Source: an optimization exercise on an open RTL-to-GDS flow (aim: small area, a short achievable clock period and few clock cycles per item). Production flows keep margins and buffers that such runs may drop. The RTL was checked by simulation tests, not by an equivalence proof against the original design. Some runs may be left out. An edit can pass the tests and still lose a function that they never use.

run_1/pins.png
Pins as bars across the die edge, other pins in gray.
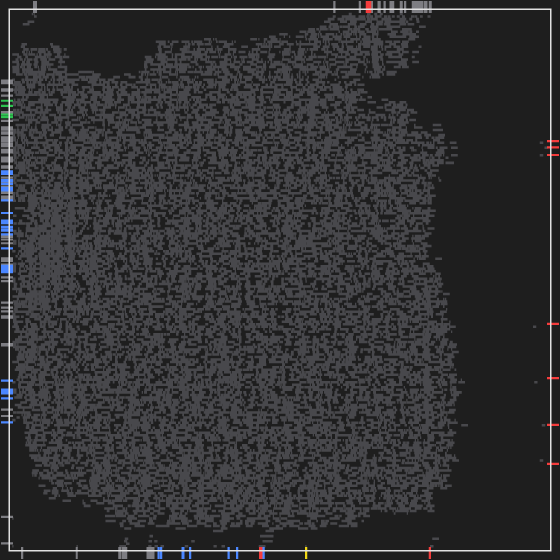
run_1/clock_map.png
Scale: 1 px per um.
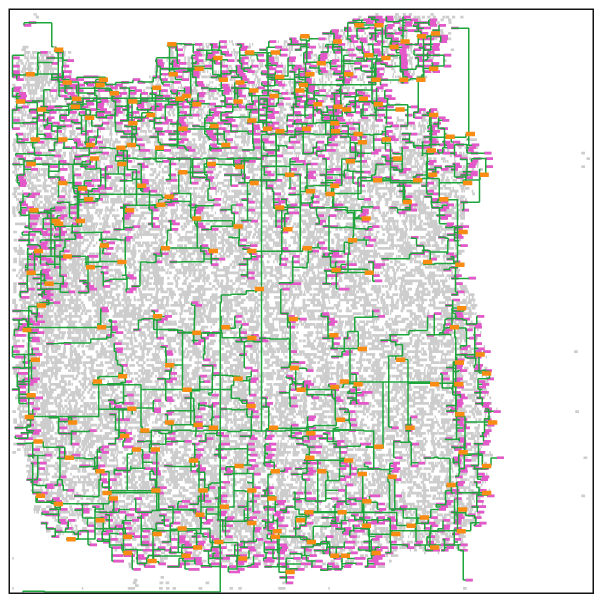
run_1/cts_layout.png
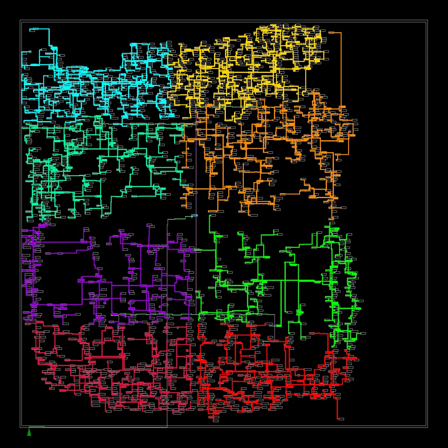
File: flow/design.v
module c2_dot5 (
    input  [7:0]  p0, p1, p2, p3, p4,
    input  [19:0] one, two, neg, negb,
    input  [8:0]  nsum,
    input  [22:0] acc_in,
    output [22:0] r0,
    output [22:0] r1,
    output [22:0] r2,
    output [22:0] r3
);
wire pp1;
wire pp2;
wire pp3;
wire pp4;
wire pp5;
wire pp6;
wire pp7;
wire pp8;
wire pp9;
wire pp10;
wire pp11;
wire pp12;
wire pp13;
wire pp14;
wire pp15;
wire pp16;
wire pp17;
wire pp18;
wire pp19;
wire pp20;
wire pp21;
wire pp22;
wire pp23;
wire pp24;
wire pp25;
wire pp26;
wire pp27;
wire pp28;
wire pp29;
wire pp30;
wire pp31;
wire pp32;
wire pp33;
wire pp34;
wire pp35;
wire pp36;
wire pp37;
wire pp38;
wire pp39;
wire pp40;
wire pp41;
wire pp42;
wire pp43;
wire pp44;
wire pp45;
wire pp46;
wire pp47;
wire pp48;
wire pp49;
wire pp50;
wire pp51;
wire pp52;
wire pp53;
wire pp54;
wire pp55;
wire pp56;
wire pp57;
wire pp58;
wire pp59;
wire pp60;
wire pp61;
wire pp62;
wire pp63;
wire pp64;
wire pp65;
wire pp66;
wire pp67;
wire pp68;
wire pp69;
wire pp70;
wire pp71;
wire pp72;
wire pp73;
wire pp74;
wire pp75;
wire pp76;
wire pp77;
wire pp78;
wire pp79;
wire pp80;
wire pp81;
wire pp82;
wire pp83;
wire pp84;
wire pp85;
wire pp86;
wire pp87;
wire pp88;
wire pp89;
wire pp90;
wire pp91;
wire pp92;
wire pp93;
wire pp94;
wire pp95;
wire pp96;
wire pp97;
wire pp98;
wire pp99;
wire pp100;
wire pp101;
wire pp102;
wire pp103;
wire pp104;
wire pp105;
wire pp106;
wire pp107;
wire pp108;
wire pp109;
wire pp110;
wire pp111;
wire pp112;
wire pp113;
wire pp114;
wire pp115;
wire pp116;
wire pp117;
wire pp118;
wire pp119;
wire pp120;
wire pp121;
wire pp122;
wire pp123;
wire pp124;
wire pp125;
wire pp126;
wire pp127;
wire pp128;
wire pp129;
wire pp130;
wire pp131;
wire pp132;
wire pp133;
wire pp134;
wire pp135;
wire pp136;
wire pp137;
wire pp138;
wire pp139;
wire pp140;
wire pp141;
wire pp142;
wire pp143;
wire pp144;
wire pp145;
wire pp146;
wire pp147;
wire pp148;
wire pp149;
wire pp150;
wire pp151;
wire pp152;
wire pp153;
wire pp154;
wire pp155;
wire pp156;
wire pp157;
wire pp158;
wire pp159;
wire pp160;
wire pp161;
wire pp162;
wire pp163;
wire pp164;
wire pp165;
wire pp166;
wire pp167;
wire pp168;
wire pp169;
wire pp170;
wire pp171;
wire pp172;
wire pp173;
wire pp174;
wire pp175;
wire pp176;
wire pp177;
wire pp178;
wire pp179;
wire pp180;
wire fs181;
wire fc182;
wire hs183;
wire hc184;
wire fs185;
wire fc186;
wire fs187;
wire fc188;
wire hs189;
wire hc190;
wire fs191;
wire fc192;
wire fs193;
wire fc194;
wire fs195;
wire fc196;
wire fs197;
wire fc198;
wire fs199;
wire fc200;
wire hs201;
wire hc202;
wire fs203;
wire fc204;
wire fs205;
wire fc206;
wire fs207;
wire fc208;
wire fs209;
wire fc210;
wire fs211;
wire fc212;
wire fs213;
wire fc214;
wire fs215;
wire fc216;
wire fs217;
wire fc218;
wire fs219;
wire fc220;
wire fs221;
wire fc222;
wire fs223;
wire fc224;
wire fs225;
wire fc226;
wire fs227;
wire fc228;
wire fs229;
wire fc230;
wire fs231;
wire fc232;
wire fs233;
wire fc234;
wire fs235;
wire fc236;
wire fs237;
wire fc238;
wire fs239;
wire fc240;
wire fs241;
wire fc242;
wire fs243;
wire fc244;
wire fs245;
wire fc246;
wire fs247;
wire fc248;
wire fs249;
wire fc250;
wire fs251;
wire fc252;
wire fs253;
wire fc254;
wire fs255;
wire fc256;
wire fs257;
wire fc258;
wire hs259;
wire hc260;
wire fs261;
wire fc262;
wire fs263;
wire fc264;
wire fs265;
wire fc266;
wire fs267;
wire fc268;
wire fs269;
wire fc270;
wire fs271;
wire fc272;
wire fs273;
wire fc274;
wire fs275;
wire fc276;
wire fs277;
wire fc278;
wire fs279;
wire fc280;
wire fs281;
wire fc282;
wire fs283;
wire fc284;
wire fs285;
wire fc286;
wire fs287;
wire fc288;
wire fs289;
wire fc290;
wire fs291;
wire fc292;
wire fs293;
wire fc294;
wire fs295;
wire fc296;
wire fs297;
wire fc298;
wire fs299;
wire fc300;
wire fs301;
wire fc302;
wire fs303;
wire fc304;
wire fs305;
wire fc306;
wire fs307;
wire fc308;
wire fs309;
wire fc310;
wire fs311;
wire fc312;
wire fs313;
wire fc314;
wire fs315;
wire fc316;
wire fs317;
wire fc318;
wire fs319;
wire fc320;
wire fs321;
wire fc322;
wire hs323;
wire hc324;
wire fs325;
wire fc326;
wire fs327;
wire fc328;
wire fs329;
wire fc330;
wire fs331;
wire fc332;
wire fs333;
wire fc334;
wire fs335;
wire fc336;
wire fs337;
wire fc338;
wire fs339;
wire fc340;
wire fs341;
wire fc342;
wire fs343;
wire fc344;
wire fs345;
wire fc346;
wire fs347;
wire fc348;
wire fs349;
wire fc350;
wire fs351;
wire fc352;
wire fs353;
wire fc354;
wire fs355;
wire fc356;
wire fs357;
wire fc358;
wire hs359;
wire hc360;
wire fs361;
wire fc362;
wire fs363;
wire fc364;
wire fs365;
wire fc366;
wire fs367;
wire fc368;
wire fs369;
wire fc370;
wire fs371;
wire fc372;
wire fs373;
wire fc374;
wire fs375;
wire fc376;
wire fs377;
wire fc378;
wire fs379;
wire fc380;
wire fs381;
wire fc382;
wire fs383;
wire fc384;
wire fs385;
wire fc386;
wire fs387;
wire fc388;
wire fs389;
wire fc390;
wire fs391;
wire fc392;
wire fs393;
wire fc394;
wire fs395;
wire fc396;
wire fs397;
wire fc398;
wire fs399;
wire fc400;
wire fs401;
wire fc402;
wire fs403;
wire fc404;
wire fs405;
wire fc406;
wire fs407;
wire fc408;
wire fs409;
wire fc410;
wire fs411;
wire fc412;
wire fs413;
wire fc414;
wire fs415;
wire fc416;
wire hs417;
wire hc418;
wire fs419;
wire fc420;
wire fs421;
wire fc422;
wire fs423;
wire fc424;
wire fs425;
wire fc426;
wire fs427;
wire fc428;
wire fs429;
wire fc430;
wire fs431;
wire fc432;
wire fs433;
wire fc434;
wire fs435;
wire fc436;
wire fs437;
wire fc438;
wire hs439;
wire hc440;
wire fs441;
wire fc442;
wire fs443;
wire fc444;
wire fs445;
wire fc446;
wire fs447;
wire fc448;
wire fs449;
wire fc450;
wire fs451;
wire fc452;
wire fs453;
wire fc454;
wire fs455;
wire fc456;
wire fs457;
wire fc458;
wire fs459;
wire fc460;
wire fs461;
wire fc462;
wire fs463;
wire fc464;
wire fs465;
wire fc466;
wire fs467;
wire fc468;
wire hs469;
wire hc470;
wire fs471;
wire fc472;
wire fs473;
wire fc474;
wire fs475;
wire fc476;
wire fs477;
wire fc478;
wire hs479;
wire hc480;
assign pp1 = (one[0] & p0[0]) ^ neg[0];
assign pp2 = ((one[0] & p0[1]) | (two[0] & p0[0])) ^ neg[0];
assign pp3 = ((one[0] & p0[2]) | (two[0] & p0[1])) ^ neg[0];
assign pp4 = ((one[0] & p0[3]) | (two[0] & p0[2])) ^ neg[0];
assign pp5 = ((one[0] & p0[4]) | (two[0] & p0[3])) ^ neg[0];
assign pp6 = ((one[0] & p0[5]) | (two[0] & p0[4])) ^ neg[0];
assign pp7 = ((one[0] & p0[6]) | (two[0] & p0[5])) ^ neg[0];
assign pp8 = ((one[0] & p0[7]) | (two[0] & p0[6])) ^ neg[0];
assign pp9 = ((one[0] & p0[7]) | (two[0] & p0[7])) ^ negb[0];
assign pp10 = (one[1] & p0[0]) ^ neg[1];
assign pp11 = ((one[1] & p0[1]) | (two[1] & p0[0])) ^ neg[1];
assign pp12 = ((one[1] & p0[2]) | (two[1] & p0[1])) ^ neg[1];
assign pp13 = ((one[1] & p0[3]) | (two[1] & p0[2])) ^ neg[1];
assign pp14 = ((one[1] & p0[4]) | (two[1] & p0[3])) ^ neg[1];
assign pp15 = ((one[1] & p0[5]) | (two[1] & p0[4])) ^ neg[1];
assign pp16 = ((one[1] & p0[6]) | (two[1] & p0[5])) ^ neg[1];
assign pp17 = ((one[1] & p0[7]) | (two[1] & p0[6])) ^ neg[1];
assign pp18 = ((one[1] & p0[7]) | (two[1] & p0[7])) ^ negb[1];
assign pp19 = (one[2] & p0[0]) ^ neg[2];
assign pp20 = ((one[2] & p0[1]) | (two[2] & p0[0])) ^ neg[2];
assign pp21 = ((one[2] & p0[2]) | (two[2] & p0[1])) ^ neg[2];
assign pp22 = ((one[2] & p0[3]) | (two[2] & p0[2])) ^ neg[2];
assign pp23 = ((one[2] & p0[4]) | (two[2] & p0[3])) ^ neg[2];
assign pp24 = ((one[2] & p0[5]) | (two[2] & p0[4])) ^ neg[2];
assign pp25 = ((one[2] & p0[6]) | (two[2] & p0[5])) ^ neg[2];
assign pp26 = ((one[2] & p0[7]) | (two[2] & p0[6])) ^ neg[2];
assign pp27 = ((one[2] & p0[7]) | (two[2] & p0[7])) ^ negb[2];
assign pp28 = (one[3] & p0[0]) ^ neg[3];
assign pp29 = ((one[3] & p0[1]) | (two[3] & p0[0])) ^ neg[3];
assign pp30 = ((one[3] & p0[2]) | (two[3] & p0[1])) ^ neg[3];
assign pp31 = ((one[3] & p0[3]) | (two[3] & p0[2])) ^ neg[3];
assign pp32 = ((one[3] & p0[4]) | (two[3] & p0[3])) ^ neg[3];
assign pp33 = ((one[3] & p0[5]) | (two[3] & p0[4])) ^ neg[3];
assign pp34 = ((one[3] & p0[6]) | (two[3] & p0[5])) ^ neg[3];
assign pp35 = ((one[3] & p0[7]) | (two[3] & p0[6])) ^ neg[3];
assign pp36 = ((one[3] & p0[7]) | (two[3] & p0[7])) ^ negb[3];
assign pp37 = (one[4] & p1[0]) ^ neg[4];
assign pp38 = ((one[4] & p1[1]) | (two[4] & p1[0])) ^ neg[4];
assign pp39 = ((one[4] & p1[2]) | (two[4] & p1[1])) ^ neg[4];
assign pp40 = ((one[4] & p1[3]) | (two[4] & p1[2])) ^ neg[4];
assign pp41 = ((one[4] & p1[4]) | (two[4] & p1[3])) ^ neg[4];
assign pp42 = ((one[4] & p1[5]) | (two[4] & p1[4])) ^ neg[4];
assign pp43 = ((one[4] & p1[6]) | (two[4] & p1[5])) ^ neg[4];
assign pp44 = ((one[4] & p1[7]) | (two[4] & p1[6])) ^ neg[4];
assign pp45 = ((one[4] & p1[7]) | (two[4] & p1[7])) ^ negb[4];
assign pp46 = (one[5] & p1[0]) ^ neg[5];
assign pp47 = ((one[5] & p1[1]) | (two[5] & p1[0])) ^ neg[5];
assign pp48 = ((one[5] & p1[2]) | (two[5] & p1[1])) ^ neg[5];
assign pp49 = ((one[5] & p1[3]) | (two[5] & p1[2])) ^ neg[5];
assign pp50 = ((one[5] & p1[4]) | (two[5] & p1[3])) ^ neg[5];
assign pp51 = ((one[5] & p1[5]) | (two[5] & p1[4])) ^ neg[5];
assign pp52 = ((one[5] & p1[6]) | (two[5] & p1[5])) ^ neg[5];
assign pp53 = ((one[5] & p1[7]) | (two[5] & p1[6])) ^ neg[5];
assign pp54 = ((one[5] & p1[7]) | (two[5] & p1[7])) ^ negb[5];
assign pp55 = (one[6] & p1[0]) ^ neg[6];
assign pp56 = ((one[6] & p1[1]) | (two[6] & p1[0])) ^ neg[6];
assign pp57 = ((one[6] & p1[2]) | (two[6] & p1[1])) ^ neg[6];
assign pp58 = ((one[6] & p1[3]) | (two[6] & p1[2])) ^ neg[6];
assign pp59 = ((one[6] & p1[4]) | (two[6] & p1[3])) ^ neg[6];
assign pp60 = ((one[6] & p1[5]) | (two[6] & p1[4])) ^ neg[6];
assign pp61 = ((one[6] & p1[6]) | (two[6] & p1[5])) ^ neg[6];
assign pp62 = ((one[6] & p1[7]) | (two[6] & p1[6])) ^ neg[6];
assign pp63 = ((one[6] & p1[7]) | (two[6] & p1[7])) ^ negb[6];
assign pp64 = (one[7] & p1[0]) ^ neg[7];
assign pp65 = ((one[7] & p1[1]) | (two[7] & p1[0])) ^ neg[7];
assign pp66 = ((one[7] & p1[2]) | (two[7] & p1[1])) ^ neg[7];
assign pp67 = ((one[7] & p1[3]) | (two[7] & p1[2])) ^ neg[7];
assign pp68 = ((one[7] & p1[4]) | (two[7] & p1[3])) ^ neg[7];
assign pp69 = ((one[7] & p1[5]) | (two[7] & p1[4])) ^ neg[7];
assign pp70 = ((one[7] & p1[6]) | (two[7] & p1[5])) ^ neg[7];
assign pp71 = ((one[7] & p1[7]) | (two[7] & p1[6])) ^ neg[7];
assign pp72 = ((one[7] & p1[7]) | (two[7] & p1[7])) ^ negb[7];
assign pp73 = (one[8] & p2[0]) ^ neg[8];
assign pp74 = ((one[8] & p2[1]) | (two[8] & p2[0])) ^ neg[8];
assign pp75 = ((one[8] & p2[2]) | (two[8] & p2[1])) ^ neg[8];
assign pp76 = ((one[8] & p2[3]) | (two[8] & p2[2])) ^ neg[8];
assign pp77 = ((one[8] & p2[4]) | (two[8] & p2[3])) ^ neg[8];
assign pp78 = ((one[8] & p2[5]) | (two[8] & p2[4])) ^ neg[8];
assign pp79 = ((one[8] & p2[6]) | (two[8] & p2[5])) ^ neg[8];
assign pp80 = ((one[8] & p2[7]) | (two[8] & p2[6])) ^ neg[8];
assign pp81 = ((one[8] & p2[7]) | (two[8] & p2[7])) ^ negb[8];
assign pp82 = (one[9] & p2[0]) ^ neg[9];
assign pp83 = ((one[9] & p2[1]) | (two[9] & p2[0])) ^ neg[9];
assign pp84 = ((one[9] & p2[2]) | (two[9] & p2[1])) ^ neg[9];
assign pp85 = ((one[9] & p2[3]) | (two[9] & p2[2])) ^ neg[9];
assign pp86 = ((one[9] & p2[4]) | (two[9] & p2[3])) ^ neg[9];
assign pp87 = ((one[9] & p2[5]) | (two[9] & p2[4])) ^ neg[9];
assign pp88 = ((one[9] & p2[6]) | (two[9] & p2[5])) ^ neg[9];
assign pp89 = ((one[9] & p2[7]) | (two[9] & p2[6])) ^ neg[9];
assign pp90 = ((one[9] & p2[7]) | (two[9] & p2[7])) ^ negb[9];
assign pp91 = (one[10] & p2[0]) ^ neg[10];
assign pp92 = ((one[10] & p2[1]) | (two[10] & p2[0])) ^ neg[10];
assign pp93 = ((one[10] & p2[2]) | (two[10] & p2[1])) ^ neg[10];
assign pp94 = ((one[10] & p2[3]) | (two[10] & p2[2])) ^ neg[10];
assign pp95 = ((one[10] & p2[4]) | (two[10] & p2[3])) ^ neg[10];
assign pp96 = ((one[10] & p2[5]) | (two[10] & p2[4])) ^ neg[10];
assign pp97 = ((one[10] & p2[6]) | (two[10] & p2[5])) ^ neg[10];
assign pp98 = ((one[10] & p2[7]) | (two[10] & p2[6])) ^ neg[10];
assign pp99 = ((one[10] & p2[7]) | (two[10] & p2[7])) ^ negb[10];
assign pp100 = (one[11] & p2[0]) ^ neg[11];
assign pp101 = ((one[11] & p2[1]) | (two[11] & p2[0])) ^ neg[11];
assign pp102 = ((one[11] & p2[2]) | (two[11] & p2[1])) ^ neg[11];
assign pp103 = ((one[11] & p2[3]) | (two[11] & p2[2])) ^ neg[11];
assign pp104 = ((one[11] & p2[4]) | (two[11] & p2[3])) ^ neg[11];
assign pp105 = ((one[11] & p2[5]) | (two[11] & p2[4])) ^ neg[11];
assign pp106 = ((one[11] & p2[6]) | (two[11] & p2[5])) ^ neg[11];
assign pp107 = ((one[11] & p2[7]) | (two[11] & p2[6])) ^ neg[11];
assign pp108 = ((one[11] & p2[7]) | (two[11] & p2[7])) ^ negb[11];
assign pp109 = (one[12] & p3[0]) ^ neg[12];
assign pp110 = ((one[12] & p3[1]) | (two[12] & p3[0])) ^ neg[12];
assign pp111 = ((one[12] & p3[2]) | (two[12] & p3[1])) ^ neg[12];
assign pp112 = ((one[12] & p3[3]) | (two[12] & p3[2])) ^ neg[12];
assign pp113 = ((one[12] & p3[4]) | (two[12] & p3[3])) ^ neg[12];
assign pp114 = ((one[12] & p3[5]) | (two[12] & p3[4])) ^ neg[12];
assign pp115 = ((one[12] & p3[6]) | (two[12] & p3[5])) ^ neg[12];
assign pp116 = ((one[12] & p3[7]) | (two[12] & p3[6])) ^ neg[12];
assign pp117 = ((one[12] & p3[7]) | (two[12] & p3[7])) ^ negb[12];
assign pp118 = (one[13] & p3[0]) ^ neg[13];
assign pp119 = ((one[13] & p3[1]) | (two[13] & p3[0])) ^ neg[13];
assign pp120 = ((one[13] & p3[2]) | (two[13] & p3[1])) ^ neg[13];
assign pp121 = ((one[13] & p3[3]) | (two[13] & p3[2])) ^ neg[13];
assign pp122 = ((one[13] & p3[4]) | (two[13] & p3[3])) ^ neg[13];
assign pp123 = ((one[13] & p3[5]) | (two[13] & p3[4])) ^ neg[13];
assign pp124 = ((one[13] & p3[6]) | (two[13] & p3[5])) ^ neg[13];
assign pp125 = ((one[13] & p3[7]) | (two[13] & p3[6])) ^ neg[13];
assign pp126 = ((one[13] & p3[7]) | (two[13] & p3[7])) ^ negb[13];
assign pp127 = (one[14] & p3[0]) ^ neg[14];
assign pp128 = ((one[14] & p3[1]) | (two[14] & p3[0])) ^ neg[14];
assign pp129 = ((one[14] & p3[2]) | (two[14] & p3[1])) ^ neg[14];
assign pp130 = ((one[14] & p3[3]) | (two[14] & p3[2])) ^ neg[14];
assign pp131 = ((one[14] & p3[4]) | (two[14] & p3[3])) ^ neg[14];
assign pp132 = ((one[14] & p3[5]) | (two[14] & p3[4])) ^ neg[14];
assign pp133 = ((one[14] & p3[6]) | (two[14] & p3[5])) ^ neg[14];
assign pp134 = ((one[14] & p3[7]) | (two[14] & p3[6])) ^ neg[14];
assign pp135 = ((one[14] & p3[7]) | (two[14] & p3[7])) ^ negb[14];
assign pp136 = (one[15] & p3[0]) ^ neg[15];
assign pp137 = ((one[15] & p3[1]) | (two[15] & p3[0])) ^ neg[15];
assign pp138 = ((one[15] & p3[2]) | (two[15] & p3[1])) ^ neg[15];
assign pp139 = ((one[15] & p3[3]) | (two[15] & p3[2])) ^ neg[15];
assign pp140 = ((one[15] & p3[4]) | (two[15] & p3[3])) ^ neg[15];
assign pp141 = ((one[15] & p3[5]) | (two[15] & p3[4])) ^ neg[15];
assign pp142 = ((one[15] & p3[6]) | (two[15] & p3[5])) ^ neg[15];
assign pp143 = ((one[15] & p3[7]) | (two[15] & p3[6])) ^ neg[15];
assign pp144 = ((one[15] & p3[7]) | (two[15] & p3[7])) ^ negb[15];
assign pp145 = (one[16] & p4[0]) ^ neg[16];
assign pp146 = ((one[16] & p4[1]) | (two[16] & p4[0])) ^ neg[16];
assign pp147 = ((one[16] & p4[2]) | (two[16] & p4[1])) ^ neg[16];
assign pp148 = ((one[16] & p4[3]) | (two[16] & p4[2])) ^ neg[16];
assign pp149 = ((one[16] & p4[4]) | (two[16] & p4[3])) ^ neg[16];
assign pp150 = ((one[16] & p4[5]) | (two[16] & p4[4])) ^ neg[16];
assign pp151 = ((one[16] & p4[6]) | (two[16] & p4[5])) ^ neg[16];
assign pp152 = ((one[16] & p4[7]) | (two[16] & p4[6])) ^ neg[16];
assign pp153 = ((one[16] & p4[7]) | (two[16] & p4[7])) ^ negb[16];
assign pp154 = (one[17] & p4[0]) ^ neg[17];
assign pp155 = ((one[17] & p4[1]) | (two[17] & p4[0])) ^ neg[17];
assign pp156 = ((one[17] & p4[2]) | (two[17] & p4[1])) ^ neg[17];
assign pp157 = ((one[17] & p4[3]) | (two[17] & p4[2])) ^ neg[17];
assign pp158 = ((one[17] & p4[4]) | (two[17] & p4[3])) ^ neg[17];
assign pp159 = ((one[17] & p4[5]) | (two[17] & p4[4])) ^ neg[17];
assign pp160 = ((one[17] & p4[6]) | (two[17] & p4[5])) ^ neg[17];
assign pp161 = ((one[17] & p4[7]) | (two[17] & p4[6])) ^ neg[17];
assign pp162 = ((one[17] & p4[7]) | (two[17] & p4[7])) ^ negb[17];
assign pp163 = (one[18] & p4[0]) ^ neg[18];
assign pp164 = ((one[18] & p4[1]) | (two[18] & p4[0])) ^ neg[18];
assign pp165 = ((one[18] & p4[2]) | (two[18] & p4[1])) ^ neg[18];
assign pp166 = ((one[18] & p4[3]) | (two[18] & p4[2])) ^ neg[18];
assign pp167 = ((one[18] & p4[4]) | (two[18] & p4[3])) ^ neg[18];
assign pp168 = ((one[18] & p4[5]) | (two[18] & p4[4])) ^ neg[18];
assign pp169 = ((one[18] & p4[6]) | (two[18] & p4[5])) ^ neg[18];
assign pp170 = ((one[18] & p4[7]) | (two[18] & p4[6])) ^ neg[18];
assign pp171 = ((one[18] & p4[7]) | (two[18] & p4[7])) ^ negb[18];
assign pp172 = (one[19] & p4[0]) ^ neg[19];
assign pp173 = ((one[19] & p4[1]) | (two[19] & p4[0])) ^ neg[19];
assign pp174 = ((one[19] & p4[2]) | (two[19] & p4[1])) ^ neg[19];
assign pp175 = ((one[19] & p4[3]) | (two[19] & p4[2])) ^ neg[19];
assign pp176 = ((one[19] & p4[4]) | (two[19] & p4[3])) ^ neg[19];
assign pp177 = ((one[19] & p4[5]) | (two[19] & p4[4])) ^ neg[19];
assign pp178 = ((one[19] & p4[6]) | (two[19] & p4[5])) ^ neg[19];
assign pp179 = ((one[19] & p4[7]) | (two[19] & p4[6])) ^ neg[19];
assign pp180 = ((one[19] & p4[7]) | (two[19] & p4[7])) ^ negb[19];
assign {fc182, fs181} = {1'b0, nsum[0]} + {1'b0, acc_in[0]} + {1'b0, pp1};
assign {hc184, hs183} = {1'b0, pp37} + {1'b0, pp73};
assign {fc186, fs185} = {1'b0, nsum[1]} + {1'b0, acc_in[1]} + {1'b0, pp2};
assign {fc188, fs187} = {1'b0, pp38} + {1'b0, pp74} + {1'b0, pp110};
assign {hc190, hs189} = {1'b0, pp146} + {1'b0, hc184};
assign {fc192, fs191} = {1'b0, nsum[2]} + {1'b0, acc_in[2]} + {1'b0, pp3};
assign {fc194, fs193} = {1'b0, pp10} + {1'b0, pp39} + {1'b0, pp46};
assign {fc196, fs195} = {1'b0, pp75} + {1'b0, pp82} + {1'b0, pp111};
assign {fc198, fs197} = {1'b0, pp118} + {1'b0, pp147} + {1'b0, pp154};
assign {fc200, fs199} = {1'b0, hc190} + {1'b0, fc186} + {1'b0, fc188};
assign {hc202, hs201} = {1'b0, fs191} + {1'b0, fs193};
assign {fc204, fs203} = {1'b0, nsum[3]} + {1'b0, acc_in[3]} + {1'b0, pp4};
assign {fc206, fs205} = {1'b0, pp11} + {1'b0, pp40} + {1'b0, pp47};
assign {fc208, fs207} = {1'b0, pp76} + {1'b0, pp83} + {1'b0, pp112};
assign {fc210, fs209} = {1'b0, pp119} + {1'b0, pp148} + {1'b0, pp155};
assign {fc212, fs211} = {1'b0, fc192} + {1'b0, fc194} + {1'b0, fc196};
assign {fc214, fs213} = {1'b0, fc198} + {1'b0, fs203} + {1'b0, fs205};
assign {fc216, fs215} = {1'b0, fs207} + {1'b0, fs209} + {1'b0, hc202};
assign {fc218, fs217} = {1'b0, nsum[4]} + {1'b0, acc_in[4]} + {1'b0, pp5};
assign {fc220, fs219} = {1'b0, pp12} + {1'b0, pp19} + {1'b0, pp41};
assign {fc222, fs221} = {1'b0, pp48} + {1'b0, pp55} + {1'b0, pp77};
assign {fc224, fs223} = {1'b0, pp84} + {1'b0, pp91} + {1'b0, pp113};
assign {fc226, fs225} = {1'b0, pp120} + {1'b0, pp127} + {1'b0, pp149};
assign {fc228, fs227} = {1'b0, pp156} + {1'b0, pp163} + {1'b0, fc204};
assign {fc230, fs229} = {1'b0, fc206} + {1'b0, fc208} + {1'b0, fc210};
assign {fc232, fs231} = {1'b0, fs217} + {1'b0, fs219} + {1'b0, fs221};
assign {fc234, fs233} = {1'b0, fs223} + {1'b0, fs225} + {1'b0, fc212};
assign {fc236, fs235} = {1'b0, fc214} + {1'b0, fs227} + {1'b0, fs229};
assign {fc238, fs237} = {1'b0, nsum[5]} + {1'b0, acc_in[5]} + {1'b0, pp6};
assign {fc240, fs239} = {1'b0, pp13} + {1'b0, pp20} + {1'b0, pp42};
assign {fc242, fs241} = {1'b0, pp49} + {1'b0, pp56} + {1'b0, pp78};
assign {fc244, fs243} = {1'b0, pp85} + {1'b0, pp92} + {1'b0, pp114};
assign {fc246, fs245} = {1'b0, pp121} + {1'b0, pp128} + {1'b0, pp150};
assign {fc248, fs247} = {1'b0, pp157} + {1'b0, pp164} + {1'b0, fc218};
assign {fc250, fs249} = {1'b0, fc220} + {1'b0, fc222} + {1'b0, fc224};
assign {fc252, fs251} = {1'b0, fc226} + {1'b0, fs237} + {1'b0, fs239};
assign {fc254, fs253} = {1'b0, fs241} + {1'b0, fs243} + {1'b0, fs245};
assign {fc256, fs255} = {1'b0, fc228} + {1'b0, fc230} + {1'b0, fc232};
assign {fc258, fs257} = {1'b0, fs247} + {1'b0, fs249} + {1'b0, fs251};
assign {hc260, hs259} = {1'b0, fs253} + {1'b0, fc234};
assign {fc262, fs261} = {1'b0, nsum[6]} + {1'b0, acc_in[6]} + {1'b0, pp7};
assign {fc264, fs263} = {1'b0, pp14} + {1'b0, pp21} + {1'b0, pp28};
assign {fc266, fs265} = {1'b0, pp43} + {1'b0, pp50} + {1'b0, pp57};
assign {fc268, fs267} = {1'b0, pp64} + {1'b0, pp79} + {1'b0, pp86};
assign {fc270, fs269} = {1'b0, pp93} + {1'b0, pp100} + {1'b0, pp115};
assign {fc272, fs271} = {1'b0, pp122} + {1'b0, pp129} + {1'b0, pp136};
assign {fc274, fs273} = {1'b0, pp151} + {1'b0, pp158} + {1'b0, pp165};
assign {fc276, fs275} = {1'b0, pp172} + {1'b0, fc238} + {1'b0, fc240};
assign {fc278, fs277} = {1'b0, fc242} + {1'b0, fc244} + {1'b0, fc246};
assign {fc280, fs279} = {1'b0, fs261} + {1'b0, fs263} + {1'b0, fs265};
assign {fc282, fs281} = {1'b0, fs267} + {1'b0, fs269} + {1'b0, fs271};
assign {fc284, fs283} = {1'b0, fs273} + {1'b0, fc248} + {1'b0, fc250};
assign {fc286, fs285} = {1'b0, fc252} + {1'b0, fc254} + {1'b0, fs275};
assign {fc288, fs287} = {1'b0, fs277} + {1'b0, fs279} + {1'b0, fs281};
assign {fc290, fs289} = {1'b0, fc256} + {1'b0, fs283} + {1'b0, fc258};
assign {fc292, fs291} = {1'b0, nsum[7]} + {1'b0, acc_in[7]} + {1'b0, pp8};
assign {fc294, fs293} = {1'b0, pp15} + {1'b0, pp22} + {1'b0, pp29};
assign {fc296, fs295} = {1'b0, pp44} + {1'b0, pp51} + {1'b0, pp58};
assign {fc298, fs297} = {1'b0, pp65} + {1'b0, pp80} + {1'b0, pp87};
assign {fc300, fs299} = {1'b0, pp94} + {1'b0, pp101} + {1'b0, pp116};
assign {fc302, fs301} = {1'b0, pp123} + {1'b0, pp130} + {1'b0, pp137};
assign {fc304, fs303} = {1'b0, pp152} + {1'b0, pp159} + {1'b0, pp166};
assign {fc306, fs305} = {1'b0, pp173} + {1'b0, fc262} + {1'b0, fc264};
assign {fc308, fs307} = {1'b0, fc266} + {1'b0, fc268} + {1'b0, fc270};
assign {fc310, fs309} = {1'b0, fc272} + {1'b0, fc274} + {1'b0, fs291};
assign {fc312, fs311} = {1'b0, fs293} + {1'b0, fs295} + {1'b0, fs297};
assign {fc314, fs313} = {1'b0, fs299} + {1'b0, fs301} + {1'b0, fs303};
assign {fc316, fs315} = {1'b0, fc276} + {1'b0, fc278} + {1'b0, fc280};
assign {fc318, fs317} = {1'b0, fc282} + {1'b0, fs305} + {1'b0, fs307};
assign {fc320, fs319} = {1'b0, fs309} + {1'b0, fs311} + {1'b0, fs313};
assign {fc322, fs321} = {1'b0, fc284} + {1'b0, fc286} + {1'b0, fc288};
assign {hc324, hs323} = {1'b0, fs315} + {1'b0, fs317};
assign {fc326, fs325} = {1'b0, nsum[8]} + {1'b0, acc_in[8]} + {1'b0, pp9};
assign {fc328, fs327} = {1'b0, pp16} + {1'b0, pp23} + {1'b0, pp30};
assign {fc330, fs329} = {1'b0, pp45} + {1'b0, pp52} + {1'b0, pp59};
assign {fc332, fs331} = {1'b0, pp66} + {1'b0, pp81} + {1'b0, pp88};
assign {fc334, fs333} = {1'b0, pp95} + {1'b0, pp102} + {1'b0, pp117};
assign {fc336, fs335} = {1'b0, pp124} + {1'b0, pp131} + {1'b0, pp138};
assign {fc338, fs337} = {1'b0, pp153} + {1'b0, pp160} + {1'b0, pp167};
assign {fc340, fs339} = {1'b0, pp174} + {1'b0, fc292} + {1'b0, fc294};
assign {fc342, fs341} = {1'b0, fc296} + {1'b0, fc298} + {1'b0, fc300};
assign {fc344, fs343} = {1'b0, fc302} + {1'b0, fc304} + {1'b0, fs325};
assign {fc346, fs345} = {1'b0, fs327} + {1'b0, fs329} + {1'b0, fs331};
assign {fc348, fs347} = {1'b0, fs333} + {1'b0, fs335} + {1'b0, fs337};
assign {fc350, fs349} = {1'b0, fc306} + {1'b0, fc308} + {1'b0, fc310};
assign {fc352, fs351} = {1'b0, fc312} + {1'b0, fc314} + {1'b0, fs339};
assign {fc354, fs353} = {1'b0, fs341} + {1'b0, fs343} + {1'b0, fs345};
assign {fc356, fs355} = {1'b0, fs347} + {1'b0, fc316} + {1'b0, fc318};
assign {fc358, fs357} = {1'b0, fc320} + {1'b0, fs349} + {1'b0, fs351};
assign {hc360, hs359} = {1'b0, fs353} + {1'b0, hc324};
assign {fc362, fs361} = {1'b0, acc_in[9]} + {1'b0, pp17} + {1'b0, pp24};
assign {fc364, fs363} = {1'b0, pp31} + {1'b0, pp53} + {1'b0, pp60};
assign {fc366, fs365} = {1'b0, pp67} + {1'b0, pp89} + {1'b0, pp96};
assign {fc368, fs367} = {1'b0, pp103} + {1'b0, pp125} + {1'b0, pp132};
assign {fc370, fs369} = {1'b0, pp139} + {1'b0, pp161} + {1'b0, pp168};
assign {fc372, fs371} = {1'b0, pp175} + {1'b0, fc326} + {1'b0, fc328};
assign {fc374, fs373} = {1'b0, fc330} + {1'b0, fc332} + {1'b0, fc334};
assign {fc376, fs375} = {1'b0, fc336} + {1'b0, fc338} + {1'b0, fs361};
assign {fc378, fs377} = {1'b0, fs363} + {1'b0, fs365} + {1'b0, fs367};
assign {fc380, fs379} = {1'b0, fs369} + {1'b0, fc340} + {1'b0, fc342};
assign {fc382, fs381} = {1'b0, fc344} + {1'b0, fc346} + {1'b0, fc348};
assign {fc384, fs383} = {1'b0, fs371} + {1'b0, fs373} + {1'b0, fs375};
assign {fc386, fs385} = {1'b0, fs377} + {1'b0, fc350} + {1'b0, fc352};
assign {fc388, fs387} = {1'b0, fs379} + {1'b0, fc354} + {1'b0, fs381};
assign {fc390, fs389} = {1'b0, fs383} + {1'b0, fc356} + {1'b0, hc360};
assign {fc392, fs391} = {1'b0, acc_in[10]} + {1'b0, pp18} + {1'b0, pp25};
assign {fc394, fs393} = {1'b0, pp32} + {1'b0, pp54} + {1'b0, pp61};
assign {fc396, fs395} = {1'b0, pp68} + {1'b0, pp90} + {1'b0, pp97};
assign {fc398, fs397} = {1'b0, pp104} + {1'b0, pp126} + {1'b0, pp133};
assign {fc400, fs399} = {1'b0, pp140} + {1'b0, pp162} + {1'b0, pp169};
assign {fc402, fs401} = {1'b0, pp176} + {1'b0, fc362} + {1'b0, fc364};
assign {fc404, fs403} = {1'b0, fc366} + {1'b0, fc368} + {1'b0, fc370};
assign {fc406, fs405} = {1'b0, fs391} + {1'b0, fs393} + {1'b0, fs395};
assign {fc408, fs407} = {1'b0, fs397} + {1'b0, fs399} + {1'b0, fc372};
assign {fc410, fs409} = {1'b0, fc374} + {1'b0, fc376} + {1'b0, fc378};
assign {fc412, fs411} = {1'b0, fs401} + {1'b0, fs403} + {1'b0, fs405};
assign {fc414, fs413} = {1'b0, fc380} + {1'b0, fc382} + {1'b0, fs407};
assign {fc416, fs415} = {1'b0, fc384} + {1'b0, fs409} + {1'b0, fs411};
assign {hc418, hs417} = {1'b0, fc386} + {1'b0, fc388};
assign {fc420, fs419} = {1'b0, acc_in[11]} + {1'b0, pp26} + {1'b0, pp33};
assign {fc422, fs421} = {1'b0, pp62} + {1'b0, pp69} + {1'b0, pp98};
assign {fc424, fs423} = {1'b0, pp105} + {1'b0, pp134} + {1'b0, pp141};
assign {fc426, fs425} = {1'b0, pp170} + {1'b0, pp177} + {1'b0, fc392};
assign {fc428, fs427} = {1'b0, fc394} + {1'b0, fc396} + {1'b0, fc398};
assign {fc430, fs429} = {1'b0, fc400} + {1'b0, fs419} + {1'b0, fs421};
assign {fc432, fs431} = {1'b0, fs423} + {1'b0, fc402} + {1'b0, fc404};
assign {fc434, fs433} = {1'b0, fc406} + {1'b0, fs425} + {1'b0, fs427};
assign {fc436, fs435} = {1'b0, fs429} + {1'b0, fc408} + {1'b0, fc410};
assign {fc438, fs437} = {1'b0, fs431} + {1'b0, fc412} + {1'b0, fs433};
assign {hc440, hs439} = {1'b0, fc414} + {1'b0, fs435};
assign {fc442, fs441} = {1'b0, acc_in[12]} + {1'b0, pp27} + {1'b0, pp34};
assign {fc444, fs443} = {1'b0, pp63} + {1'b0, pp70} + {1'b0, pp99};
assign {fc446, fs445} = {1'b0, pp106} + {1'b0, pp135} + {1'b0, pp142};
assign {fc448, fs447} = {1'b0, pp171} + {1'b0, pp178} + {1'b0, fc420};
assign {fc450, fs449} = {1'b0, fc422} + {1'b0, fc424} + {1'b0, fs441};
assign {fc452, fs451} = {1'b0, fs443} + {1'b0, fs445} + {1'b0, fc426};
assign {fc454, fs453} = {1'b0, fc428} + {1'b0, fc430} + {1'b0, fs447};
assign {fc456, fs455} = {1'b0, fs449} + {1'b0, fc432} + {1'b0, fc434};
assign {fc458, fs457} = {1'b0, fs451} + {1'b0, fs453} + {1'b0, fc436};
assign {fc460, fs459} = {1'b0, acc_in[13]} + {1'b0, pp35} + {1'b0, pp71};
assign {fc462, fs461} = {1'b0, pp107} + {1'b0, pp143} + {1'b0, pp179};
assign {fc464, fs463} = {1'b0, fc442} + {1'b0, fc444} + {1'b0, fc446};
assign {fc466, fs465} = {1'b0, fs459} + {1'b0, fs461} + {1'b0, fc448};
assign {fc468, fs467} = {1'b0, fc450} + {1'b0, fs463} + {1'b0, fc452};
assign {hc470, hs469} = {1'b0, fc454} + {1'b0, fs465};
assign {fc472, fs471} = {1'b0, acc_in[14]} + {1'b0, pp36} + {1'b0, pp72};
assign {fc474, fs473} = {1'b0, pp108} + {1'b0, pp144} + {1'b0, pp180};
assign {fc476, fs475} = {1'b0, fc460} + {1'b0, fc462} + {1'b0, fs471};
assign {fc478, fs477} = {1'b0, fs473} + {1'b0, fc464} + {1'b0, fs475};
assign {hc480, hs479} = {1'b0, acc_in[15]} + {1'b0, fc472};
assign r0 = {acc_in[22], acc_in[21], acc_in[20], acc_in[19], acc_in[18], acc_in[17], acc_in[16], fc474, fc466, fc456, fc438, fc416, fs413, fc358, fc322, fs319, fs285, fc236, fs231, fc200, fs195, fc182, pp109};
assign r1 = {1'b0, 1'b0, 1'b0, 1'b0, 1'b0, 1'b0, hc480, fc476, hc470, fs467, fs455, fs437, fs415, fs385, fs355, fc290, fs287, fs255, fc216, fs211, fs197, fs185, pp145};
assign r2 = {1'b0, 1'b0, 1'b0, 1'b0, 1'b0, 1'b0, 1'b0, fc478, fc468, fc458, hc440, hc418, fc390, fs387, fs357, fs321, hc260, fs257, fs233, fs213, fs199, fs187, fs181};
assign r3 = {1'b0, 1'b0, 1'b0, 1'b0, 1'b0, 1'b0, 1'b0, hs479, fs477, hs469, fs457, hs439, hs417, fs389, hs359, hs323, fs289, hs259, fs235, fs215, hs201, hs189, hs183};
endmodule
module c2_addn (
    input  [22:0] r0,
    input  [22:0] r1,
    input  [22:0] r2,
    input  [22:0] r3,
    output [22:0] s
);
wire afs1;
wire afc2;
wire afs3;
wire afc4;
wire ahs5;
wire ahc6;
wire afs7;
wire afc8;
wire afs9;
wire afc10;
wire afs11;
wire afc12;
wire afs13;
wire afc14;
wire afs15;
wire afc16;
wire afs17;
wire afc18;
wire afs19;
wire afc20;
wire afs21;
wire afc22;
wire afs23;
wire afc24;
wire afs25;
wire afc26;
wire afs27;
wire afc28;
wire afs29;
wire afc30;
wire afs31;
wire afc32;
wire afs33;
wire afc34;
wire afs35;
wire afc36;
wire afs37;
wire afc38;
wire afs39;
wire afc40;
wire afs41;
wire afc42;
wire afs43;
wire afc44;
wire afs45;
wire afc46;
wire afs47;
wire afc48;
wire afs49;
wire afc50;
wire afs51;
wire afc52;
wire afs53;
wire afc54;
wire afs55;
wire afc56;
wire afs57;
wire afc58;
wire afs59;
wire afc60;
wire afs61;
wire afc62;
wire afs63;
wire afc64;
assign {afc2, afs1} = {1'b0, r0[0]} + {1'b0, r1[0]} + {1'b0, r2[0]};
assign {afc4, afs3} = {1'b0, r0[1]} + {1'b0, r1[1]} + {1'b0, r2[1]};
assign {ahc6, ahs5} = {1'b0, r3[1]} + {1'b0, afc2};
assign {afc8, afs7} = {1'b0, r0[2]} + {1'b0, r1[2]} + {1'b0, r2[2]};
assign {afc10, afs9} = {1'b0, r3[2]} + {1'b0, afc4} + {1'b0, afs7};
assign {afc12, afs11} = {1'b0, r0[3]} + {1'b0, r1[3]} + {1'b0, r2[3]};
assign {afc14, afs13} = {1'b0, r3[3]} + {1'b0, afc8} + {1'b0, afs11};
assign {afc16, afs15} = {1'b0, r0[4]} + {1'b0, r1[4]} + {1'b0, r2[4]};
assign {afc18, afs17} = {1'b0, r3[4]} + {1'b0, afc12} + {1'b0, afs15};
assign {afc20, afs19} = {1'b0, r0[5]} + {1'b0, r1[5]} + {1'b0, r2[5]};
assign {afc22, afs21} = {1'b0, r3[5]} + {1'b0, afc16} + {1'b0, afs19};
assign {afc24, afs23} = {1'b0, r0[6]} + {1'b0, r1[6]} + {1'b0, r2[6]};
assign {afc26, afs25} = {1'b0, r3[6]} + {1'b0, afc20} + {1'b0, afs23};
assign {afc28, afs27} = {1'b0, r0[7]} + {1'b0, r1[7]} + {1'b0, r2[7]};
assign {afc30, afs29} = {1'b0, r3[7]} + {1'b0, afc24} + {1'b0, afs27};
assign {afc32, afs31} = {1'b0, r0[8]} + {1'b0, r1[8]} + {1'b0, r2[8]};
assign {afc34, afs33} = {1'b0, r3[8]} + {1'b0, afc28} + {1'b0, afs31};
assign {afc36, afs35} = {1'b0, r0[9]} + {1'b0, r1[9]} + {1'b0, r2[9]};
assign {afc38, afs37} = {1'b0, r3[9]} + {1'b0, afc32} + {1'b0, afs35};
assign {afc40, afs39} = {1'b0, r0[10]} + {1'b0, r1[10]} + {1'b0, r2[10]};
assign {afc42, afs41} = {1'b0, r3[10]} + {1'b0, afc36} + {1'b0, afs39};
assign {afc44, afs43} = {1'b0, r0[11]} + {1'b0, r1[11]} + {1'b0, r2[11]};
assign {afc46, afs45} = {1'b0, r3[11]} + {1'b0, afc40} + {1'b0, afs43};
assign {afc48, afs47} = {1'b0, r0[12]} + {1'b0, r1[12]} + {1'b0, r2[12]};
assign {afc50, afs49} = {1'b0, r3[12]} + {1'b0, afc44} + {1'b0, afs47};
assign {afc52, afs51} = {1'b0, r0[13]} + {1'b0, r1[13]} + {1'b0, r2[13]};
assign {afc54, afs53} = {1'b0, r3[13]} + {1'b0, afc48} + {1'b0, afs51};
assign {afc56, afs55} = {1'b0, r0[14]} + {1'b0, r1[14]} + {1'b0, r2[14]};
assign {afc58, afs57} = {1'b0, r3[14]} + {1'b0, afc52} + {1'b0, afs55};
assign {afc60, afs59} = {1'b0, r0[15]} + {1'b0, r1[15]} + {1'b0, r2[15]};
assign {afc62, afs61} = {1'b0, r3[15]} + {1'b0, afc56} + {1'b0, afs59};
assign {afc64, afs63} = {1'b0, r0[16]} + {1'b0, r1[16]} + {1'b0, afc60};
assign s = {r0[22], r0[21], r0[20], r0[19], r0[18], r0[17], afc62, afc58, afc54, afc50, afc46, afc42, afc38, afc34, afc30, afc26, afc22, afc18, afc14, afc10, ahc6, afs3, r3[0]} + {1'b0, 1'b0, 1'b0, 1'b0, 1'b0, afc64, afs63, afs61, afs57, afs53, afs49, afs45, afs41, afs37, afs33, afs29, afs25, afs21, afs17, afs13, afs9, ahs5, afs1};
endmodule
 `timescale 1ns/10ps
module lenet5_conv2 (
    input          clk               ,
    input          areset            ,
    input          i_run             ,
    output         o_idle            ,
    output         o_run             ,
    output         o_en_err          ,
    output         o_n_ready         ,
    output         o_ot_done         ,
    output         o_ot_valid        ,
    output [0 : 0] o_ot_ox_b_idx     ,
    output [2 : 0] o_ot_ox_t_idx     ,
    output [3 : 0] o_ot_oy_idx       ,
    output [1 : 0] o_ot_och_b_idx    ,
    output [31: 0] o_ot_och_t_otfmap ,
    output [8 : 0] b_o_infmap_addr   ,
    output         b_o_infmap_ce     ,
    output         b_o_infmap_we     ,
    input  [31: 0] b_i_infmap_q      ,
    output [8 : 0] b_o_weight_addr   ,
    output         b_o_weight_ce     ,
    output         b_o_weight_we     ,
    input  [39: 0] b_i_weight_q      ,
    output [3 : 0] b_o_bias_addr     ,
    output         b_o_bias_ce       ,
    output         b_o_bias_we       ,
    input  [15: 0] b_i_bias_q
);
reg r_run;
reg r_en_err;
reg r_done;
reg r_n_ready;
always @(posedge clk) begin
    if (areset)
        r_run <= 1'b0;
    else if (i_run)
        r_run <= 1'b1;
    else if (r_done)
        r_run <= 1'b0;
end
always @(posedge clk) begin
    if (areset)
        r_en_err <= 1'b0;
    else if (r_run && i_run && !r_done)
        r_en_err <= 1'b1;
end
reg       pf_act;
reg [1:0] pf_j;
reg [2:0] pf_ky;
reg [2:0] pf_c;
reg [1:0] pf_b;
reg [3:0] pf_y;
reg [1:0] st_d;      
reg       wf_act;
reg [1:0] wf_j;
reg [2:0] wf_ky;
reg [2:0] wf_c;
reg [1:0] wf_b;
reg [3:0] wf_y;
wire pf_end = (pf_j == 2'd3) && (pf_ky == 3'd4) && (pf_c == 3'd5) &&
              (pf_b == 2'd3) && (pf_y == 4'd9);
wire wf_end = (wf_j == 2'd3) && (wf_ky == 3'd4) && (wf_c == 3'd5) &&
              (wf_b == 2'd3) && (wf_y == 4'd9);
always @(posedge clk) begin
    if (areset)
        pf_act <= 1'b0;
    else if (i_run)
        pf_act <= 1'b1;
    else if (pf_end)
        pf_act <= 1'b0;
end
always @(posedge clk) begin
    if (i_run || !pf_act) begin
        pf_j <= 2'd0; pf_ky <= 3'd0; pf_c <= 3'd0; pf_b <= 2'd0; pf_y <= 4'd0;
    end else begin
        pf_j <= pf_j + 2'd1;
        if (pf_j == 2'd3) begin
            pf_ky <= (pf_ky == 3'd4) ? 3'd0 : pf_ky + 3'd1;
            if (pf_ky == 3'd4) begin
                pf_c <= (pf_c == 3'd5) ? 3'd0 : pf_c + 3'd1;
                if (pf_c == 3'd5) begin
                    pf_b <= pf_b + 2'd1;
                    if (pf_b == 2'd3)
                        pf_y <= pf_y + 4'd1;
                end
            end
        end
    end
end
always @(posedge clk) begin
    if (areset)
        st_d <= 2'd0;
    else
        st_d <= {st_d[0], i_run};
end
always @(posedge clk) begin
    if (areset)
        wf_act <= 1'b0;
    else if (st_d[1])
        wf_act <= 1'b1;
    else if (wf_end)
        wf_act <= 1'b0;
end
always @(posedge clk) begin
    if (st_d[1] || !wf_act) begin
        wf_j <= 2'd0; wf_ky <= 3'd0; wf_c <= 3'd0; wf_b <= 2'd0; wf_y <= 4'd0;
    end else begin
        wf_j <= wf_j + 2'd1;
        if (wf_j == 2'd3) begin
            wf_ky <= (wf_ky == 3'd4) ? 3'd0 : wf_ky + 3'd1;
            if (wf_ky == 3'd4) begin
                wf_c <= (wf_c == 3'd5) ? 3'd0 : wf_c + 3'd1;
                if (wf_c == 3'd5) begin
                    wf_b <= wf_b + 2'd1;
                    if (wf_b == 2'd3)
                        wf_y <= wf_y + 4'd1;
                end
            end
        end
    end
end
wire [3:0] pf_r    = pf_y + {1'b0, pf_ky};
wire [6:0] pf_r7   = {pf_r, 3'b000} - {3'b000, pf_r};
wire [8:0] pf_addr = pf_c * 9'd49 + {3'b0, pf_r7[6:1]} + {7'b0, pf_j};
reg [8:0] r_i_addr;
reg       r_i_ce;
always @(posedge clk) begin
    r_i_addr <= pf_addr;
    if (areset)
        r_i_ce <= 1'b0;
    else
        r_i_ce <= pf_act;
end
wire [3:0] wf_o    = {wf_b, wf_j};
wire [8:0] wf_addr = wf_o * 9'd30 + wf_c * 9'd5 + {6'b0, wf_ky};
reg [8:0] r_w_addr1, r_w_addr;
reg       r_w_ce1, r_w_ce;
reg [3:0] r_b_addr;
reg       r_b_ce;
always @(posedge clk) begin
    r_w_addr1 <= wf_addr;
    r_w_addr  <= r_w_addr1;
    r_b_addr  <= wf_o;
    if (areset) begin
        r_w_ce1 <= 1'b0;
        r_w_ce  <= 1'b0;
        r_b_ce  <= 1'b0;
    end else begin
        r_w_ce1 <= wf_act;
        r_w_ce  <= r_w_ce1;
        r_b_ce  <= wf_act && (wf_c == 3'd0) && (wf_ky == 3'd0);
    end
end
assign b_o_infmap_addr = r_i_addr;
assign b_o_infmap_ce   = r_i_ce;
assign b_o_infmap_we   = 1'b0;
assign b_o_weight_addr = r_w_addr;
assign b_o_weight_ce   = r_w_ce;
assign b_o_weight_we   = 1'b0;
assign b_o_bias_addr   = r_b_addr;
assign b_o_bias_ce     = r_b_ce;
assign b_o_bias_we     = 1'b0;
reg [31:0] stg0, stg1, stg2;
always @(posedge clk) begin
    stg0 <= b_i_infmap_q;
    stg1 <= stg0;
    stg2 <= stg1;
end
reg [1:0] rl_d;      
reg [1:0] ro_d;      
always @(posedge clk) begin
    if (areset)
        rl_d <= 2'd0;
    else
        rl_d <= {rl_d[0], pf_act && (pf_j == 2'd3)};
    ro_d <= {ro_d[0], pf_r[0]};
end
reg  [111:0] row_r;
wire [127:0] row_w = {b_i_infmap_q, stg0, stg1, stg2};
always @(posedge clk) begin
    if (rl_d[1])
        row_r <= ro_d[1] ? row_w[127:16] : row_w[111:0];
end
reg [19:0] bo_one, bo_two, bo_neg, bo_negb;
reg [15:0] bias_r;
reg [8:0]  bo_nsum;      
integer t, k;
reg b2, b1, b0;
always @(posedge clk) begin
    for (t = 0; t < 5; t = t + 1) begin
        for (k = 0; k < 4; k = k + 1) begin
            b2 = b_i_weight_q[8*t + 2*k + 1];
            b1 = b_i_weight_q[8*t + 2*k];
            b0 = (k == 0) ? 1'b0 : b_i_weight_q[8*t + 2*k - 1];
            bo_one[t*4+k] <= b1 ^ b0;
            bo_two[t*4+k] <= (b2 & ~b1 & ~b0) | (~b2 & b1 & b0);
            bo_neg[t*4+k] <= b2;
            bo_negb[t*4+k] <= ~b2;
        end
    end
    bias_r <= b_i_bias_q;
    bo_nsum <= {2'b0, b_i_weight_q[ 7], 1'b0, b_i_weight_q[ 5], 1'b0, b_i_weight_q[ 3], 1'b0, b_i_weight_q[ 1]}
             + {2'b0, b_i_weight_q[15], 1'b0, b_i_weight_q[13], 1'b0, b_i_weight_q[11], 1'b0, b_i_weight_q[ 9]}
             + {2'b0, b_i_weight_q[23], 1'b0, b_i_weight_q[21], 1'b0, b_i_weight_q[19], 1'b0, b_i_weight_q[17]}
             + {2'b0, b_i_weight_q[31], 1'b0, b_i_weight_q[29], 1'b0, b_i_weight_q[27], 1'b0, b_i_weight_q[25]}
             + {2'b0, b_i_weight_q[39], 1'b0, b_i_weight_q[37], 1'b0, b_i_weight_q[35], 1'b0, b_i_weight_q[33]};
end
reg [2:0] cf_d;      
reg [3:0] cl_d;      
reg [1:0] cj_d0, cj_d1, cj_d2, cj_d3;
always @(posedge clk) begin
    cf_d  <= {cf_d[1:0], (wf_c == 3'd0) && (wf_ky == 3'd0)};
    cj_d0 <= wf_j;
    cj_d1 <= cj_d0;
    cj_d2 <= cj_d1;
    cj_d3 <= cj_d2;
    if (areset)
        cl_d <= 4'd0;
    else
        cl_d <= {cl_d[2:0], wf_act && (wf_c == 3'd5) && (wf_ky == 3'd4)};
end
wire       c_first_m1 = cf_d[2];
wire       c_last     = cl_d[3];
wire [1:0] c_j        = cj_d3;
reg       cap_last_d1, cap_last_d2;
reg [1:0] cap_j_d1, cap_j_d2;
always @(posedge clk) begin
    if (areset) begin
        cap_last_d1 <= 1'b0;
        cap_last_d2 <= 1'b0;
    end else begin
        cap_last_d1 <= c_last;
        cap_last_d2 <= cap_last_d1;
    end
    cap_j_d1 <= c_j;
    cap_j_d2 <= cap_j_d1;
end
localparam [22:0] INIT_K = 23'd5124864;
wire [22:0] init_v = {{7{bias_r[15]}}, bias_r} + INIT_K;
wire [7:0]  q_x [0:9];
genvar gx;
generate
for (gx = 0; gx < 10; gx = gx + 1) begin : u
    reg  [22:0] cs0, cs1, cs2, cs3, acc_a, acc_b, acc_c;
    wire [22:0] t0, t1, t2, t3, t_sum;
    c2_dot5 u_t (
        .p0 (row_r[8*gx      +: 8]),
        .p1 (row_r[8*gx +  8 +: 8]),
        .p2 (row_r[8*gx + 16 +: 8]),
        .p3 (row_r[8*gx + 24 +: 8]),
        .p4 (row_r[8*gx + 32 +: 8]),
        .one (bo_one), .two (bo_two), .neg (bo_neg), .negb (bo_negb),
        .nsum (bo_nsum),
        .acc_in (acc_c),
        .r0 (t0), .r1 (t1), .r2 (t2), .r3 (t3)
    );
    c2_addn u_a (
        .r0 (cs0), .r1 (cs1), .r2 (cs2), .r3 (cs3),
        .s  (t_sum)
    );
    always @(posedge clk) begin
        cs0   <= t0;
        cs1   <= t1;
        cs2   <= t2;
        cs3   <= t3;
        acc_a <= t_sum;
        acc_b <= acc_a;
        acc_c <= c_first_m1 ? init_v : acc_b;
    end
    assign q_x[gx] = acc_a[22] ? 8'd0 :
                     (|acc_a[21:16]) ? 8'd127 : {1'b0, acc_a[15:9]};
end
endgenerate
reg [7:0] ln0 [0:9];
reg [7:0] ln1 [0:9];
reg [7:0] ln2 [0:9];
reg [7:0] ln3 [0:9];
reg [7:0] d0a, d0b, d0c, d1a, d1b, d2a;
wire cap0 = cap_last_d2 && (cap_j_d2 == 2'd0);
wire cap1 = cap_last_d2 && (cap_j_d2 == 2'd1);
wire cap2 = cap_last_d2 && (cap_j_d2 == 2'd2);
wire cap3 = cap_last_d2 && (cap_j_d2 == 2'd3);
integer x;
always @(posedge clk) begin
    for (x = 0; x < 10; x = x + 1) begin
        ln0[x] <= (cap0 || x == 9) ? q_x[x] : ln0[(x + 1) % 10];
        ln1[x] <= (cap1 || x == 9) ? q_x[x] : ln1[(x + 1) % 10];
        ln2[x] <= (cap2 || x == 9) ? q_x[x] : ln2[(x + 1) % 10];
        ln3[x] <= (cap3 || x == 9) ? q_x[x] : ln3[(x + 1) % 10];
    end
    d0a <= ln0[0]; d0b <= d0a; d0c <= d0b;
    d1a <= ln1[0]; d1b <= d1a;
    d2a <= ln2[0];
end
reg       r_valid;
reg [3:0] e_cnt;
reg       e_oxb;
reg [2:0] e_oxt;
reg [1:0] e_b;
reg [3:0] e_y;
wire e_act      = (e_cnt != 4'd15);
wire e_lasttile = (e_b == 2'd3) && (e_y == 4'd9);
always @(posedge clk) begin
    if (areset) begin
        r_valid   <= 1'b0;
        e_cnt     <= 4'd15;
        e_oxb     <= 1'b0;
        e_oxt     <= 3'd0;
        e_b       <= 2'd0;
        e_y       <= 4'd0;
        r_done    <= 1'b0;
        r_n_ready <= 1'b0;
    end else begin
        r_done    <= e_act && (e_cnt == 4'd8) && e_lasttile;
        r_n_ready <= e_act && (e_cnt == 4'd7) && e_lasttile;
        r_valid   <= cap3 || (e_act && (e_cnt != 4'd9));
        if (cap3) begin
            e_cnt   <= 4'd0;
            e_oxb   <= 1'b0;
            e_oxt   <= 3'd0;
        end else if (e_act) begin
            e_cnt <= (e_cnt == 4'd9) ? 4'd15 : e_cnt + 4'd1;
            e_oxt <= (e_oxt == 3'd4) ? 3'd0 : e_oxt + 3'd1;
            if (e_oxt == 3'd4)
                e_oxb <= ~e_oxb;
        end
        if (i_run) begin
            e_b <= 2'd0;
            e_y <= 4'd0;
        end else if (e_act && (e_cnt == 4'd9)) begin
            e_b <= e_b + 2'd1;
            if (e_b == 2'd3)
                e_y <= e_y + 4'd1;
        end
    end
end
assign o_idle            = ~r_run;
assign o_run             = r_run;
assign o_en_err          = r_en_err;
assign o_n_ready         = r_n_ready;
assign o_ot_done         = r_done;
assign o_ot_valid        = r_valid;
assign o_ot_ox_b_idx     = e_oxb;
assign o_ot_ox_t_idx     = e_oxt;
assign o_ot_oy_idx       = e_y;
assign o_ot_och_b_idx    = e_b;
assign o_ot_och_t_otfmap = {ln3[0], d2a, d1b, d0c};
endmodule
`timescale 1ns/10ps
File: flow/flow/run.sh
#!/bin/bash
# The standard layout (standard.sh: ORFS synthesis to finish, unchanged),
# with a larger setup repair margin so that the resizer works on paths down
# to a 3.8 ns cycle instead of stopping at the 10 ns clock.  The clock and
# constraints are the standard flow's; only the repair target changes.  make's output
# goes to make.log here, each ORFS step's log to orfs/logs/.
set -euo pipefail
bash standard.sh SETUP_SLACK_MARGIN=6.2 finish > make.log 2>&1
File: flow/standard.sh
#!/bin/bash
# synth_recipe.tcl (not shown) runs the flow's synth.tcl, then flattens the netlist and writes it again
# the make line also repeats each setting of config.mk as NAME=value (left out here)
make -C /OpenROAD-flow-scripts/flow DESIGN_CONFIG=/design/flow/config.mk WORK_HOME=/design/flow/orfs CLKGATE_MAP_FILE= SYNTH_SCRIPT=/design/flow/synth_recipe.tcl "${@:-finish}"
File: flow/config.mk
export PLATFORM = sky130hd
export DESIGN_NAME = lenet5_conv2
export DESIGN_NICKNAME = lenet5_conv2
export VERILOG_FILES = /design/flow/design.v
export SDC_FILE = /design/flow/constraint.sdc
export NUM_CORES = 4
export LEC_CHECK = 0
export CAP_MARGIN = 20
export CORE_MARGIN = 2
export CORE_UTILIZATION = 40
export PLACE_DENSITY = 0.6
export SLEW_MARGIN = 20
File: flow/constraint.sdc
create_clock -name core_clock -period 10.0 [get_ports {clk}]
set_input_delay 2.0000 -clock core_clock [delete_from_list [all_inputs] [get_ports {clk}]]
set_output_delay 2.0000 -clock core_clock [all_outputs]
set_load 0.01 [all_outputs]
==> run_summary.xml, run 1 <==
<?xml version="1.0" encoding="UTF-8"?>
<metrics>
  <group name="floorplanning">
    <metric name="floorplan.die_area" unit="sq mm">0.339</metric>
    <metric name="starting_density_of_the_core" unit="%">40.2</metric>
    <metric name="well_tap_count" unit="">4387</metric>
    <metric name="die_h" unit="um">582</metric>
    <metric name="die_w" unit="um">582</metric>
  </group>
  <group name="grt">
    <metric name="first_global_vias" unit="">105000</metric>
    <metric name="grt_pass1_wl" unit="um">772000</metric>
    <metric name="groute.layer.met3.usage" unit="%">13.8</metric>
    <metric name="grt.busiest_layer" unit="">met2</metric>
    <metric name="global_route.overflow_total" unit="">0</metric>
    <metric name="grt_use_total" unit="%">32.2</metric>
    <metric name="met1_usage_grt" unit="%">38.2</metric>
  </group>
  <group name="cells_and_area">
    <metric name="seq_area" unit="sq mm">0.0441</metric>
    <metric name="clkbuf_count" unit="">324</metric>
    <metric name="buf_share" unit="%">6.15</metric>
    <metric name="nets" unit="">14700</metric>
    <metric name="final.fill_count" unit="">30700</metric>
    <metric name="final_core_util" unit="%">46.3</metric>
    <metric name="multi_input_area_share" unit="%">53.3</metric>
    <metric name="layout-area-overhead-vs-synth" unit="%">15.2</metric>
    <metric name="most-common-layout-cells" unit="">dfxtp_1 (1949), fa_1 (1718), xor2_1 (1565)</metric>
    <metric name="final_std_cells_w_o_fill" unit="">17100</metric>
    <metric name="finish.instance_area" unit="sq mm">0.154</metric>
    <metric name="clk_share" unit="%">4.97</metric>
    <metric name="comb.multi_input.count" unit="">8045</metric>
    <metric name="layout.non_clock_inverters" unit="">1372</metric>
  </group>
  <group name="route">
    <metric name="number_of_drc_violations_after_detailed_routing" unit="">0</metric>
    <metric name="drt-met1-wl" unit="um">196000</metric>
    <metric name="detail_route.vias_per_cell" unit="">5.99</metric>
    <metric name="dr_wl_met3" unit="um">83300</metric>
    <metric name="routed.top_layer" unit="">met5</metric>
    <metric name="initialDrtViolationCount" unit="">14000</metric>
    <metric name="ant_nets" unit="">0</metric>
    <metric name="total_iterations_of_the_first_detailed_routing_run" unit="">10</metric>
    <metric name="wl" unit="um">558000</metric>
    <metric name="wl_met2" unit="um">230000</metric>
  </group>
  <group name="critical_path">
    <metric name="crit_path_end_kind" unit="">flip-flop</metric>
    <metric name="worstPathCellList" unit="">buf_4 &gt; buf_4 &gt; xor2_1 &gt; fa_1 &gt; fa_1 &gt; fa_1 &gt; inv_1</metric>
    <metric name="timing.critical_path.mode_cell" unit="">fa_1</metric>
    <metric name="timing.rr.start" unit="">bo_neg[19]</metric>
    <metric name="endpoint" unit="">u[8].cs1[11]</metric>
    <metric name="worst_path_largest_cell_delay" unit="ns">0.69</metric>
    <metric name="setup.reg_to_reg.worst_slack" unit="ns">6.07</metric>
    <metric name="reg2reg_to" unit="">u[8].cs1[11]</metric>
    <metric name="startpoint" unit="">bo_neg[19]</metric>
    <metric name="worst-endpoint-required" unit="ns">10.84</metric>
    <metric name="r2r_cells" unit="">7</metric>
    <metric name="cp_max_fo" unit="">23</metric>
    <metric name="worst_ep_arrival_time" unit="ns">4.76</metric>
    <metric name="critical_path.n_buffers_inverters" unit="">3</metric>
  </group>
  <group name="place">
    <metric name="placement.setup.worst_slack" unit="ns">4.95</metric>
    <metric name="placedInstanceArea" unit="sq mm">0.139</metric>
    <metric name="place.detailed.instances" unit="">16300</metric>
    <metric name="hpwlAfterDp" unit="um">330000</metric>
  </group>
  <group name="yosys">
    <metric name="synth.distinct_cells" unit="">74</metric>
    <metric name="synth_area_per_cell" unit="sq um">10.7</metric>
    <metric name="synth.ff_latch_count" unit="">2133</metric>
    <metric name="post_synth_mux_area_share" unit="%">0.989</metric>
    <metric name="synth_top_flop_cell" unit="">dfxtp_1</metric>
    <metric name="post_synth_fa_ha_maj_area_fraction" unit="%">29.5</metric>
    <metric name="synth-async-reset-ratio" unit="%">0</metric>
    <metric name="synthCells" unit="">12500</metric>
    <metric name="synth_edf_count" unit="">112</metric>
    <metric name="yosysWarnings" unit="">5</metric>
    <metric name="synth_top_area_cell" unit="">dfxtp_1</metric>
    <metric name="fraction_of_synthesized_cell_area_in_xor_and_xnor_cells" unit="%">13.4</metric>
  </group>
  <group name="clock_network">
    <metric name="resized_gates_after_cts" unit="">505</metric>
    <metric name="cts_hold_buf" unit="">0</metric>
    <metric name="clkLatencyLatePin" unit="ns">0.96</metric>
    <metric name="tritoncts" unit="">done</metric>
    <metric name="clkSlewWorstSetupHoldPaths" unit="ns">0.07</metric>
    <metric name="clock_tree.buffer_depth" unit="">4</metric>
    <metric name="post_cts_setup_repair_bufs" unit="">223</metric>
  </group>
  <group name="timing">
    <metric name="post-route-min-period" unit="ns">3.93</metric>
    <metric name="maxSlewViolCount" unit="">0</metric>
    <metric name="timing.final.hold_violations" unit="">0</metric>
    <metric name="fmax" unit="MHz">255</metric>
    <metric name="finalClockSkew" unit="ns">0.0664</metric>
    <metric name="setup_viol" unit="">0</metric>
    <metric name="timing.final.ws_setup" unit="ns">6.07</metric>
    <metric name="post_route_fraction_of_the_period_consumed_by_the_critical_path" unit="%">39.3</metric>
    <metric name="tightest_slew" unit="ns">1.21</metric>
    <metric name="hold-worst-slack" unit="ns">0.304</metric>
    <metric name="final.setup.tns" unit="ns">0</metric>
  </group>
  <group name="min_path">
    <metric name="holdCritStartpoint" unit="">u[0].acc_a[3]</metric>
    <metric name="timing.hold.worst_endpoint" unit="">u[0].acc_b[3]</metric>
  </group>
  <group name="status">
    <metric name="outcome" unit="">finished clean</metric>
  </group>
  <group name="run">
    <metric name="drv.max_cap_violation_count" unit="">0</metric>
  </group>
</metrics>
Testbench counts for the RTL of run 1, summed over its fixed seeds: cycles 231,264, images 48.
## Picture notes: pins.png
port	color	pins	direction	edge
b_o_weight_we	yellow	1	output	south
b_o_bias_addr	green	4	output	west
b_i_weight_q	blue	40	input	32 west, 8 south
b_i_bias_q	red	16	input	7 east, 5 north, 4 south
all pins by edge	95 west, 36 north, 29 south, 7 east

## Picture notes: clock_map.png
[clock wires] green | length: 28.8 mm
[cells driving clock nets] orange | count: 234
[flip-flops] magenta | count: 2133
routed clock nets	235
flops lie	all over the die

## Picture notes: cts_layout.png
cts bufs inserted: 234
library cell used as clock root buffer: clkbuf_16
number of clock sinks: 2133
sequential cells: 2133

==> run 2: too many edits to list; what changed since run 1 <==
flow/design.v: 1280 -> 1292 lines; modules unchanged: 0
  c2_dot5: edited, 825 -> 779 lines
  c2_addn: edited, 105 -> 154 lines
  c2_fa: new, 4 lines
  c2_ha: new, 4 lines
  lenet5_conv2: edited, 348 -> 349 lines
==> module c2_fa as of run 2 <==
module c2_fa (input a, b, c, output s, co);
assign s  = a ^ b ^ c;
assign co = (a & b) | (a & c) | (b & c);
endmodule
==> module lenet5_conv2 as of run 2 <==
module lenet5_conv2 (
    input          clk               ,
    input          areset            ,
    input          i_run             ,
    output         o_idle            ,
    output         o_run             ,
    output         o_en_err          ,
    output         o_n_ready         ,
    output         o_ot_done         ,
    output         o_ot_valid        ,
    output [0 : 0] o_ot_ox_b_idx     ,
    output [2 : 0] o_ot_ox_t_idx     ,
    output [3 : 0] o_ot_oy_idx       ,
    output [1 : 0] o_ot_och_b_idx    ,
    output [31: 0] o_ot_och_t_otfmap ,
    output [8 : 0] b_o_infmap_addr   ,
    output         b_o_infmap_ce     ,
    output         b_o_infmap_we     ,
    input  [31: 0] b_i_infmap_q      ,
    output [8 : 0] b_o_weight_addr   ,
    output         b_o_weight_ce     ,
    output         b_o_weight_we     ,
    input  [39: 0] b_i_weight_q      ,
    output [3 : 0] b_o_bias_addr     ,
    output         b_o_bias_ce       ,
    output         b_o_bias_we       ,
    input  [15: 0] b_i_bias_q
);
reg r_run;
reg r_en_err;
reg r_done;
reg r_n_ready;
always @(posedge clk) begin
    if (areset)
        r_run <= 1'b0;
    else if (i_run)
        r_run <= 1'b1;
    else if (r_done)
        r_run <= 1'b0;
end
always @(posedge clk) begin
    if (areset)
        r_en_err <= 1'b0;
    else if (r_run && i_run && !r_done)
        r_en_err <= 1'b1;
end
reg       pf_act;
reg [1:0] pf_j;
reg [2:0] pf_ky;
reg [2:0] pf_c;
reg [1:0] pf_b;
reg [3:0] pf_y;
reg [1:0] st_d;      
reg       wf_act;
reg [1:0] wf_j;
reg [2:0] wf_ky;
reg [2:0] wf_c;
reg [1:0] wf_b;
reg [3:0] wf_y;
wire pf_end = (pf_j == 2'd3) && (pf_ky == 3'd4) && (pf_c == 3'd5) &&
              (pf_b == 2'd3) && (pf_y == 4'd9);
wire wf_end = (wf_j == 2'd3) && (wf_ky == 3'd4) && (wf_c == 3'd5) &&
              (wf_b == 2'd3) && (wf_y == 4'd9);
always @(posedge clk) begin
    if (areset)
        pf_act <= 1'b0;
    else if (i_run)
        pf_act <= 1'b1;
    else if (pf_end)
        pf_act <= 1'b0;
end
always @(posedge clk) begin
    if (i_run || !pf_act) begin
        pf_j <= 2'd0; pf_ky <= 3'd0; pf_c <= 3'd0; pf_b <= 2'd0; pf_y <= 4'd0;
    end else begin
        pf_j <= pf_j + 2'd1;
        if (pf_j == 2'd3) begin
            pf_ky <= (pf_ky == 3'd4) ? 3'd0 : pf_ky + 3'd1;
            if (pf_ky == 3'd4) begin
                pf_c <= (pf_c == 3'd5) ? 3'd0 : pf_c + 3'd1;
                if (pf_c == 3'd5) begin
                    pf_b <= pf_b + 2'd1;
                    if (pf_b == 2'd3)
                        pf_y <= pf_y + 4'd1;
                end
            end
        end
    end
end
always @(posedge clk) begin
    if (areset)
        st_d <= 2'd0;
    else
        st_d <= {st_d[0], i_run};
end
always @(posedge clk) begin
    if (areset)
        wf_act <= 1'b0;
    else if (st_d[1])
        wf_act <= 1'b1;
    else if (wf_end)
        wf_act <= 1'b0;
end
always @(posedge clk) begin
    if (st_d[1] || !wf_act) begin
        wf_j <= 2'd0; wf_ky <= 3'd0; wf_c <= 3'd0; wf_b <= 2'd0; wf_y <= 4'd0;
    end else begin
        wf_j <= wf_j + 2'd1;
        if (wf_j == 2'd3) begin
            wf_ky <= (wf_ky == 3'd4) ? 3'd0 : wf_ky + 3'd1;
            if (wf_ky == 3'd4) begin
                wf_c <= (wf_c == 3'd5) ? 3'd0 : wf_c + 3'd1;
                if (wf_c == 3'd5) begin
                    wf_b <= wf_b + 2'd1;
                    if (wf_b == 2'd3)
                        wf_y <= wf_y + 4'd1;
                end
            end
        end
    end
end
wire [3:0] pf_r    = pf_y + {1'b0, pf_ky};
wire [6:0] pf_r7   = {pf_r, 3'b000} - {3'b000, pf_r};
wire [8:0] pf_addr = pf_c * 9'd49 + {3'b0, pf_r7[6:1]} + {7'b0, pf_j};
reg [8:0] r_i_addr;
reg       r_i_ce;
always @(posedge clk) begin
    r_i_addr <= pf_addr;
    if (areset)
        r_i_ce <= 1'b0;
    else
        r_i_ce <= pf_act;
end
wire [3:0] wf_o    = {wf_b, wf_j};
wire [8:0] wf_addr = wf_o * 9'd30 + wf_c * 9'd5 + {6'b0, wf_ky};
reg [8:0] r_w_addr1, r_w_addr;
reg       r_w_ce1, r_w_ce;
reg [3:0] r_b_addr;
reg       r_b_ce;
always @(posedge clk) begin
    r_w_addr1 <= wf_addr;
    r_w_addr  <= r_w_addr1;
    r_b_addr  <= wf_o;
    if (areset) begin
        r_w_ce1 <= 1'b0;
        r_w_ce  <= 1'b0;
        r_b_ce  <= 1'b0;
    end else begin
        r_w_ce1 <= wf_act;
        r_w_ce  <= r_w_ce1;
        r_b_ce  <= wf_act && (wf_c == 3'd0) && (wf_ky == 3'd0);
    end
end
assign b_o_infmap_addr = r_i_addr;
assign b_o_infmap_ce   = r_i_ce;
assign b_o_infmap_we   = 1'b0;
assign b_o_weight_addr = r_w_addr;
assign b_o_weight_ce   = r_w_ce;
assign b_o_weight_we   = 1'b0;
assign b_o_bias_addr   = r_b_addr;
assign b_o_bias_ce     = r_b_ce;
assign b_o_bias_we     = 1'b0;
reg [31:0] stg0, stg1, stg2;
always @(posedge clk) begin
    stg0 <= b_i_infmap_q;
    stg1 <= stg0;
    stg2 <= stg1;
end
reg [1:0] rl_d;      
reg [1:0] ro_d;      
always @(posedge clk) begin
    if (areset)
        rl_d <= 2'd0;
    else
        rl_d <= {rl_d[0], pf_act && (pf_j == 2'd3)};
    ro_d <= {ro_d[0], pf_r[0]};
end
reg  [111:0] row_r;
wire [127:0] row_w = {b_i_infmap_q, stg0, stg1, stg2};
always @(posedge clk) begin
    if (rl_d[1])
        row_r <= ro_d[1] ? row_w[127:16] : row_w[111:0];
end
reg [19:0] bo_one, bo_two, bo_neg, bo_negb;
reg [15:0] bias_r;
reg [8:0]  bo_nsum;      
integer t, k;
reg b2, b1, b0;
always @(posedge clk) begin
    for (t = 0; t < 5; t = t + 1) begin
        for (k = 0; k < 4; k = k + 1) begin
            b2 = b_i_weight_q[8*t + 2*k + 1];
            b1 = b_i_weight_q[8*t + 2*k];
            b0 = (k == 0) ? 1'b0 : b_i_weight_q[8*t + 2*k - 1];
            bo_one[t*4+k] <= b1 ^ b0;
            bo_two[t*4+k] <= (b2 & ~b1 & ~b0) | (~b2 & b1 & b0);
            bo_neg[t*4+k] <= b2;
            bo_negb[t*4+k] <= ~b2;
        end
    end
    bias_r <= b_i_bias_q;
    bo_nsum <= {2'b0, b_i_weight_q[ 7], 1'b0, b_i_weight_q[ 5], 1'b0, b_i_weight_q[ 3], 1'b0, b_i_weight_q[ 1]}
             + {2'b0, b_i_weight_q[15], 1'b0, b_i_weight_q[13], 1'b0, b_i_weight_q[11], 1'b0, b_i_weight_q[ 9]}
             + {2'b0, b_i_weight_q[23], 1'b0, b_i_weight_q[21], 1'b0, b_i_weight_q[19], 1'b0, b_i_weight_q[17]}
             + {2'b0, b_i_weight_q[31], 1'b0, b_i_weight_q[29], 1'b0, b_i_weight_q[27], 1'b0, b_i_weight_q[25]}
             + {2'b0, b_i_weight_q[39], 1'b0, b_i_weight_q[37], 1'b0, b_i_weight_q[35], 1'b0, b_i_weight_q[33]};
end
reg [2:0] cf_d;      
reg [3:0] cl_d;      
reg [1:0] cj_d0, cj_d1, cj_d2, cj_d3;
always @(posedge clk) begin
    cf_d  <= {cf_d[1:0], (wf_c == 3'd0) && (wf_ky == 3'd0)};
    cj_d0 <= wf_j;
    cj_d1 <= cj_d0;
    cj_d2 <= cj_d1;
    cj_d3 <= cj_d2;
    if (areset)
        cl_d <= 4'd0;
    else
        cl_d <= {cl_d[2:0], wf_act && (wf_c == 3'd5) && (wf_ky == 3'd4)};
end
wire       c_first_m1 = cf_d[2];
wire       c_last     = cl_d[3];
wire [1:0] c_j        = cj_d3;
reg       cap_last_d1, cap_last_d2;
reg [1:0] cap_j_d1, cap_j_d2;
always @(posedge clk) begin
    if (areset) begin
        cap_last_d1 <= 1'b0;
        cap_last_d2 <= 1'b0;
    end else begin
        cap_last_d1 <= c_last;
        cap_last_d2 <= cap_last_d1;
    end
    cap_j_d1 <= c_j;
    cap_j_d2 <= cap_j_d1;
end
localparam [22:0] INIT_K = 23'd5124864;
wire [22:0] init_v = {{7{bias_r[15]}}, bias_r} + INIT_K;
wire [6:0]  q_x [0:9];      
genvar gx;
generate
for (gx = 0; gx < 10; gx = gx + 1) begin : u
    reg  [22:0] cs0, cs1, cs2, cs3, cs4, acc_a, acc_b, acc_c;
    wire [22:0] t0, t1, t2, t3, t4, t_sum;
    c2_dot5 u_t (
        .p0 (row_r[8*gx      +: 8]),
        .p1 (row_r[8*gx +  8 +: 8]),
        .p2 (row_r[8*gx + 16 +: 8]),
        .p3 (row_r[8*gx + 24 +: 8]),
        .p4 (row_r[8*gx + 32 +: 8]),
        .one (bo_one), .two (bo_two), .neg (bo_neg), .negb (bo_negb),
        .nsum (bo_nsum),
        .acc_in (acc_c),
        .r0 (t0), .r1 (t1), .r2 (t2), .r3 (t3), .r4 (t4)
    );
    c2_addn u_a (
        .r0 (cs0), .r1 (cs1), .r2 (cs2), .r3 (cs3), .r4 (cs4),
        .s  (t_sum)
    );
    always @(posedge clk) begin
        cs0   <= t0;
        cs1   <= t1 & 23'h00ffff;
        cs2   <= t2 & 23'h00ffff;
        cs3   <= t3 & 23'h00ffff;
        cs4   <= t4 & 23'h007fff;
        acc_a <= t_sum;
        acc_b <= acc_a;
        acc_c <= c_first_m1 ? init_v : acc_b;
    end
    assign q_x[gx] = acc_a[22] ? 7'd0 :
                     (|acc_a[21:16]) ? 7'd127 : acc_a[15:9];
end
endgenerate
reg [6:0] ln0 [0:9];
reg [6:0] ln1 [0:9];
reg [6:0] ln2 [0:9];
reg [6:0] ln3 [0:9];
reg [6:0] d0a, d0b, d0c, d1a, d1b, d2a;
wire cap0 = cap_last_d2 && (cap_j_d2 == 2'd0);
wire cap1 = cap_last_d2 && (cap_j_d2 == 2'd1);
wire cap2 = cap_last_d2 && (cap_j_d2 == 2'd2);
wire cap3 = cap_last_d2 && (cap_j_d2 == 2'd3);
integer x;
always @(posedge clk) begin
    for (x = 0; x < 10; x = x + 1) begin
        ln0[x] <= (cap0 || x == 9) ? q_x[x] : ln0[(x + 1) % 10];
        ln1[x] <= (cap1 || x == 9) ? q_x[x] : ln1[(x + 1) % 10];
        ln2[x] <= (cap2 || x == 9) ? q_x[x] : ln2[(x + 1) % 10];
        ln3[x] <= (cap3 || x == 9) ? q_x[x] : ln3[(x + 1) % 10];
    end
    d0a <= ln0[0]; d0b <= d0a; d0c <= d0b;
    d1a <= ln1[0]; d1b <= d1a;
    d2a <= ln2[0];
end
reg       r_valid;
reg [3:0] e_cnt;
reg       e_oxb;
reg [2:0] e_oxt;
reg [1:0] e_b;
reg [3:0] e_y;
wire e_act      = (e_cnt != 4'd15);
wire e_lasttile = (e_b == 2'd3) && (e_y == 4'd9);
always @(posedge clk) begin
    if (areset) begin
        r_valid   <= 1'b0;
        e_cnt     <= 4'd15;
        e_oxb     <= 1'b0;
        e_oxt     <= 3'd0;
        e_b       <= 2'd0;
        e_y       <= 4'd0;
        r_done    <= 1'b0;
        r_n_ready <= 1'b0;
    end else begin
        r_done    <= e_act && (e_cnt == 4'd8) && e_lasttile;
        r_n_ready <= e_act && (e_cnt == 4'd7) && e_lasttile;
        r_valid   <= cap3 || (e_act && (e_cnt != 4'd9));
        if (cap3) begin
            e_cnt   <= 4'd0;
            e_oxb   <= 1'b0;
            e_oxt   <= 3'd0;
        end else if (e_act) begin
            e_cnt <= (e_cnt == 4'd9) ? 4'd15 : e_cnt + 4'd1;
            e_oxt <= (e_oxt == 3'd4) ? 3'd0 : e_oxt + 3'd1;
            if (e_oxt == 3'd4)
                e_oxb <= ~e_oxb;
        end
        if (i_run) begin
            e_b <= 2'd0;
            e_y <= 4'd0;
        end else if (e_act && (e_cnt == 4'd9)) begin
            e_b <= e_b + 2'd1;
            if (e_b == 2'd3)
                e_y <= e_y + 4'd1;
        end
    end
end
assign o_idle            = ~r_run;
assign o_run             = r_run;
assign o_en_err          = r_en_err;
assign o_n_ready         = r_n_ready;
assign o_ot_done         = r_done;
assign o_ot_valid        = r_valid;
assign o_ot_ox_b_idx     = e_oxb;
assign o_ot_ox_t_idx     = e_oxt;
assign o_ot_oy_idx       = e_y;
assign o_ot_och_b_idx    = e_b;
assign o_ot_och_t_otfmap = {1'b0, ln3[0], 1'b0, d2a, 1'b0, d1b, 1'b0, d0c};
endmodule
==> module c2_ha as of run 2 <==
module c2_ha (input a, b, output s, co);
assign s  = a ^ b;
assign co = a & b;
endmodule
==> flow/flow/run.sh (replaced) <==
#!/bin/bash
# The standard layout (standard.sh: ORFS synthesis to finish, unchanged),
# with a larger setup repair margin so that the resizer works on paths down
# to a 3.5 ns cycle instead of stopping at the 10 ns clock.  The clock and
# constraints are the standard flow's; only the repair target changes.  make's output
# goes to make.log here, each ORFS step's log to orfs/logs/.
set -euo pipefail
bash standard.sh SETUP_SLACK_MARGIN=6.5 finish > make.log 2>&1
--- a/flow/config.mk
+++ b/flow/config.mk
@@ -11,2 +11,4 @@
 export PLACE_DENSITY = 0.6
 export SLEW_MARGIN = 20
+export SYNTH_HIERARCHICAL = 1
+export SYNTH_MINIMUM_KEEP_SIZE = 0
run_2/clock_map.png
Scale: 1 px per um.
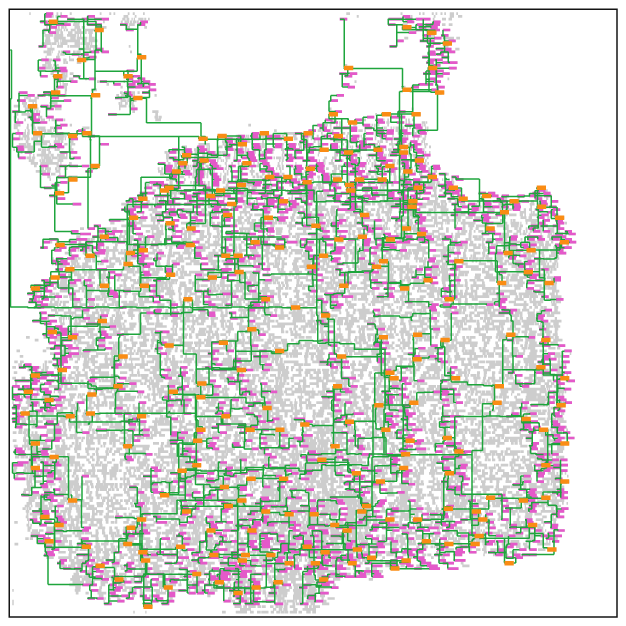
[clock wires] green | length: 31.4 mm
[cells driving clock nets] orange | count: 262
[flip-flops] magenta | count: 2273
flops lie	all over the die
routed clock nets	263

run_2/cts_layout.png
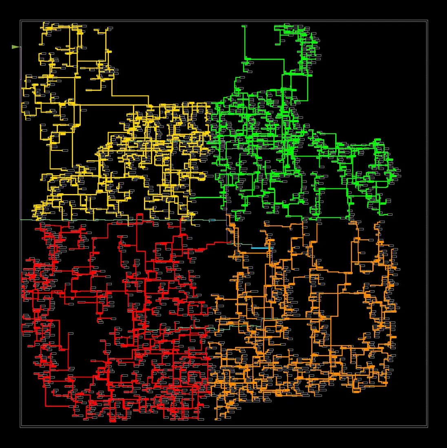
number of clock sinks: 2273
Clock H-tree levels: 5
sequential cells: 2273
cts bufs inserted: 262

==> run 2 against run 1 <==
  * Synthesized cell count rose by 1.0%
  * Critical path depth rose by 5
  * Worst setup slack improved by 0.24 ns
  * Largest cell class unchanged
  * Core utilization fell by 2.5 points
  * Worst hold slack got worse by 0.012 ns
  * Sequential share of layout area rose by 1.1 points
  * First-iteration DRC count rose by 3.5%
  * Sequential cell count rose by 140
  * Non-clock buffer count rose by 9
  * Critical path type unchanged
  * Via count rose by 0.49%
  * Clock skew rose by 0.039 ns
==> run_summary.xml, run 2 <==
<?xml version="1.0" encoding="UTF-8"?>
<metrics>
  <group name="grt">
    <metric name="grt.busiest_layer" unit="">met2</metric>
    <metric name="groute.layer.met3.usage" unit="%">12.8</metric>
    <metric name="grt_use_total" unit="%">30.8</metric>
    <metric name="grt_pass1_wl" unit="um">794000</metric>
    <metric name="first_global_vias" unit="">104000</metric>
  </group>
  <group name="timing">
    <metric name="setup_viol" unit="">0</metric>
    <metric name="tightest_slew" unit="ns">1.29</metric>
    <metric name="final.setup.tns" unit="ns">0</metric>
    <metric name="finalClockSkew" unit="ns">0.105</metric>
    <metric name="timing.final.ws_setup" unit="ns">6.31</metric>
  </group>
  <group name="route">
    <metric name="dr_wl_met3" unit="um">81400</metric>
    <metric name="detail_route.vias_per_cell" unit="">6.15</metric>
    <metric name="wl" unit="um">582000</metric>
    <metric name="number_of_drc_violations_after_detailed_routing" unit="">0</metric>
    <metric name="wl_met2" unit="um">244000</metric>
  </group>
  <group name="status">
    <metric name="outcome" unit="">finished clean</metric>
  </group>
  <group name="floorplanning">
    <metric name="die_h" unit="um">606</metric>
    <metric name="starting_density_of_the_core" unit="%">40.1</metric>
    <metric name="floorplan.die_area" unit="sq mm">0.367</metric>
  </group>
  <group name="yosys">
    <metric name="synth_area_per_cell" unit="sq um">11.4</metric>
    <metric name="yosysWarnings" unit="">11</metric>
  </group>
  <group name="critical_path">
    <metric name="timing.rr.start" unit="">u[4].cs2[3]</metric>
    <metric name="setup.reg_to_reg.worst_slack" unit="ns">6.31</metric>
    <metric name="worst_ep_arrival_time" unit="ns">4.45</metric>
    <metric name="startpoint" unit="">u[4].cs2[3]</metric>
    <metric name="crit_path_end_kind" unit="">flip-flop</metric>
    <metric name="timing.critical_path.mode_cell" unit="">fa_1</metric>
  </group>
  <group name="cells_and_area">
    <metric name="buf_share" unit="%">5.56</metric>
    <metric name="final_std_cells_w_o_fill" unit="">16800</metric>
    <metric name="most-common-layout-cells" unit="">dfxtp_1 (2032), xnor2_1 (1929), fa_1 (1667)</metric>
    <metric name="multi_input_area_share" unit="%">54.6</metric>
    <metric name="seq_area" unit="sq mm">0.0470</metric>
    <metric name="final_core_util" unit="%">43.8</metric>
    <metric name="layout.non_clock_inverters" unit="">300</metric>
    <metric name="layout-area-overhead-vs-synth" unit="%">9.16</metric>
    <metric name="final.fill_count" unit="">33300</metric>
  </group>
  <group name="place">
    <metric name="hpwlAfterDp" unit="um">328000</metric>
    <metric name="placement.setup.worst_slack" unit="ns">5.10</metric>
    <metric name="place.detailed.instances" unit="">15900</metric>
  </group>
  <group name="min_path">
    <metric name="timing.hold.worst_endpoint" unit="">u[7].cs0[22]</metric>
  </group>
  <group name="clock_network">
    <metric name="cts_hold_buf" unit="">0</metric>
    <metric name="clock_tree.root_cell" unit="">clkbuf_16</metric>
    <metric name="tritoncts" unit="">done</metric>
  </group>
</metrics>
Testbench counts for the RTL of run 2, summed over its fixed seeds: cycles 231,264, images 48.
==> inputs of run 3 (changes only) <==
--- a/flow/design.v
+++ b/flow/design.v
@@ -992,7 +992,7 @@
 reg [2:0] pf_c;
 reg [1:0] pf_b;
 reg [3:0] pf_y;
-reg [1:0] st_d;      
+reg [2:0] st_d;      
 reg       wf_act;
 reg [1:0] wf_j;
 reg [2:0] wf_ky;
@@ -1031,20 +1031,20 @@
 end
 always @(posedge clk) begin
     if (areset)
-        st_d <= 2'd0;
+        st_d <= 3'd0;
     else
-        st_d <= {st_d[0], i_run};
+        st_d <= {st_d[1:0], i_run};
 end
 always @(posedge clk) begin
     if (areset)
         wf_act <= 1'b0;
-    else if (st_d[1])
+    else if (st_d[2])
         wf_act <= 1'b1;
     else if (wf_end)
         wf_act <= 1'b0;
 end
 always @(posedge clk) begin
-    if (st_d[1] || !wf_act) begin
+    if (st_d[2] || !wf_act) begin
         wf_j <= 2'd0; wf_ky <= 3'd0; wf_c <= 3'd0; wf_b <= 2'd0; wf_y <= 4'd0;
     end else begin
         wf_j <= wf_j + 2'd1;
@@ -1063,25 +1063,33 @@
 end
 wire [3:0] pf_r    = pf_y + {1'b0, pf_ky};
 wire [6:0] pf_r7   = {pf_r, 3'b000} - {3'b000, pf_r};
-wire [8:0] pf_addr = pf_c * 9'd49 + {3'b0, pf_r7[6:1]} + {7'b0, pf_j};
+reg [8:0] pa_c;
+reg [5:0] pa_r;
 reg [8:0] r_i_addr;
-reg       r_i_ce;
+reg       pa_ce, r_i_ce;
 always @(posedge clk) begin
-    r_i_addr <= pf_addr;
-    if (areset)
+    pa_c     <= pf_c * 9'd49 + {7'b0, pf_j};
+    pa_r     <= pf_r7[6:1];
+    r_i_addr <= pa_c + {3'b0, pa_r};
+    if (areset) begin
+        pa_ce  <= 1'b0;
         r_i_ce <= 1'b0;
-    else
-        r_i_ce <= pf_act;
+    end else begin
+        pa_ce  <= pf_act;
+        r_i_ce <= pa_ce;
+    end
 end
 wire [3:0] wf_o    = {wf_b, wf_j};
-wire [8:0] wf_addr = wf_o * 9'd30 + wf_c * 9'd5 + {6'b0, wf_ky};
-reg [8:0] r_w_addr1, r_w_addr;
+reg [8:0] wa_o;
+reg [4:0] wa_ck;
+reg [8:0] r_w_addr;
 reg       r_w_ce1, r_w_ce;
 reg [3:0] r_b_addr;
 reg       r_b_ce;
 always @(posedge clk) begin
-    r_w_addr1 <= wf_addr;
-    r_w_addr  <= r_w_addr1;
+    wa_o      <= wf_o * 9'd30;
+    wa_ck     <= wf_c * 5'd5 + {2'b0, wf_ky};
+    r_w_addr  <= wa_o + {4'b0, wa_ck};
     r_b_addr  <= wf_o;
     if (areset) begin
         r_w_ce1 <= 1'b0;
@@ -1108,20 +1116,20 @@
     stg1 <= stg0;
     stg2 <= stg1;
 end
-reg [1:0] rl_d;      
-reg [1:0] ro_d;      
+reg [2:0] rl_d;      
+reg [2:0] ro_d;      
 always @(posedge clk) begin
     if (areset)
-        rl_d <= 2'd0;
+        rl_d <= 3'd0;
     else
-        rl_d <= {rl_d[0], pf_act && (pf_j == 2'd3)};
-    ro_d <= {ro_d[0], pf_r[0]};
+        rl_d <= {rl_d[1:0], pf_act && (pf_j == 2'd3)};
+    ro_d <= {ro_d[1:0], pf_r[0]};
 end
 reg  [111:0] row_r;
 wire [127:0] row_w = {b_i_infmap_q, stg0, stg1, stg2};
 always @(posedge clk) begin
-    if (rl_d[1])
-        row_r <= ro_d[1] ? row_w[127:16] : row_w[111:0];
+    if (rl_d[2])
+        row_r <= ro_d[2] ? row_w[127:16] : row_w[111:0];
 end
 reg [19:0] bo_one, bo_two, bo_neg, bo_negb;
 reg [15:0] bias_r;
--- a/flow/config.mk
+++ b/flow/config.mk
@@ -8,7 +8,7 @@
 export CAP_MARGIN = 20
 export CORE_MARGIN = 2
 export CORE_UTILIZATION = 40
-export PLACE_DENSITY = 0.6
+export PLACE_DENSITY = 0.5
 export SLEW_MARGIN = 20
 export SYNTH_HIERARCHICAL = 1
 export SYNTH_MINIMUM_KEEP_SIZE = 0
run_3/cts_layout.png
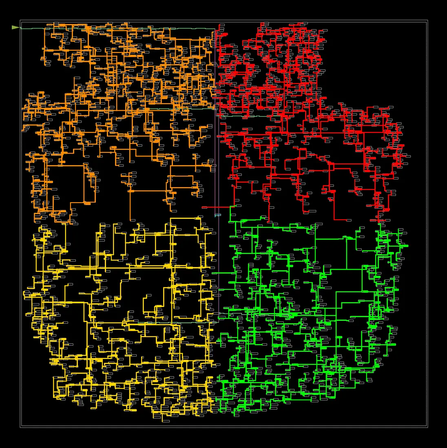
sequential cells: 2295
number of clock sinks: 2295

run_3/clock_map.png
Scale: 1 px per um.
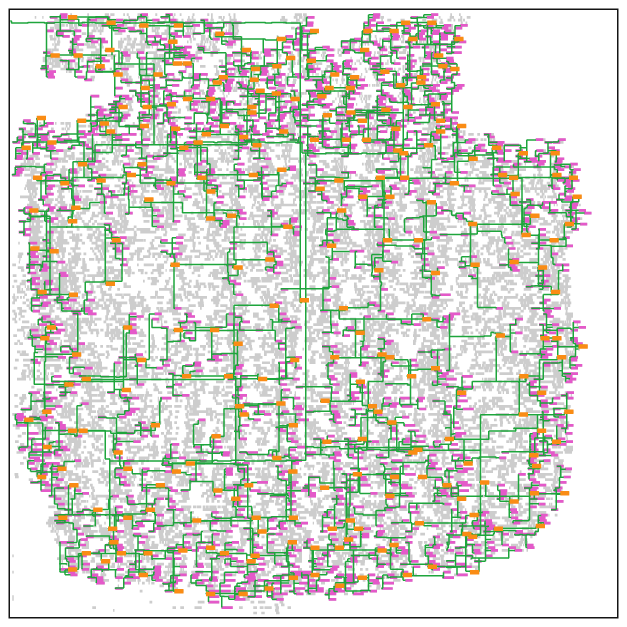
Setup Skew: 0.0692 ns

==> run 3 against run 2 <==
  * Via count grew 0.59%
  * Worst hold slack got worse by 0.014 ns
  * Sequential share of layout area is 0.19 points lower
  * First-iteration DRC count is 6.1% lower
  * Register-to-register slack gained 0.06 ns
  * Final cell count grew 0.67%
  * Non-clock buffer count rose by 94
  * Largest cell class unchanged
==> run_summary.xml, run 3 <==
<?xml version="1.0" encoding="UTF-8"?>
<metrics>
  <group name="timing">
    <metric name="tightest_slew" unit="ns">1.25</metric>
    <metric name="maxSlewViolCount" unit="">0</metric>
    <metric name="final.setup.tns" unit="ns">0</metric>
    <metric name="timing.final.hold_violations" unit="">0</metric>
    <metric name="post_route_fraction_of_the_period_consumed_by_the_critical_path" unit="%">36.2</metric>
    <metric name="post-route-min-period" unit="ns">3.62</metric>
    <metric name="fmax" unit="MHz">276</metric>
    <metric name="timing.final.ws_setup" unit="ns">6.38</metric>
    <metric name="setup_viol" unit="">0</metric>
    <metric name="hold-worst-slack" unit="ns">0.279</metric>
  </group>
  <group name="route">
    <metric name="drt-met1-wl" unit="um">233000</metric>
    <metric name="total_iterations_of_the_first_detailed_routing_run" unit="">10</metric>
    <metric name="ant_nets" unit="">0</metric>
    <metric name="initialDrtViolationCount" unit="">13600</metric>
    <metric name="wl_met2" unit="um">275000</metric>
    <metric name="detail_route.vias_per_cell" unit="">6.15</metric>
    <metric name="wl" unit="um">645000</metric>
    <metric name="routed.top_layer" unit="">met5</metric>
    <metric name="dr_wl_met3" unit="um">78500</metric>
    <metric name="routedWlPerCell" unit="um">38.2</metric>
    <metric name="number_of_drc_violations_after_detailed_routing" unit="">0</metric>
  </group>
  <group name="clock_network">
    <metric name="tritoncts" unit="">done</metric>
    <metric name="cts_bufs_inserted" unit="">277</metric>
    <metric name="clock_tree.buffer_depth" unit="">4</metric>
    <metric name="clock_tree.root_cell" unit="">clkbuf_16</metric>
    <metric name="post_cts_setup_repair_bufs" unit="">268</metric>
    <metric name="clkLatencyLatePin" unit="ns">0.95</metric>
    <metric name="clkSlewWorstSetupHoldPaths" unit="ns">0.06</metric>
    <metric name="clock_tree.htree_level_count" unit="">5</metric>
    <metric name="cts_hold_buf" unit="">0</metric>
    <metric name="resized_gates_after_cts" unit="">1039</metric>
  </group>
  <group name="floorplanning">
    <metric name="io-pin-count" unit="">167</metric>
    <metric name="die_h" unit="um">607</metric>
    <metric name="die_w" unit="um">607</metric>
    <metric name="starting_density_of_the_core" unit="%">40.2</metric>
    <metric name="fp.coreArea" unit="sq mm">0.362</metric>
    <metric name="well_tap_count" unit="">4794</metric>
    <metric name="floorplan.die_area" unit="sq mm">0.369</metric>
  </group>
  <group name="cells_and_area">
    <metric name="clkbuf_count" unit="">378</metric>
    <metric name="nets" unit="">14000</metric>
    <metric name="buf_share" unit="%">6.50</metric>
    <metric name="seq_area" unit="sq mm">0.0474</metric>
    <metric name="finish.instance_area" unit="sq mm">0.161</metric>
    <metric name="multi_input_area" unit="sq mm">0.0862</metric>
    <metric name="clk_share" unit="%">5.99</metric>
    <metric name="layout-area-overhead-vs-synth" unit="%">10.5</metric>
    <metric name="layout.non_clock_inverters" unit="">270</metric>
    <metric name="final.fill_count" unit="">33000</metric>
    <metric name="nonClockBufferCount" unit="">833</metric>
    <metric name="final_std_cells_w_o_fill" unit="">16900</metric>
    <metric name="final_core_util" unit="%">44.4</metric>
    <metric name="comb.multi_input.count" unit="">8174</metric>
    <metric name="multi_input_area_share" unit="%">53.6</metric>
  </group>
  <group name="place">
    <metric name="hpwlAfterDp" unit="um">366000</metric>
    <metric name="placement.setup.worst_slack" unit="ns">4.86</metric>
    <metric name="place.detailed.instances" unit="">15900</metric>
    <metric name="placedInstanceArea" unit="sq mm">0.141</metric>
  </group>
  <group name="critical_path">
    <metric name="crit_path_end_kind" unit="">flip-flop</metric>
    <metric name="reg2reg_to" unit="">u[3].acc_a[19]</metric>
    <metric name="timing.rr.start" unit="">u[3].cs1[8]</metric>
    <metric name="worst_ep_arrival_time" unit="ns">4.40</metric>
    <metric name="worst-endpoint-required" unit="ns">10.78</metric>
    <metric name="setup.reg_to_reg.worst_slack" unit="ns">6.38</metric>
    <metric name="r2r_cells" unit="">10</metric>
    <metric name="startpoint" unit="">u[3].cs1[8]</metric>
    <metric name="cp_max_fo" unit="">4</metric>
    <metric name="timing.critical_path.mode_cell" unit="">fa_1</metric>
    <metric name="worst_path_largest_cell_delay" unit="ns">0.52</metric>
    <metric name="worstPathCellList" unit="">fa_2 &gt; fa_1 &gt; fa_1 &gt; ha_4 &gt; nand4_1 &gt; or3_4 &gt; o211ai_4 &gt; buf_12 &gt; a41oi_2 &gt; xnor2_1</metric>
    <metric name="critical_path.n_buffers_inverters" unit="">1</metric>
  </group>
  <group name="yosys">
    <metric name="yosysWarnings" unit="">11</metric>
    <metric name="synth_area" unit="sq mm">0.145</metric>
    <metric name="synthCells" unit="">12700</metric>
  </group>
  <group name="grt">
    <metric name="first_global_vias" unit="">108000</metric>
    <metric name="met1_usage_grt" unit="%">40.7</metric>
    <metric name="grt.busiest_layer" unit="">met2</metric>
    <metric name="groute.layer.met3.usage" unit="%">11.4</metric>
    <metric name="grt_pass1_wl" unit="um">868000</metric>
    <metric name="global_route.overflow_total" unit="">0</metric>
    <metric name="grt_use_total" unit="%">34.2</metric>
    <metric name="pin_count_of_the_biggest_net_entering_global_routing" unit="">108</metric>
  </group>
  <group name="min_path">
    <metric name="timing.hold.worst_endpoint" unit="">u[8].cs0[22]</metric>
    <metric name="holdCritStartpoint" unit="">u[8].acc_c[22]</metric>
  </group>
  <group name="run">
    <metric name="drv.max_cap_violation_count" unit="">0</metric>
  </group>
  <group name="status">
    <metric name="outcome" unit="">finished clean</metric>
  </group>
</metrics>
Testbench counts for the RTL of run 3, summed over its fixed seeds: cycles 231,312, images 48.
## Run 4: large edit since run 3, in outline
flow/design.v: 1300 -> 1331 lines; modules unchanged: 3
  c2_dot5: edited, 779 -> 817 lines
  lenet5_conv2: edited, 357 -> 350 lines
--- a/flow/config.mk
+++ b/flow/config.mk
@@ -8,6 +8,8 @@
 export CAP_MARGIN = 20
 export CORE_MARGIN = 2
-export CORE_UTILIZATION = 40
-export PLACE_DENSITY = 0.5
+export CORE_UTILIZATION = 45
+export CTS_CLUSTER_DIAMETER = 80
+export CTS_CLUSTER_SIZE = 20
+export PLACE_DENSITY = 0.6
 export SLEW_MARGIN = 20
 export SYNTH_HIERARCHICAL = 1
==> run 4 against run 3 <==
  * Highest routed layer unchanged
  * Clock-buffer cell count decreased by 177
  * Fmax decreased by 2.7%
  * Area after synthesis increased by 1.3%
  * Worst setup slack got worse by 0.10 ns
  * Largest cell class unchanged
  * Critical endpoint is now u[8].acc_a[19]
  * Still clean
  * Synthesized cell count increased by 0.70%
==> run_summary.xml, run 4 <==
<?xml version="1.0" encoding="UTF-8"?>
<metrics>
  <group name="clock_network">
    <metric name="clkSlewWorstSetupHoldPaths" unit="ns">0.08</metric>
    <metric name="tritoncts" unit="">done</metric>
    <metric name="clock_tree.root_cell" unit="">clkbuf_16</metric>
    <metric name="resized_gates_after_cts" unit="">954</metric>
  </group>
  <group name="cells_and_area">
    <metric name="layout-area-overhead-vs-synth" unit="%">7.15</metric>
    <metric name="most-common-layout-cells" unit="">dfxtp_1 (2036), xnor2_1 (1917), fa_1 (1740)</metric>
    <metric name="nets" unit="">14100</metric>
    <metric name="final.fill_count" unit="">28600</metric>
    <metric name="multi_input_area_share" unit="%">56.1</metric>
    <metric name="comb.multi_input.count" unit="">8271</metric>
    <metric name="multi_input_area" unit="sq mm">0.0885</metric>
    <metric name="layout.non_clock_inverters" unit="">270</metric>
    <metric name="seq_area" unit="sq mm">0.0472</metric>
    <metric name="final_std_cells_w_o_fill" unit="">16300</metric>
    <metric name="nonClockBufferCount" unit="">818</metric>
  </group>
  <group name="timing">
    <metric name="fmax" unit="MHz">269</metric>
    <metric name="timing.final.ws_setup" unit="ns">6.28</metric>
    <metric name="final.setup.tns" unit="ns">0</metric>
    <metric name="post-route-min-period" unit="ns">3.72</metric>
  </group>
  <group name="route">
    <metric name="drt-met1-wl" unit="um">211000</metric>
    <metric name="wl" unit="um">633000</metric>
    <metric name="number_of_drc_violations_after_detailed_routing" unit="">0</metric>
  </group>
  <group name="critical_path">
    <metric name="worstPathCellList" unit="">fa_2 &gt; fa_1 &gt; fa_1 &gt; ha_4 &gt; nand4_1 &gt; or3_4 &gt; o211ai_4 &gt; buf_12 &gt; a41oi_2 &gt; xnor2_1</metric>
    <metric name="startpoint" unit="">u[8].cs2[8]</metric>
    <metric name="worst_ep_arrival_time" unit="ns">4.58</metric>
    <metric name="reg2reg_to" unit="">u[8].acc_a[19]</metric>
    <metric name="timing.critical_path.mode_cell" unit="">fa_1</metric>
    <metric name="r2r_cells" unit="">10</metric>
    <metric name="worst-endpoint-required" unit="ns">10.85</metric>
  </group>
  <group name="run">
    <metric name="drv.max_cap_violation_count" unit="">0</metric>
  </group>
  <group name="min_path">
    <metric name="timing.hold.worst_endpoint" unit="">u[7].cs0[21]</metric>
  </group>
  <group name="floorplanning">
    <metric name="floorplan.die_area" unit="sq mm">0.332</metric>
    <metric name="die_h" unit="um">576</metric>
    <metric name="fp.coreArea" unit="sq mm">0.327</metric>
    <metric name="io-pin-count" unit="">167</metric>
    <metric name="starting_density_of_the_core" unit="%">45.1</metric>
    <metric name="die_w" unit="um">576</metric>
  </group>
  <group name="grt">
    <metric name="first_global_vias" unit="">111000</metric>
    <metric name="grt_pass1_wl" unit="um">866000</metric>
  </group>
  <group name="place">
    <metric name="placedInstanceArea" unit="sq mm">0.142</metric>
  </group>
  <group name="status">
    <metric name="outcome" unit="">finished clean</metric>
  </group>
</metrics>
Testbench counts for the RTL of run 4, summed over its fixed seeds: cycles 231,312, images 48.
run_4/cell_classes.png
Scale: 1 px per um. Fill, decap, tap and diode cells in gray.
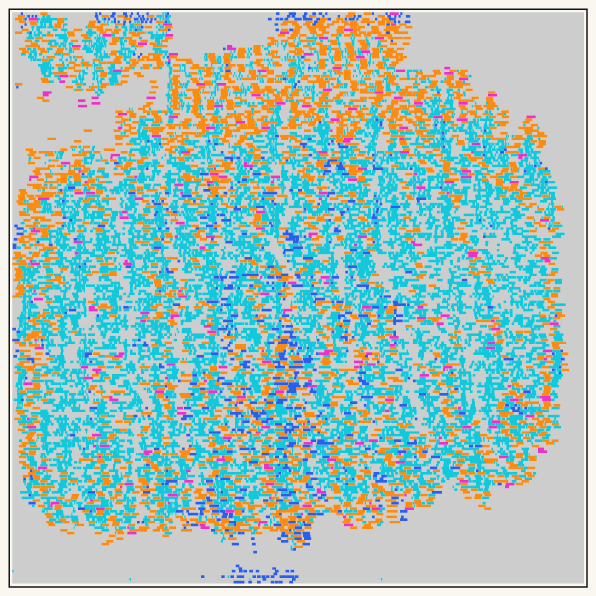
class	color	cells
clock drivers and dummy loads	magenta	273
flip-flops	orange	2286
all other logic	cyan	8541
other buffers and delay cells	blue	818

run_4/cts_layout.png
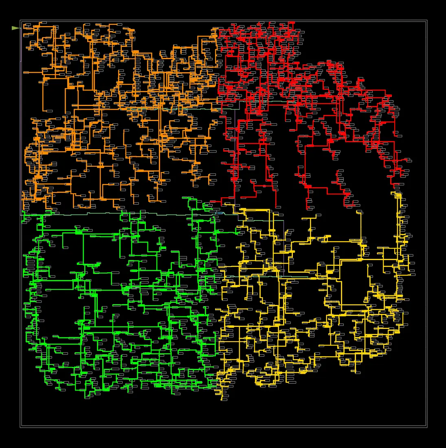
number of clock sinks: 2286
cts bufs inserted: 165
Clock H-tree levels: 4
sequential cells: 2286


## Gallery

Pin map.
Pins as bars across the die edge, other pins in gray.
Plate I
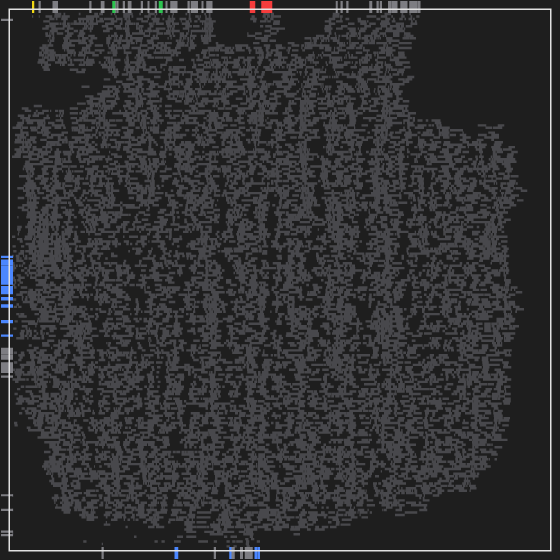
Plate II
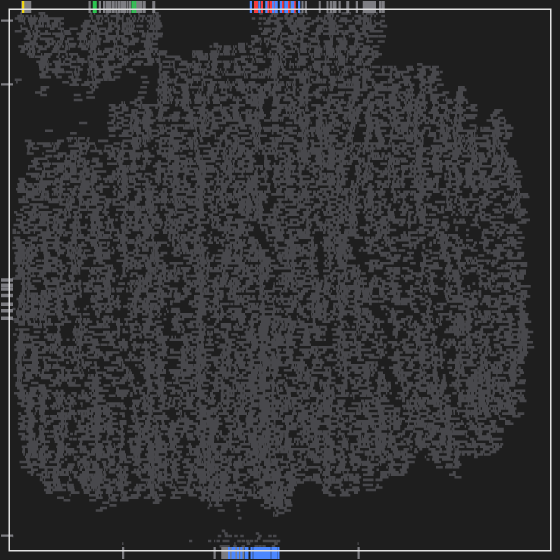
Plate III
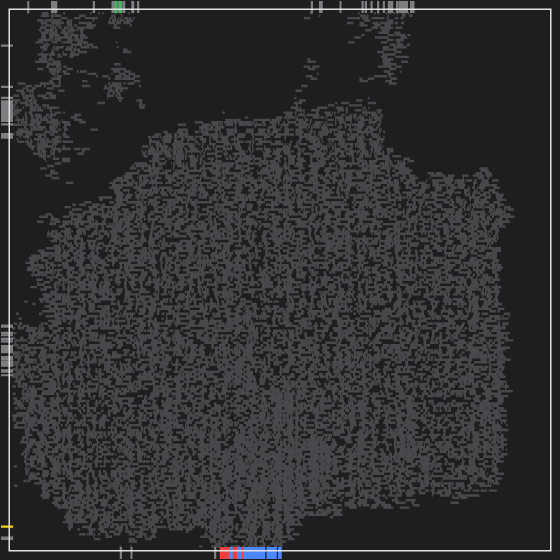
Plate III -> run 2
Plate II -> run 4
Plate I -> run 3

Key to Plate III:
port	color	pins	direction	edge
b_o_weight_we	yellow	1	output	west
b_i_weight_q	blue	40	input	south
b_i_bias_q	red	16	input	south
b_o_bias_addr	green	4	output	north


==> gallery <==
Cell classes on the final placement.
Scale: 1 px per um. Fill, decap, tap and diode cells in gray.
picture 1
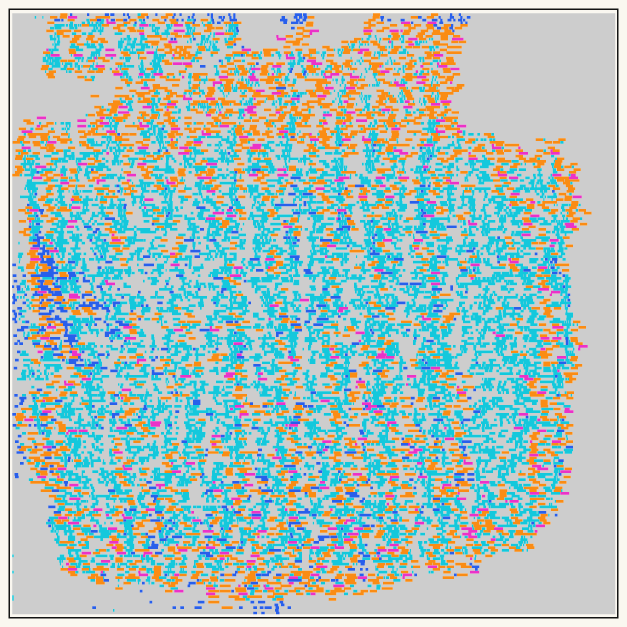
picture 2
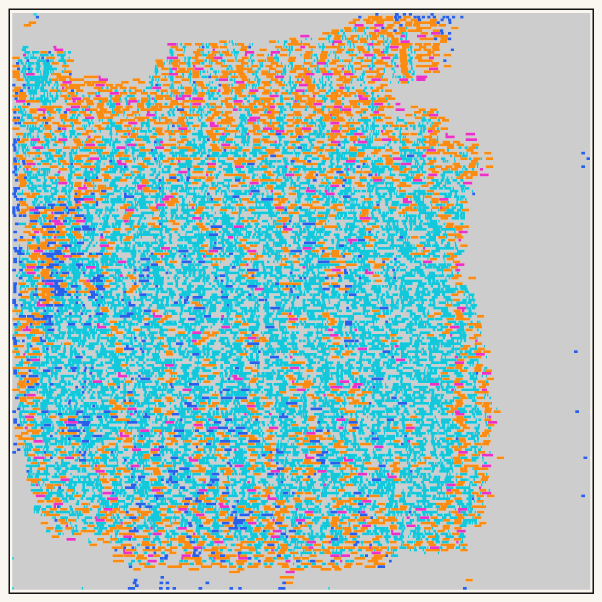
| picture | from |
|---|---|
| picture 1 | run 3 |
| picture 2 | run 1 |

## port drivers added, routing unchanged
The flow's constraints put no driver on any port. The routed layouts listed below were extracted and timed again, unchanged, in two steps. Step 1: set_driving_cell puts a clkbuf_16 on clk and a buf_2 on each other input, an assumption about the parent block. Step 2 also shifts input and output timing later by t, the mid clock arrival at the registers, as if the neighbouring blocks saw the same clock. Slacks: ideal / step 1 / step 2; pairs: ideal / step 1.
run | t, ns | setup slack, ns | worst register clock-pin slew, ns | worst slew at a driven data input, ns
run 1 | 1.031 | 6.074 / 6.074 / 5.243 | 0.09 / 0.09 | 0.15
run 2 | 1.034 | 6.314 / 6.314 / 5.543 | 0.07 / 0.07 | 0.10
run 3 | 1.035 | 6.377 / 6.377 / 5.584 | 0.07 / 0.07 | 0.12
run 4 | 1.044 | 6.276 / 6.276 / 6.135 | 0.09 / 0.09 | 0.13
After both steps setup and hold are still met in every run listed. The setup slack of run 1, which loses most, moves by 0.000 ns with the drivers and by -0.831 ns with both steps.
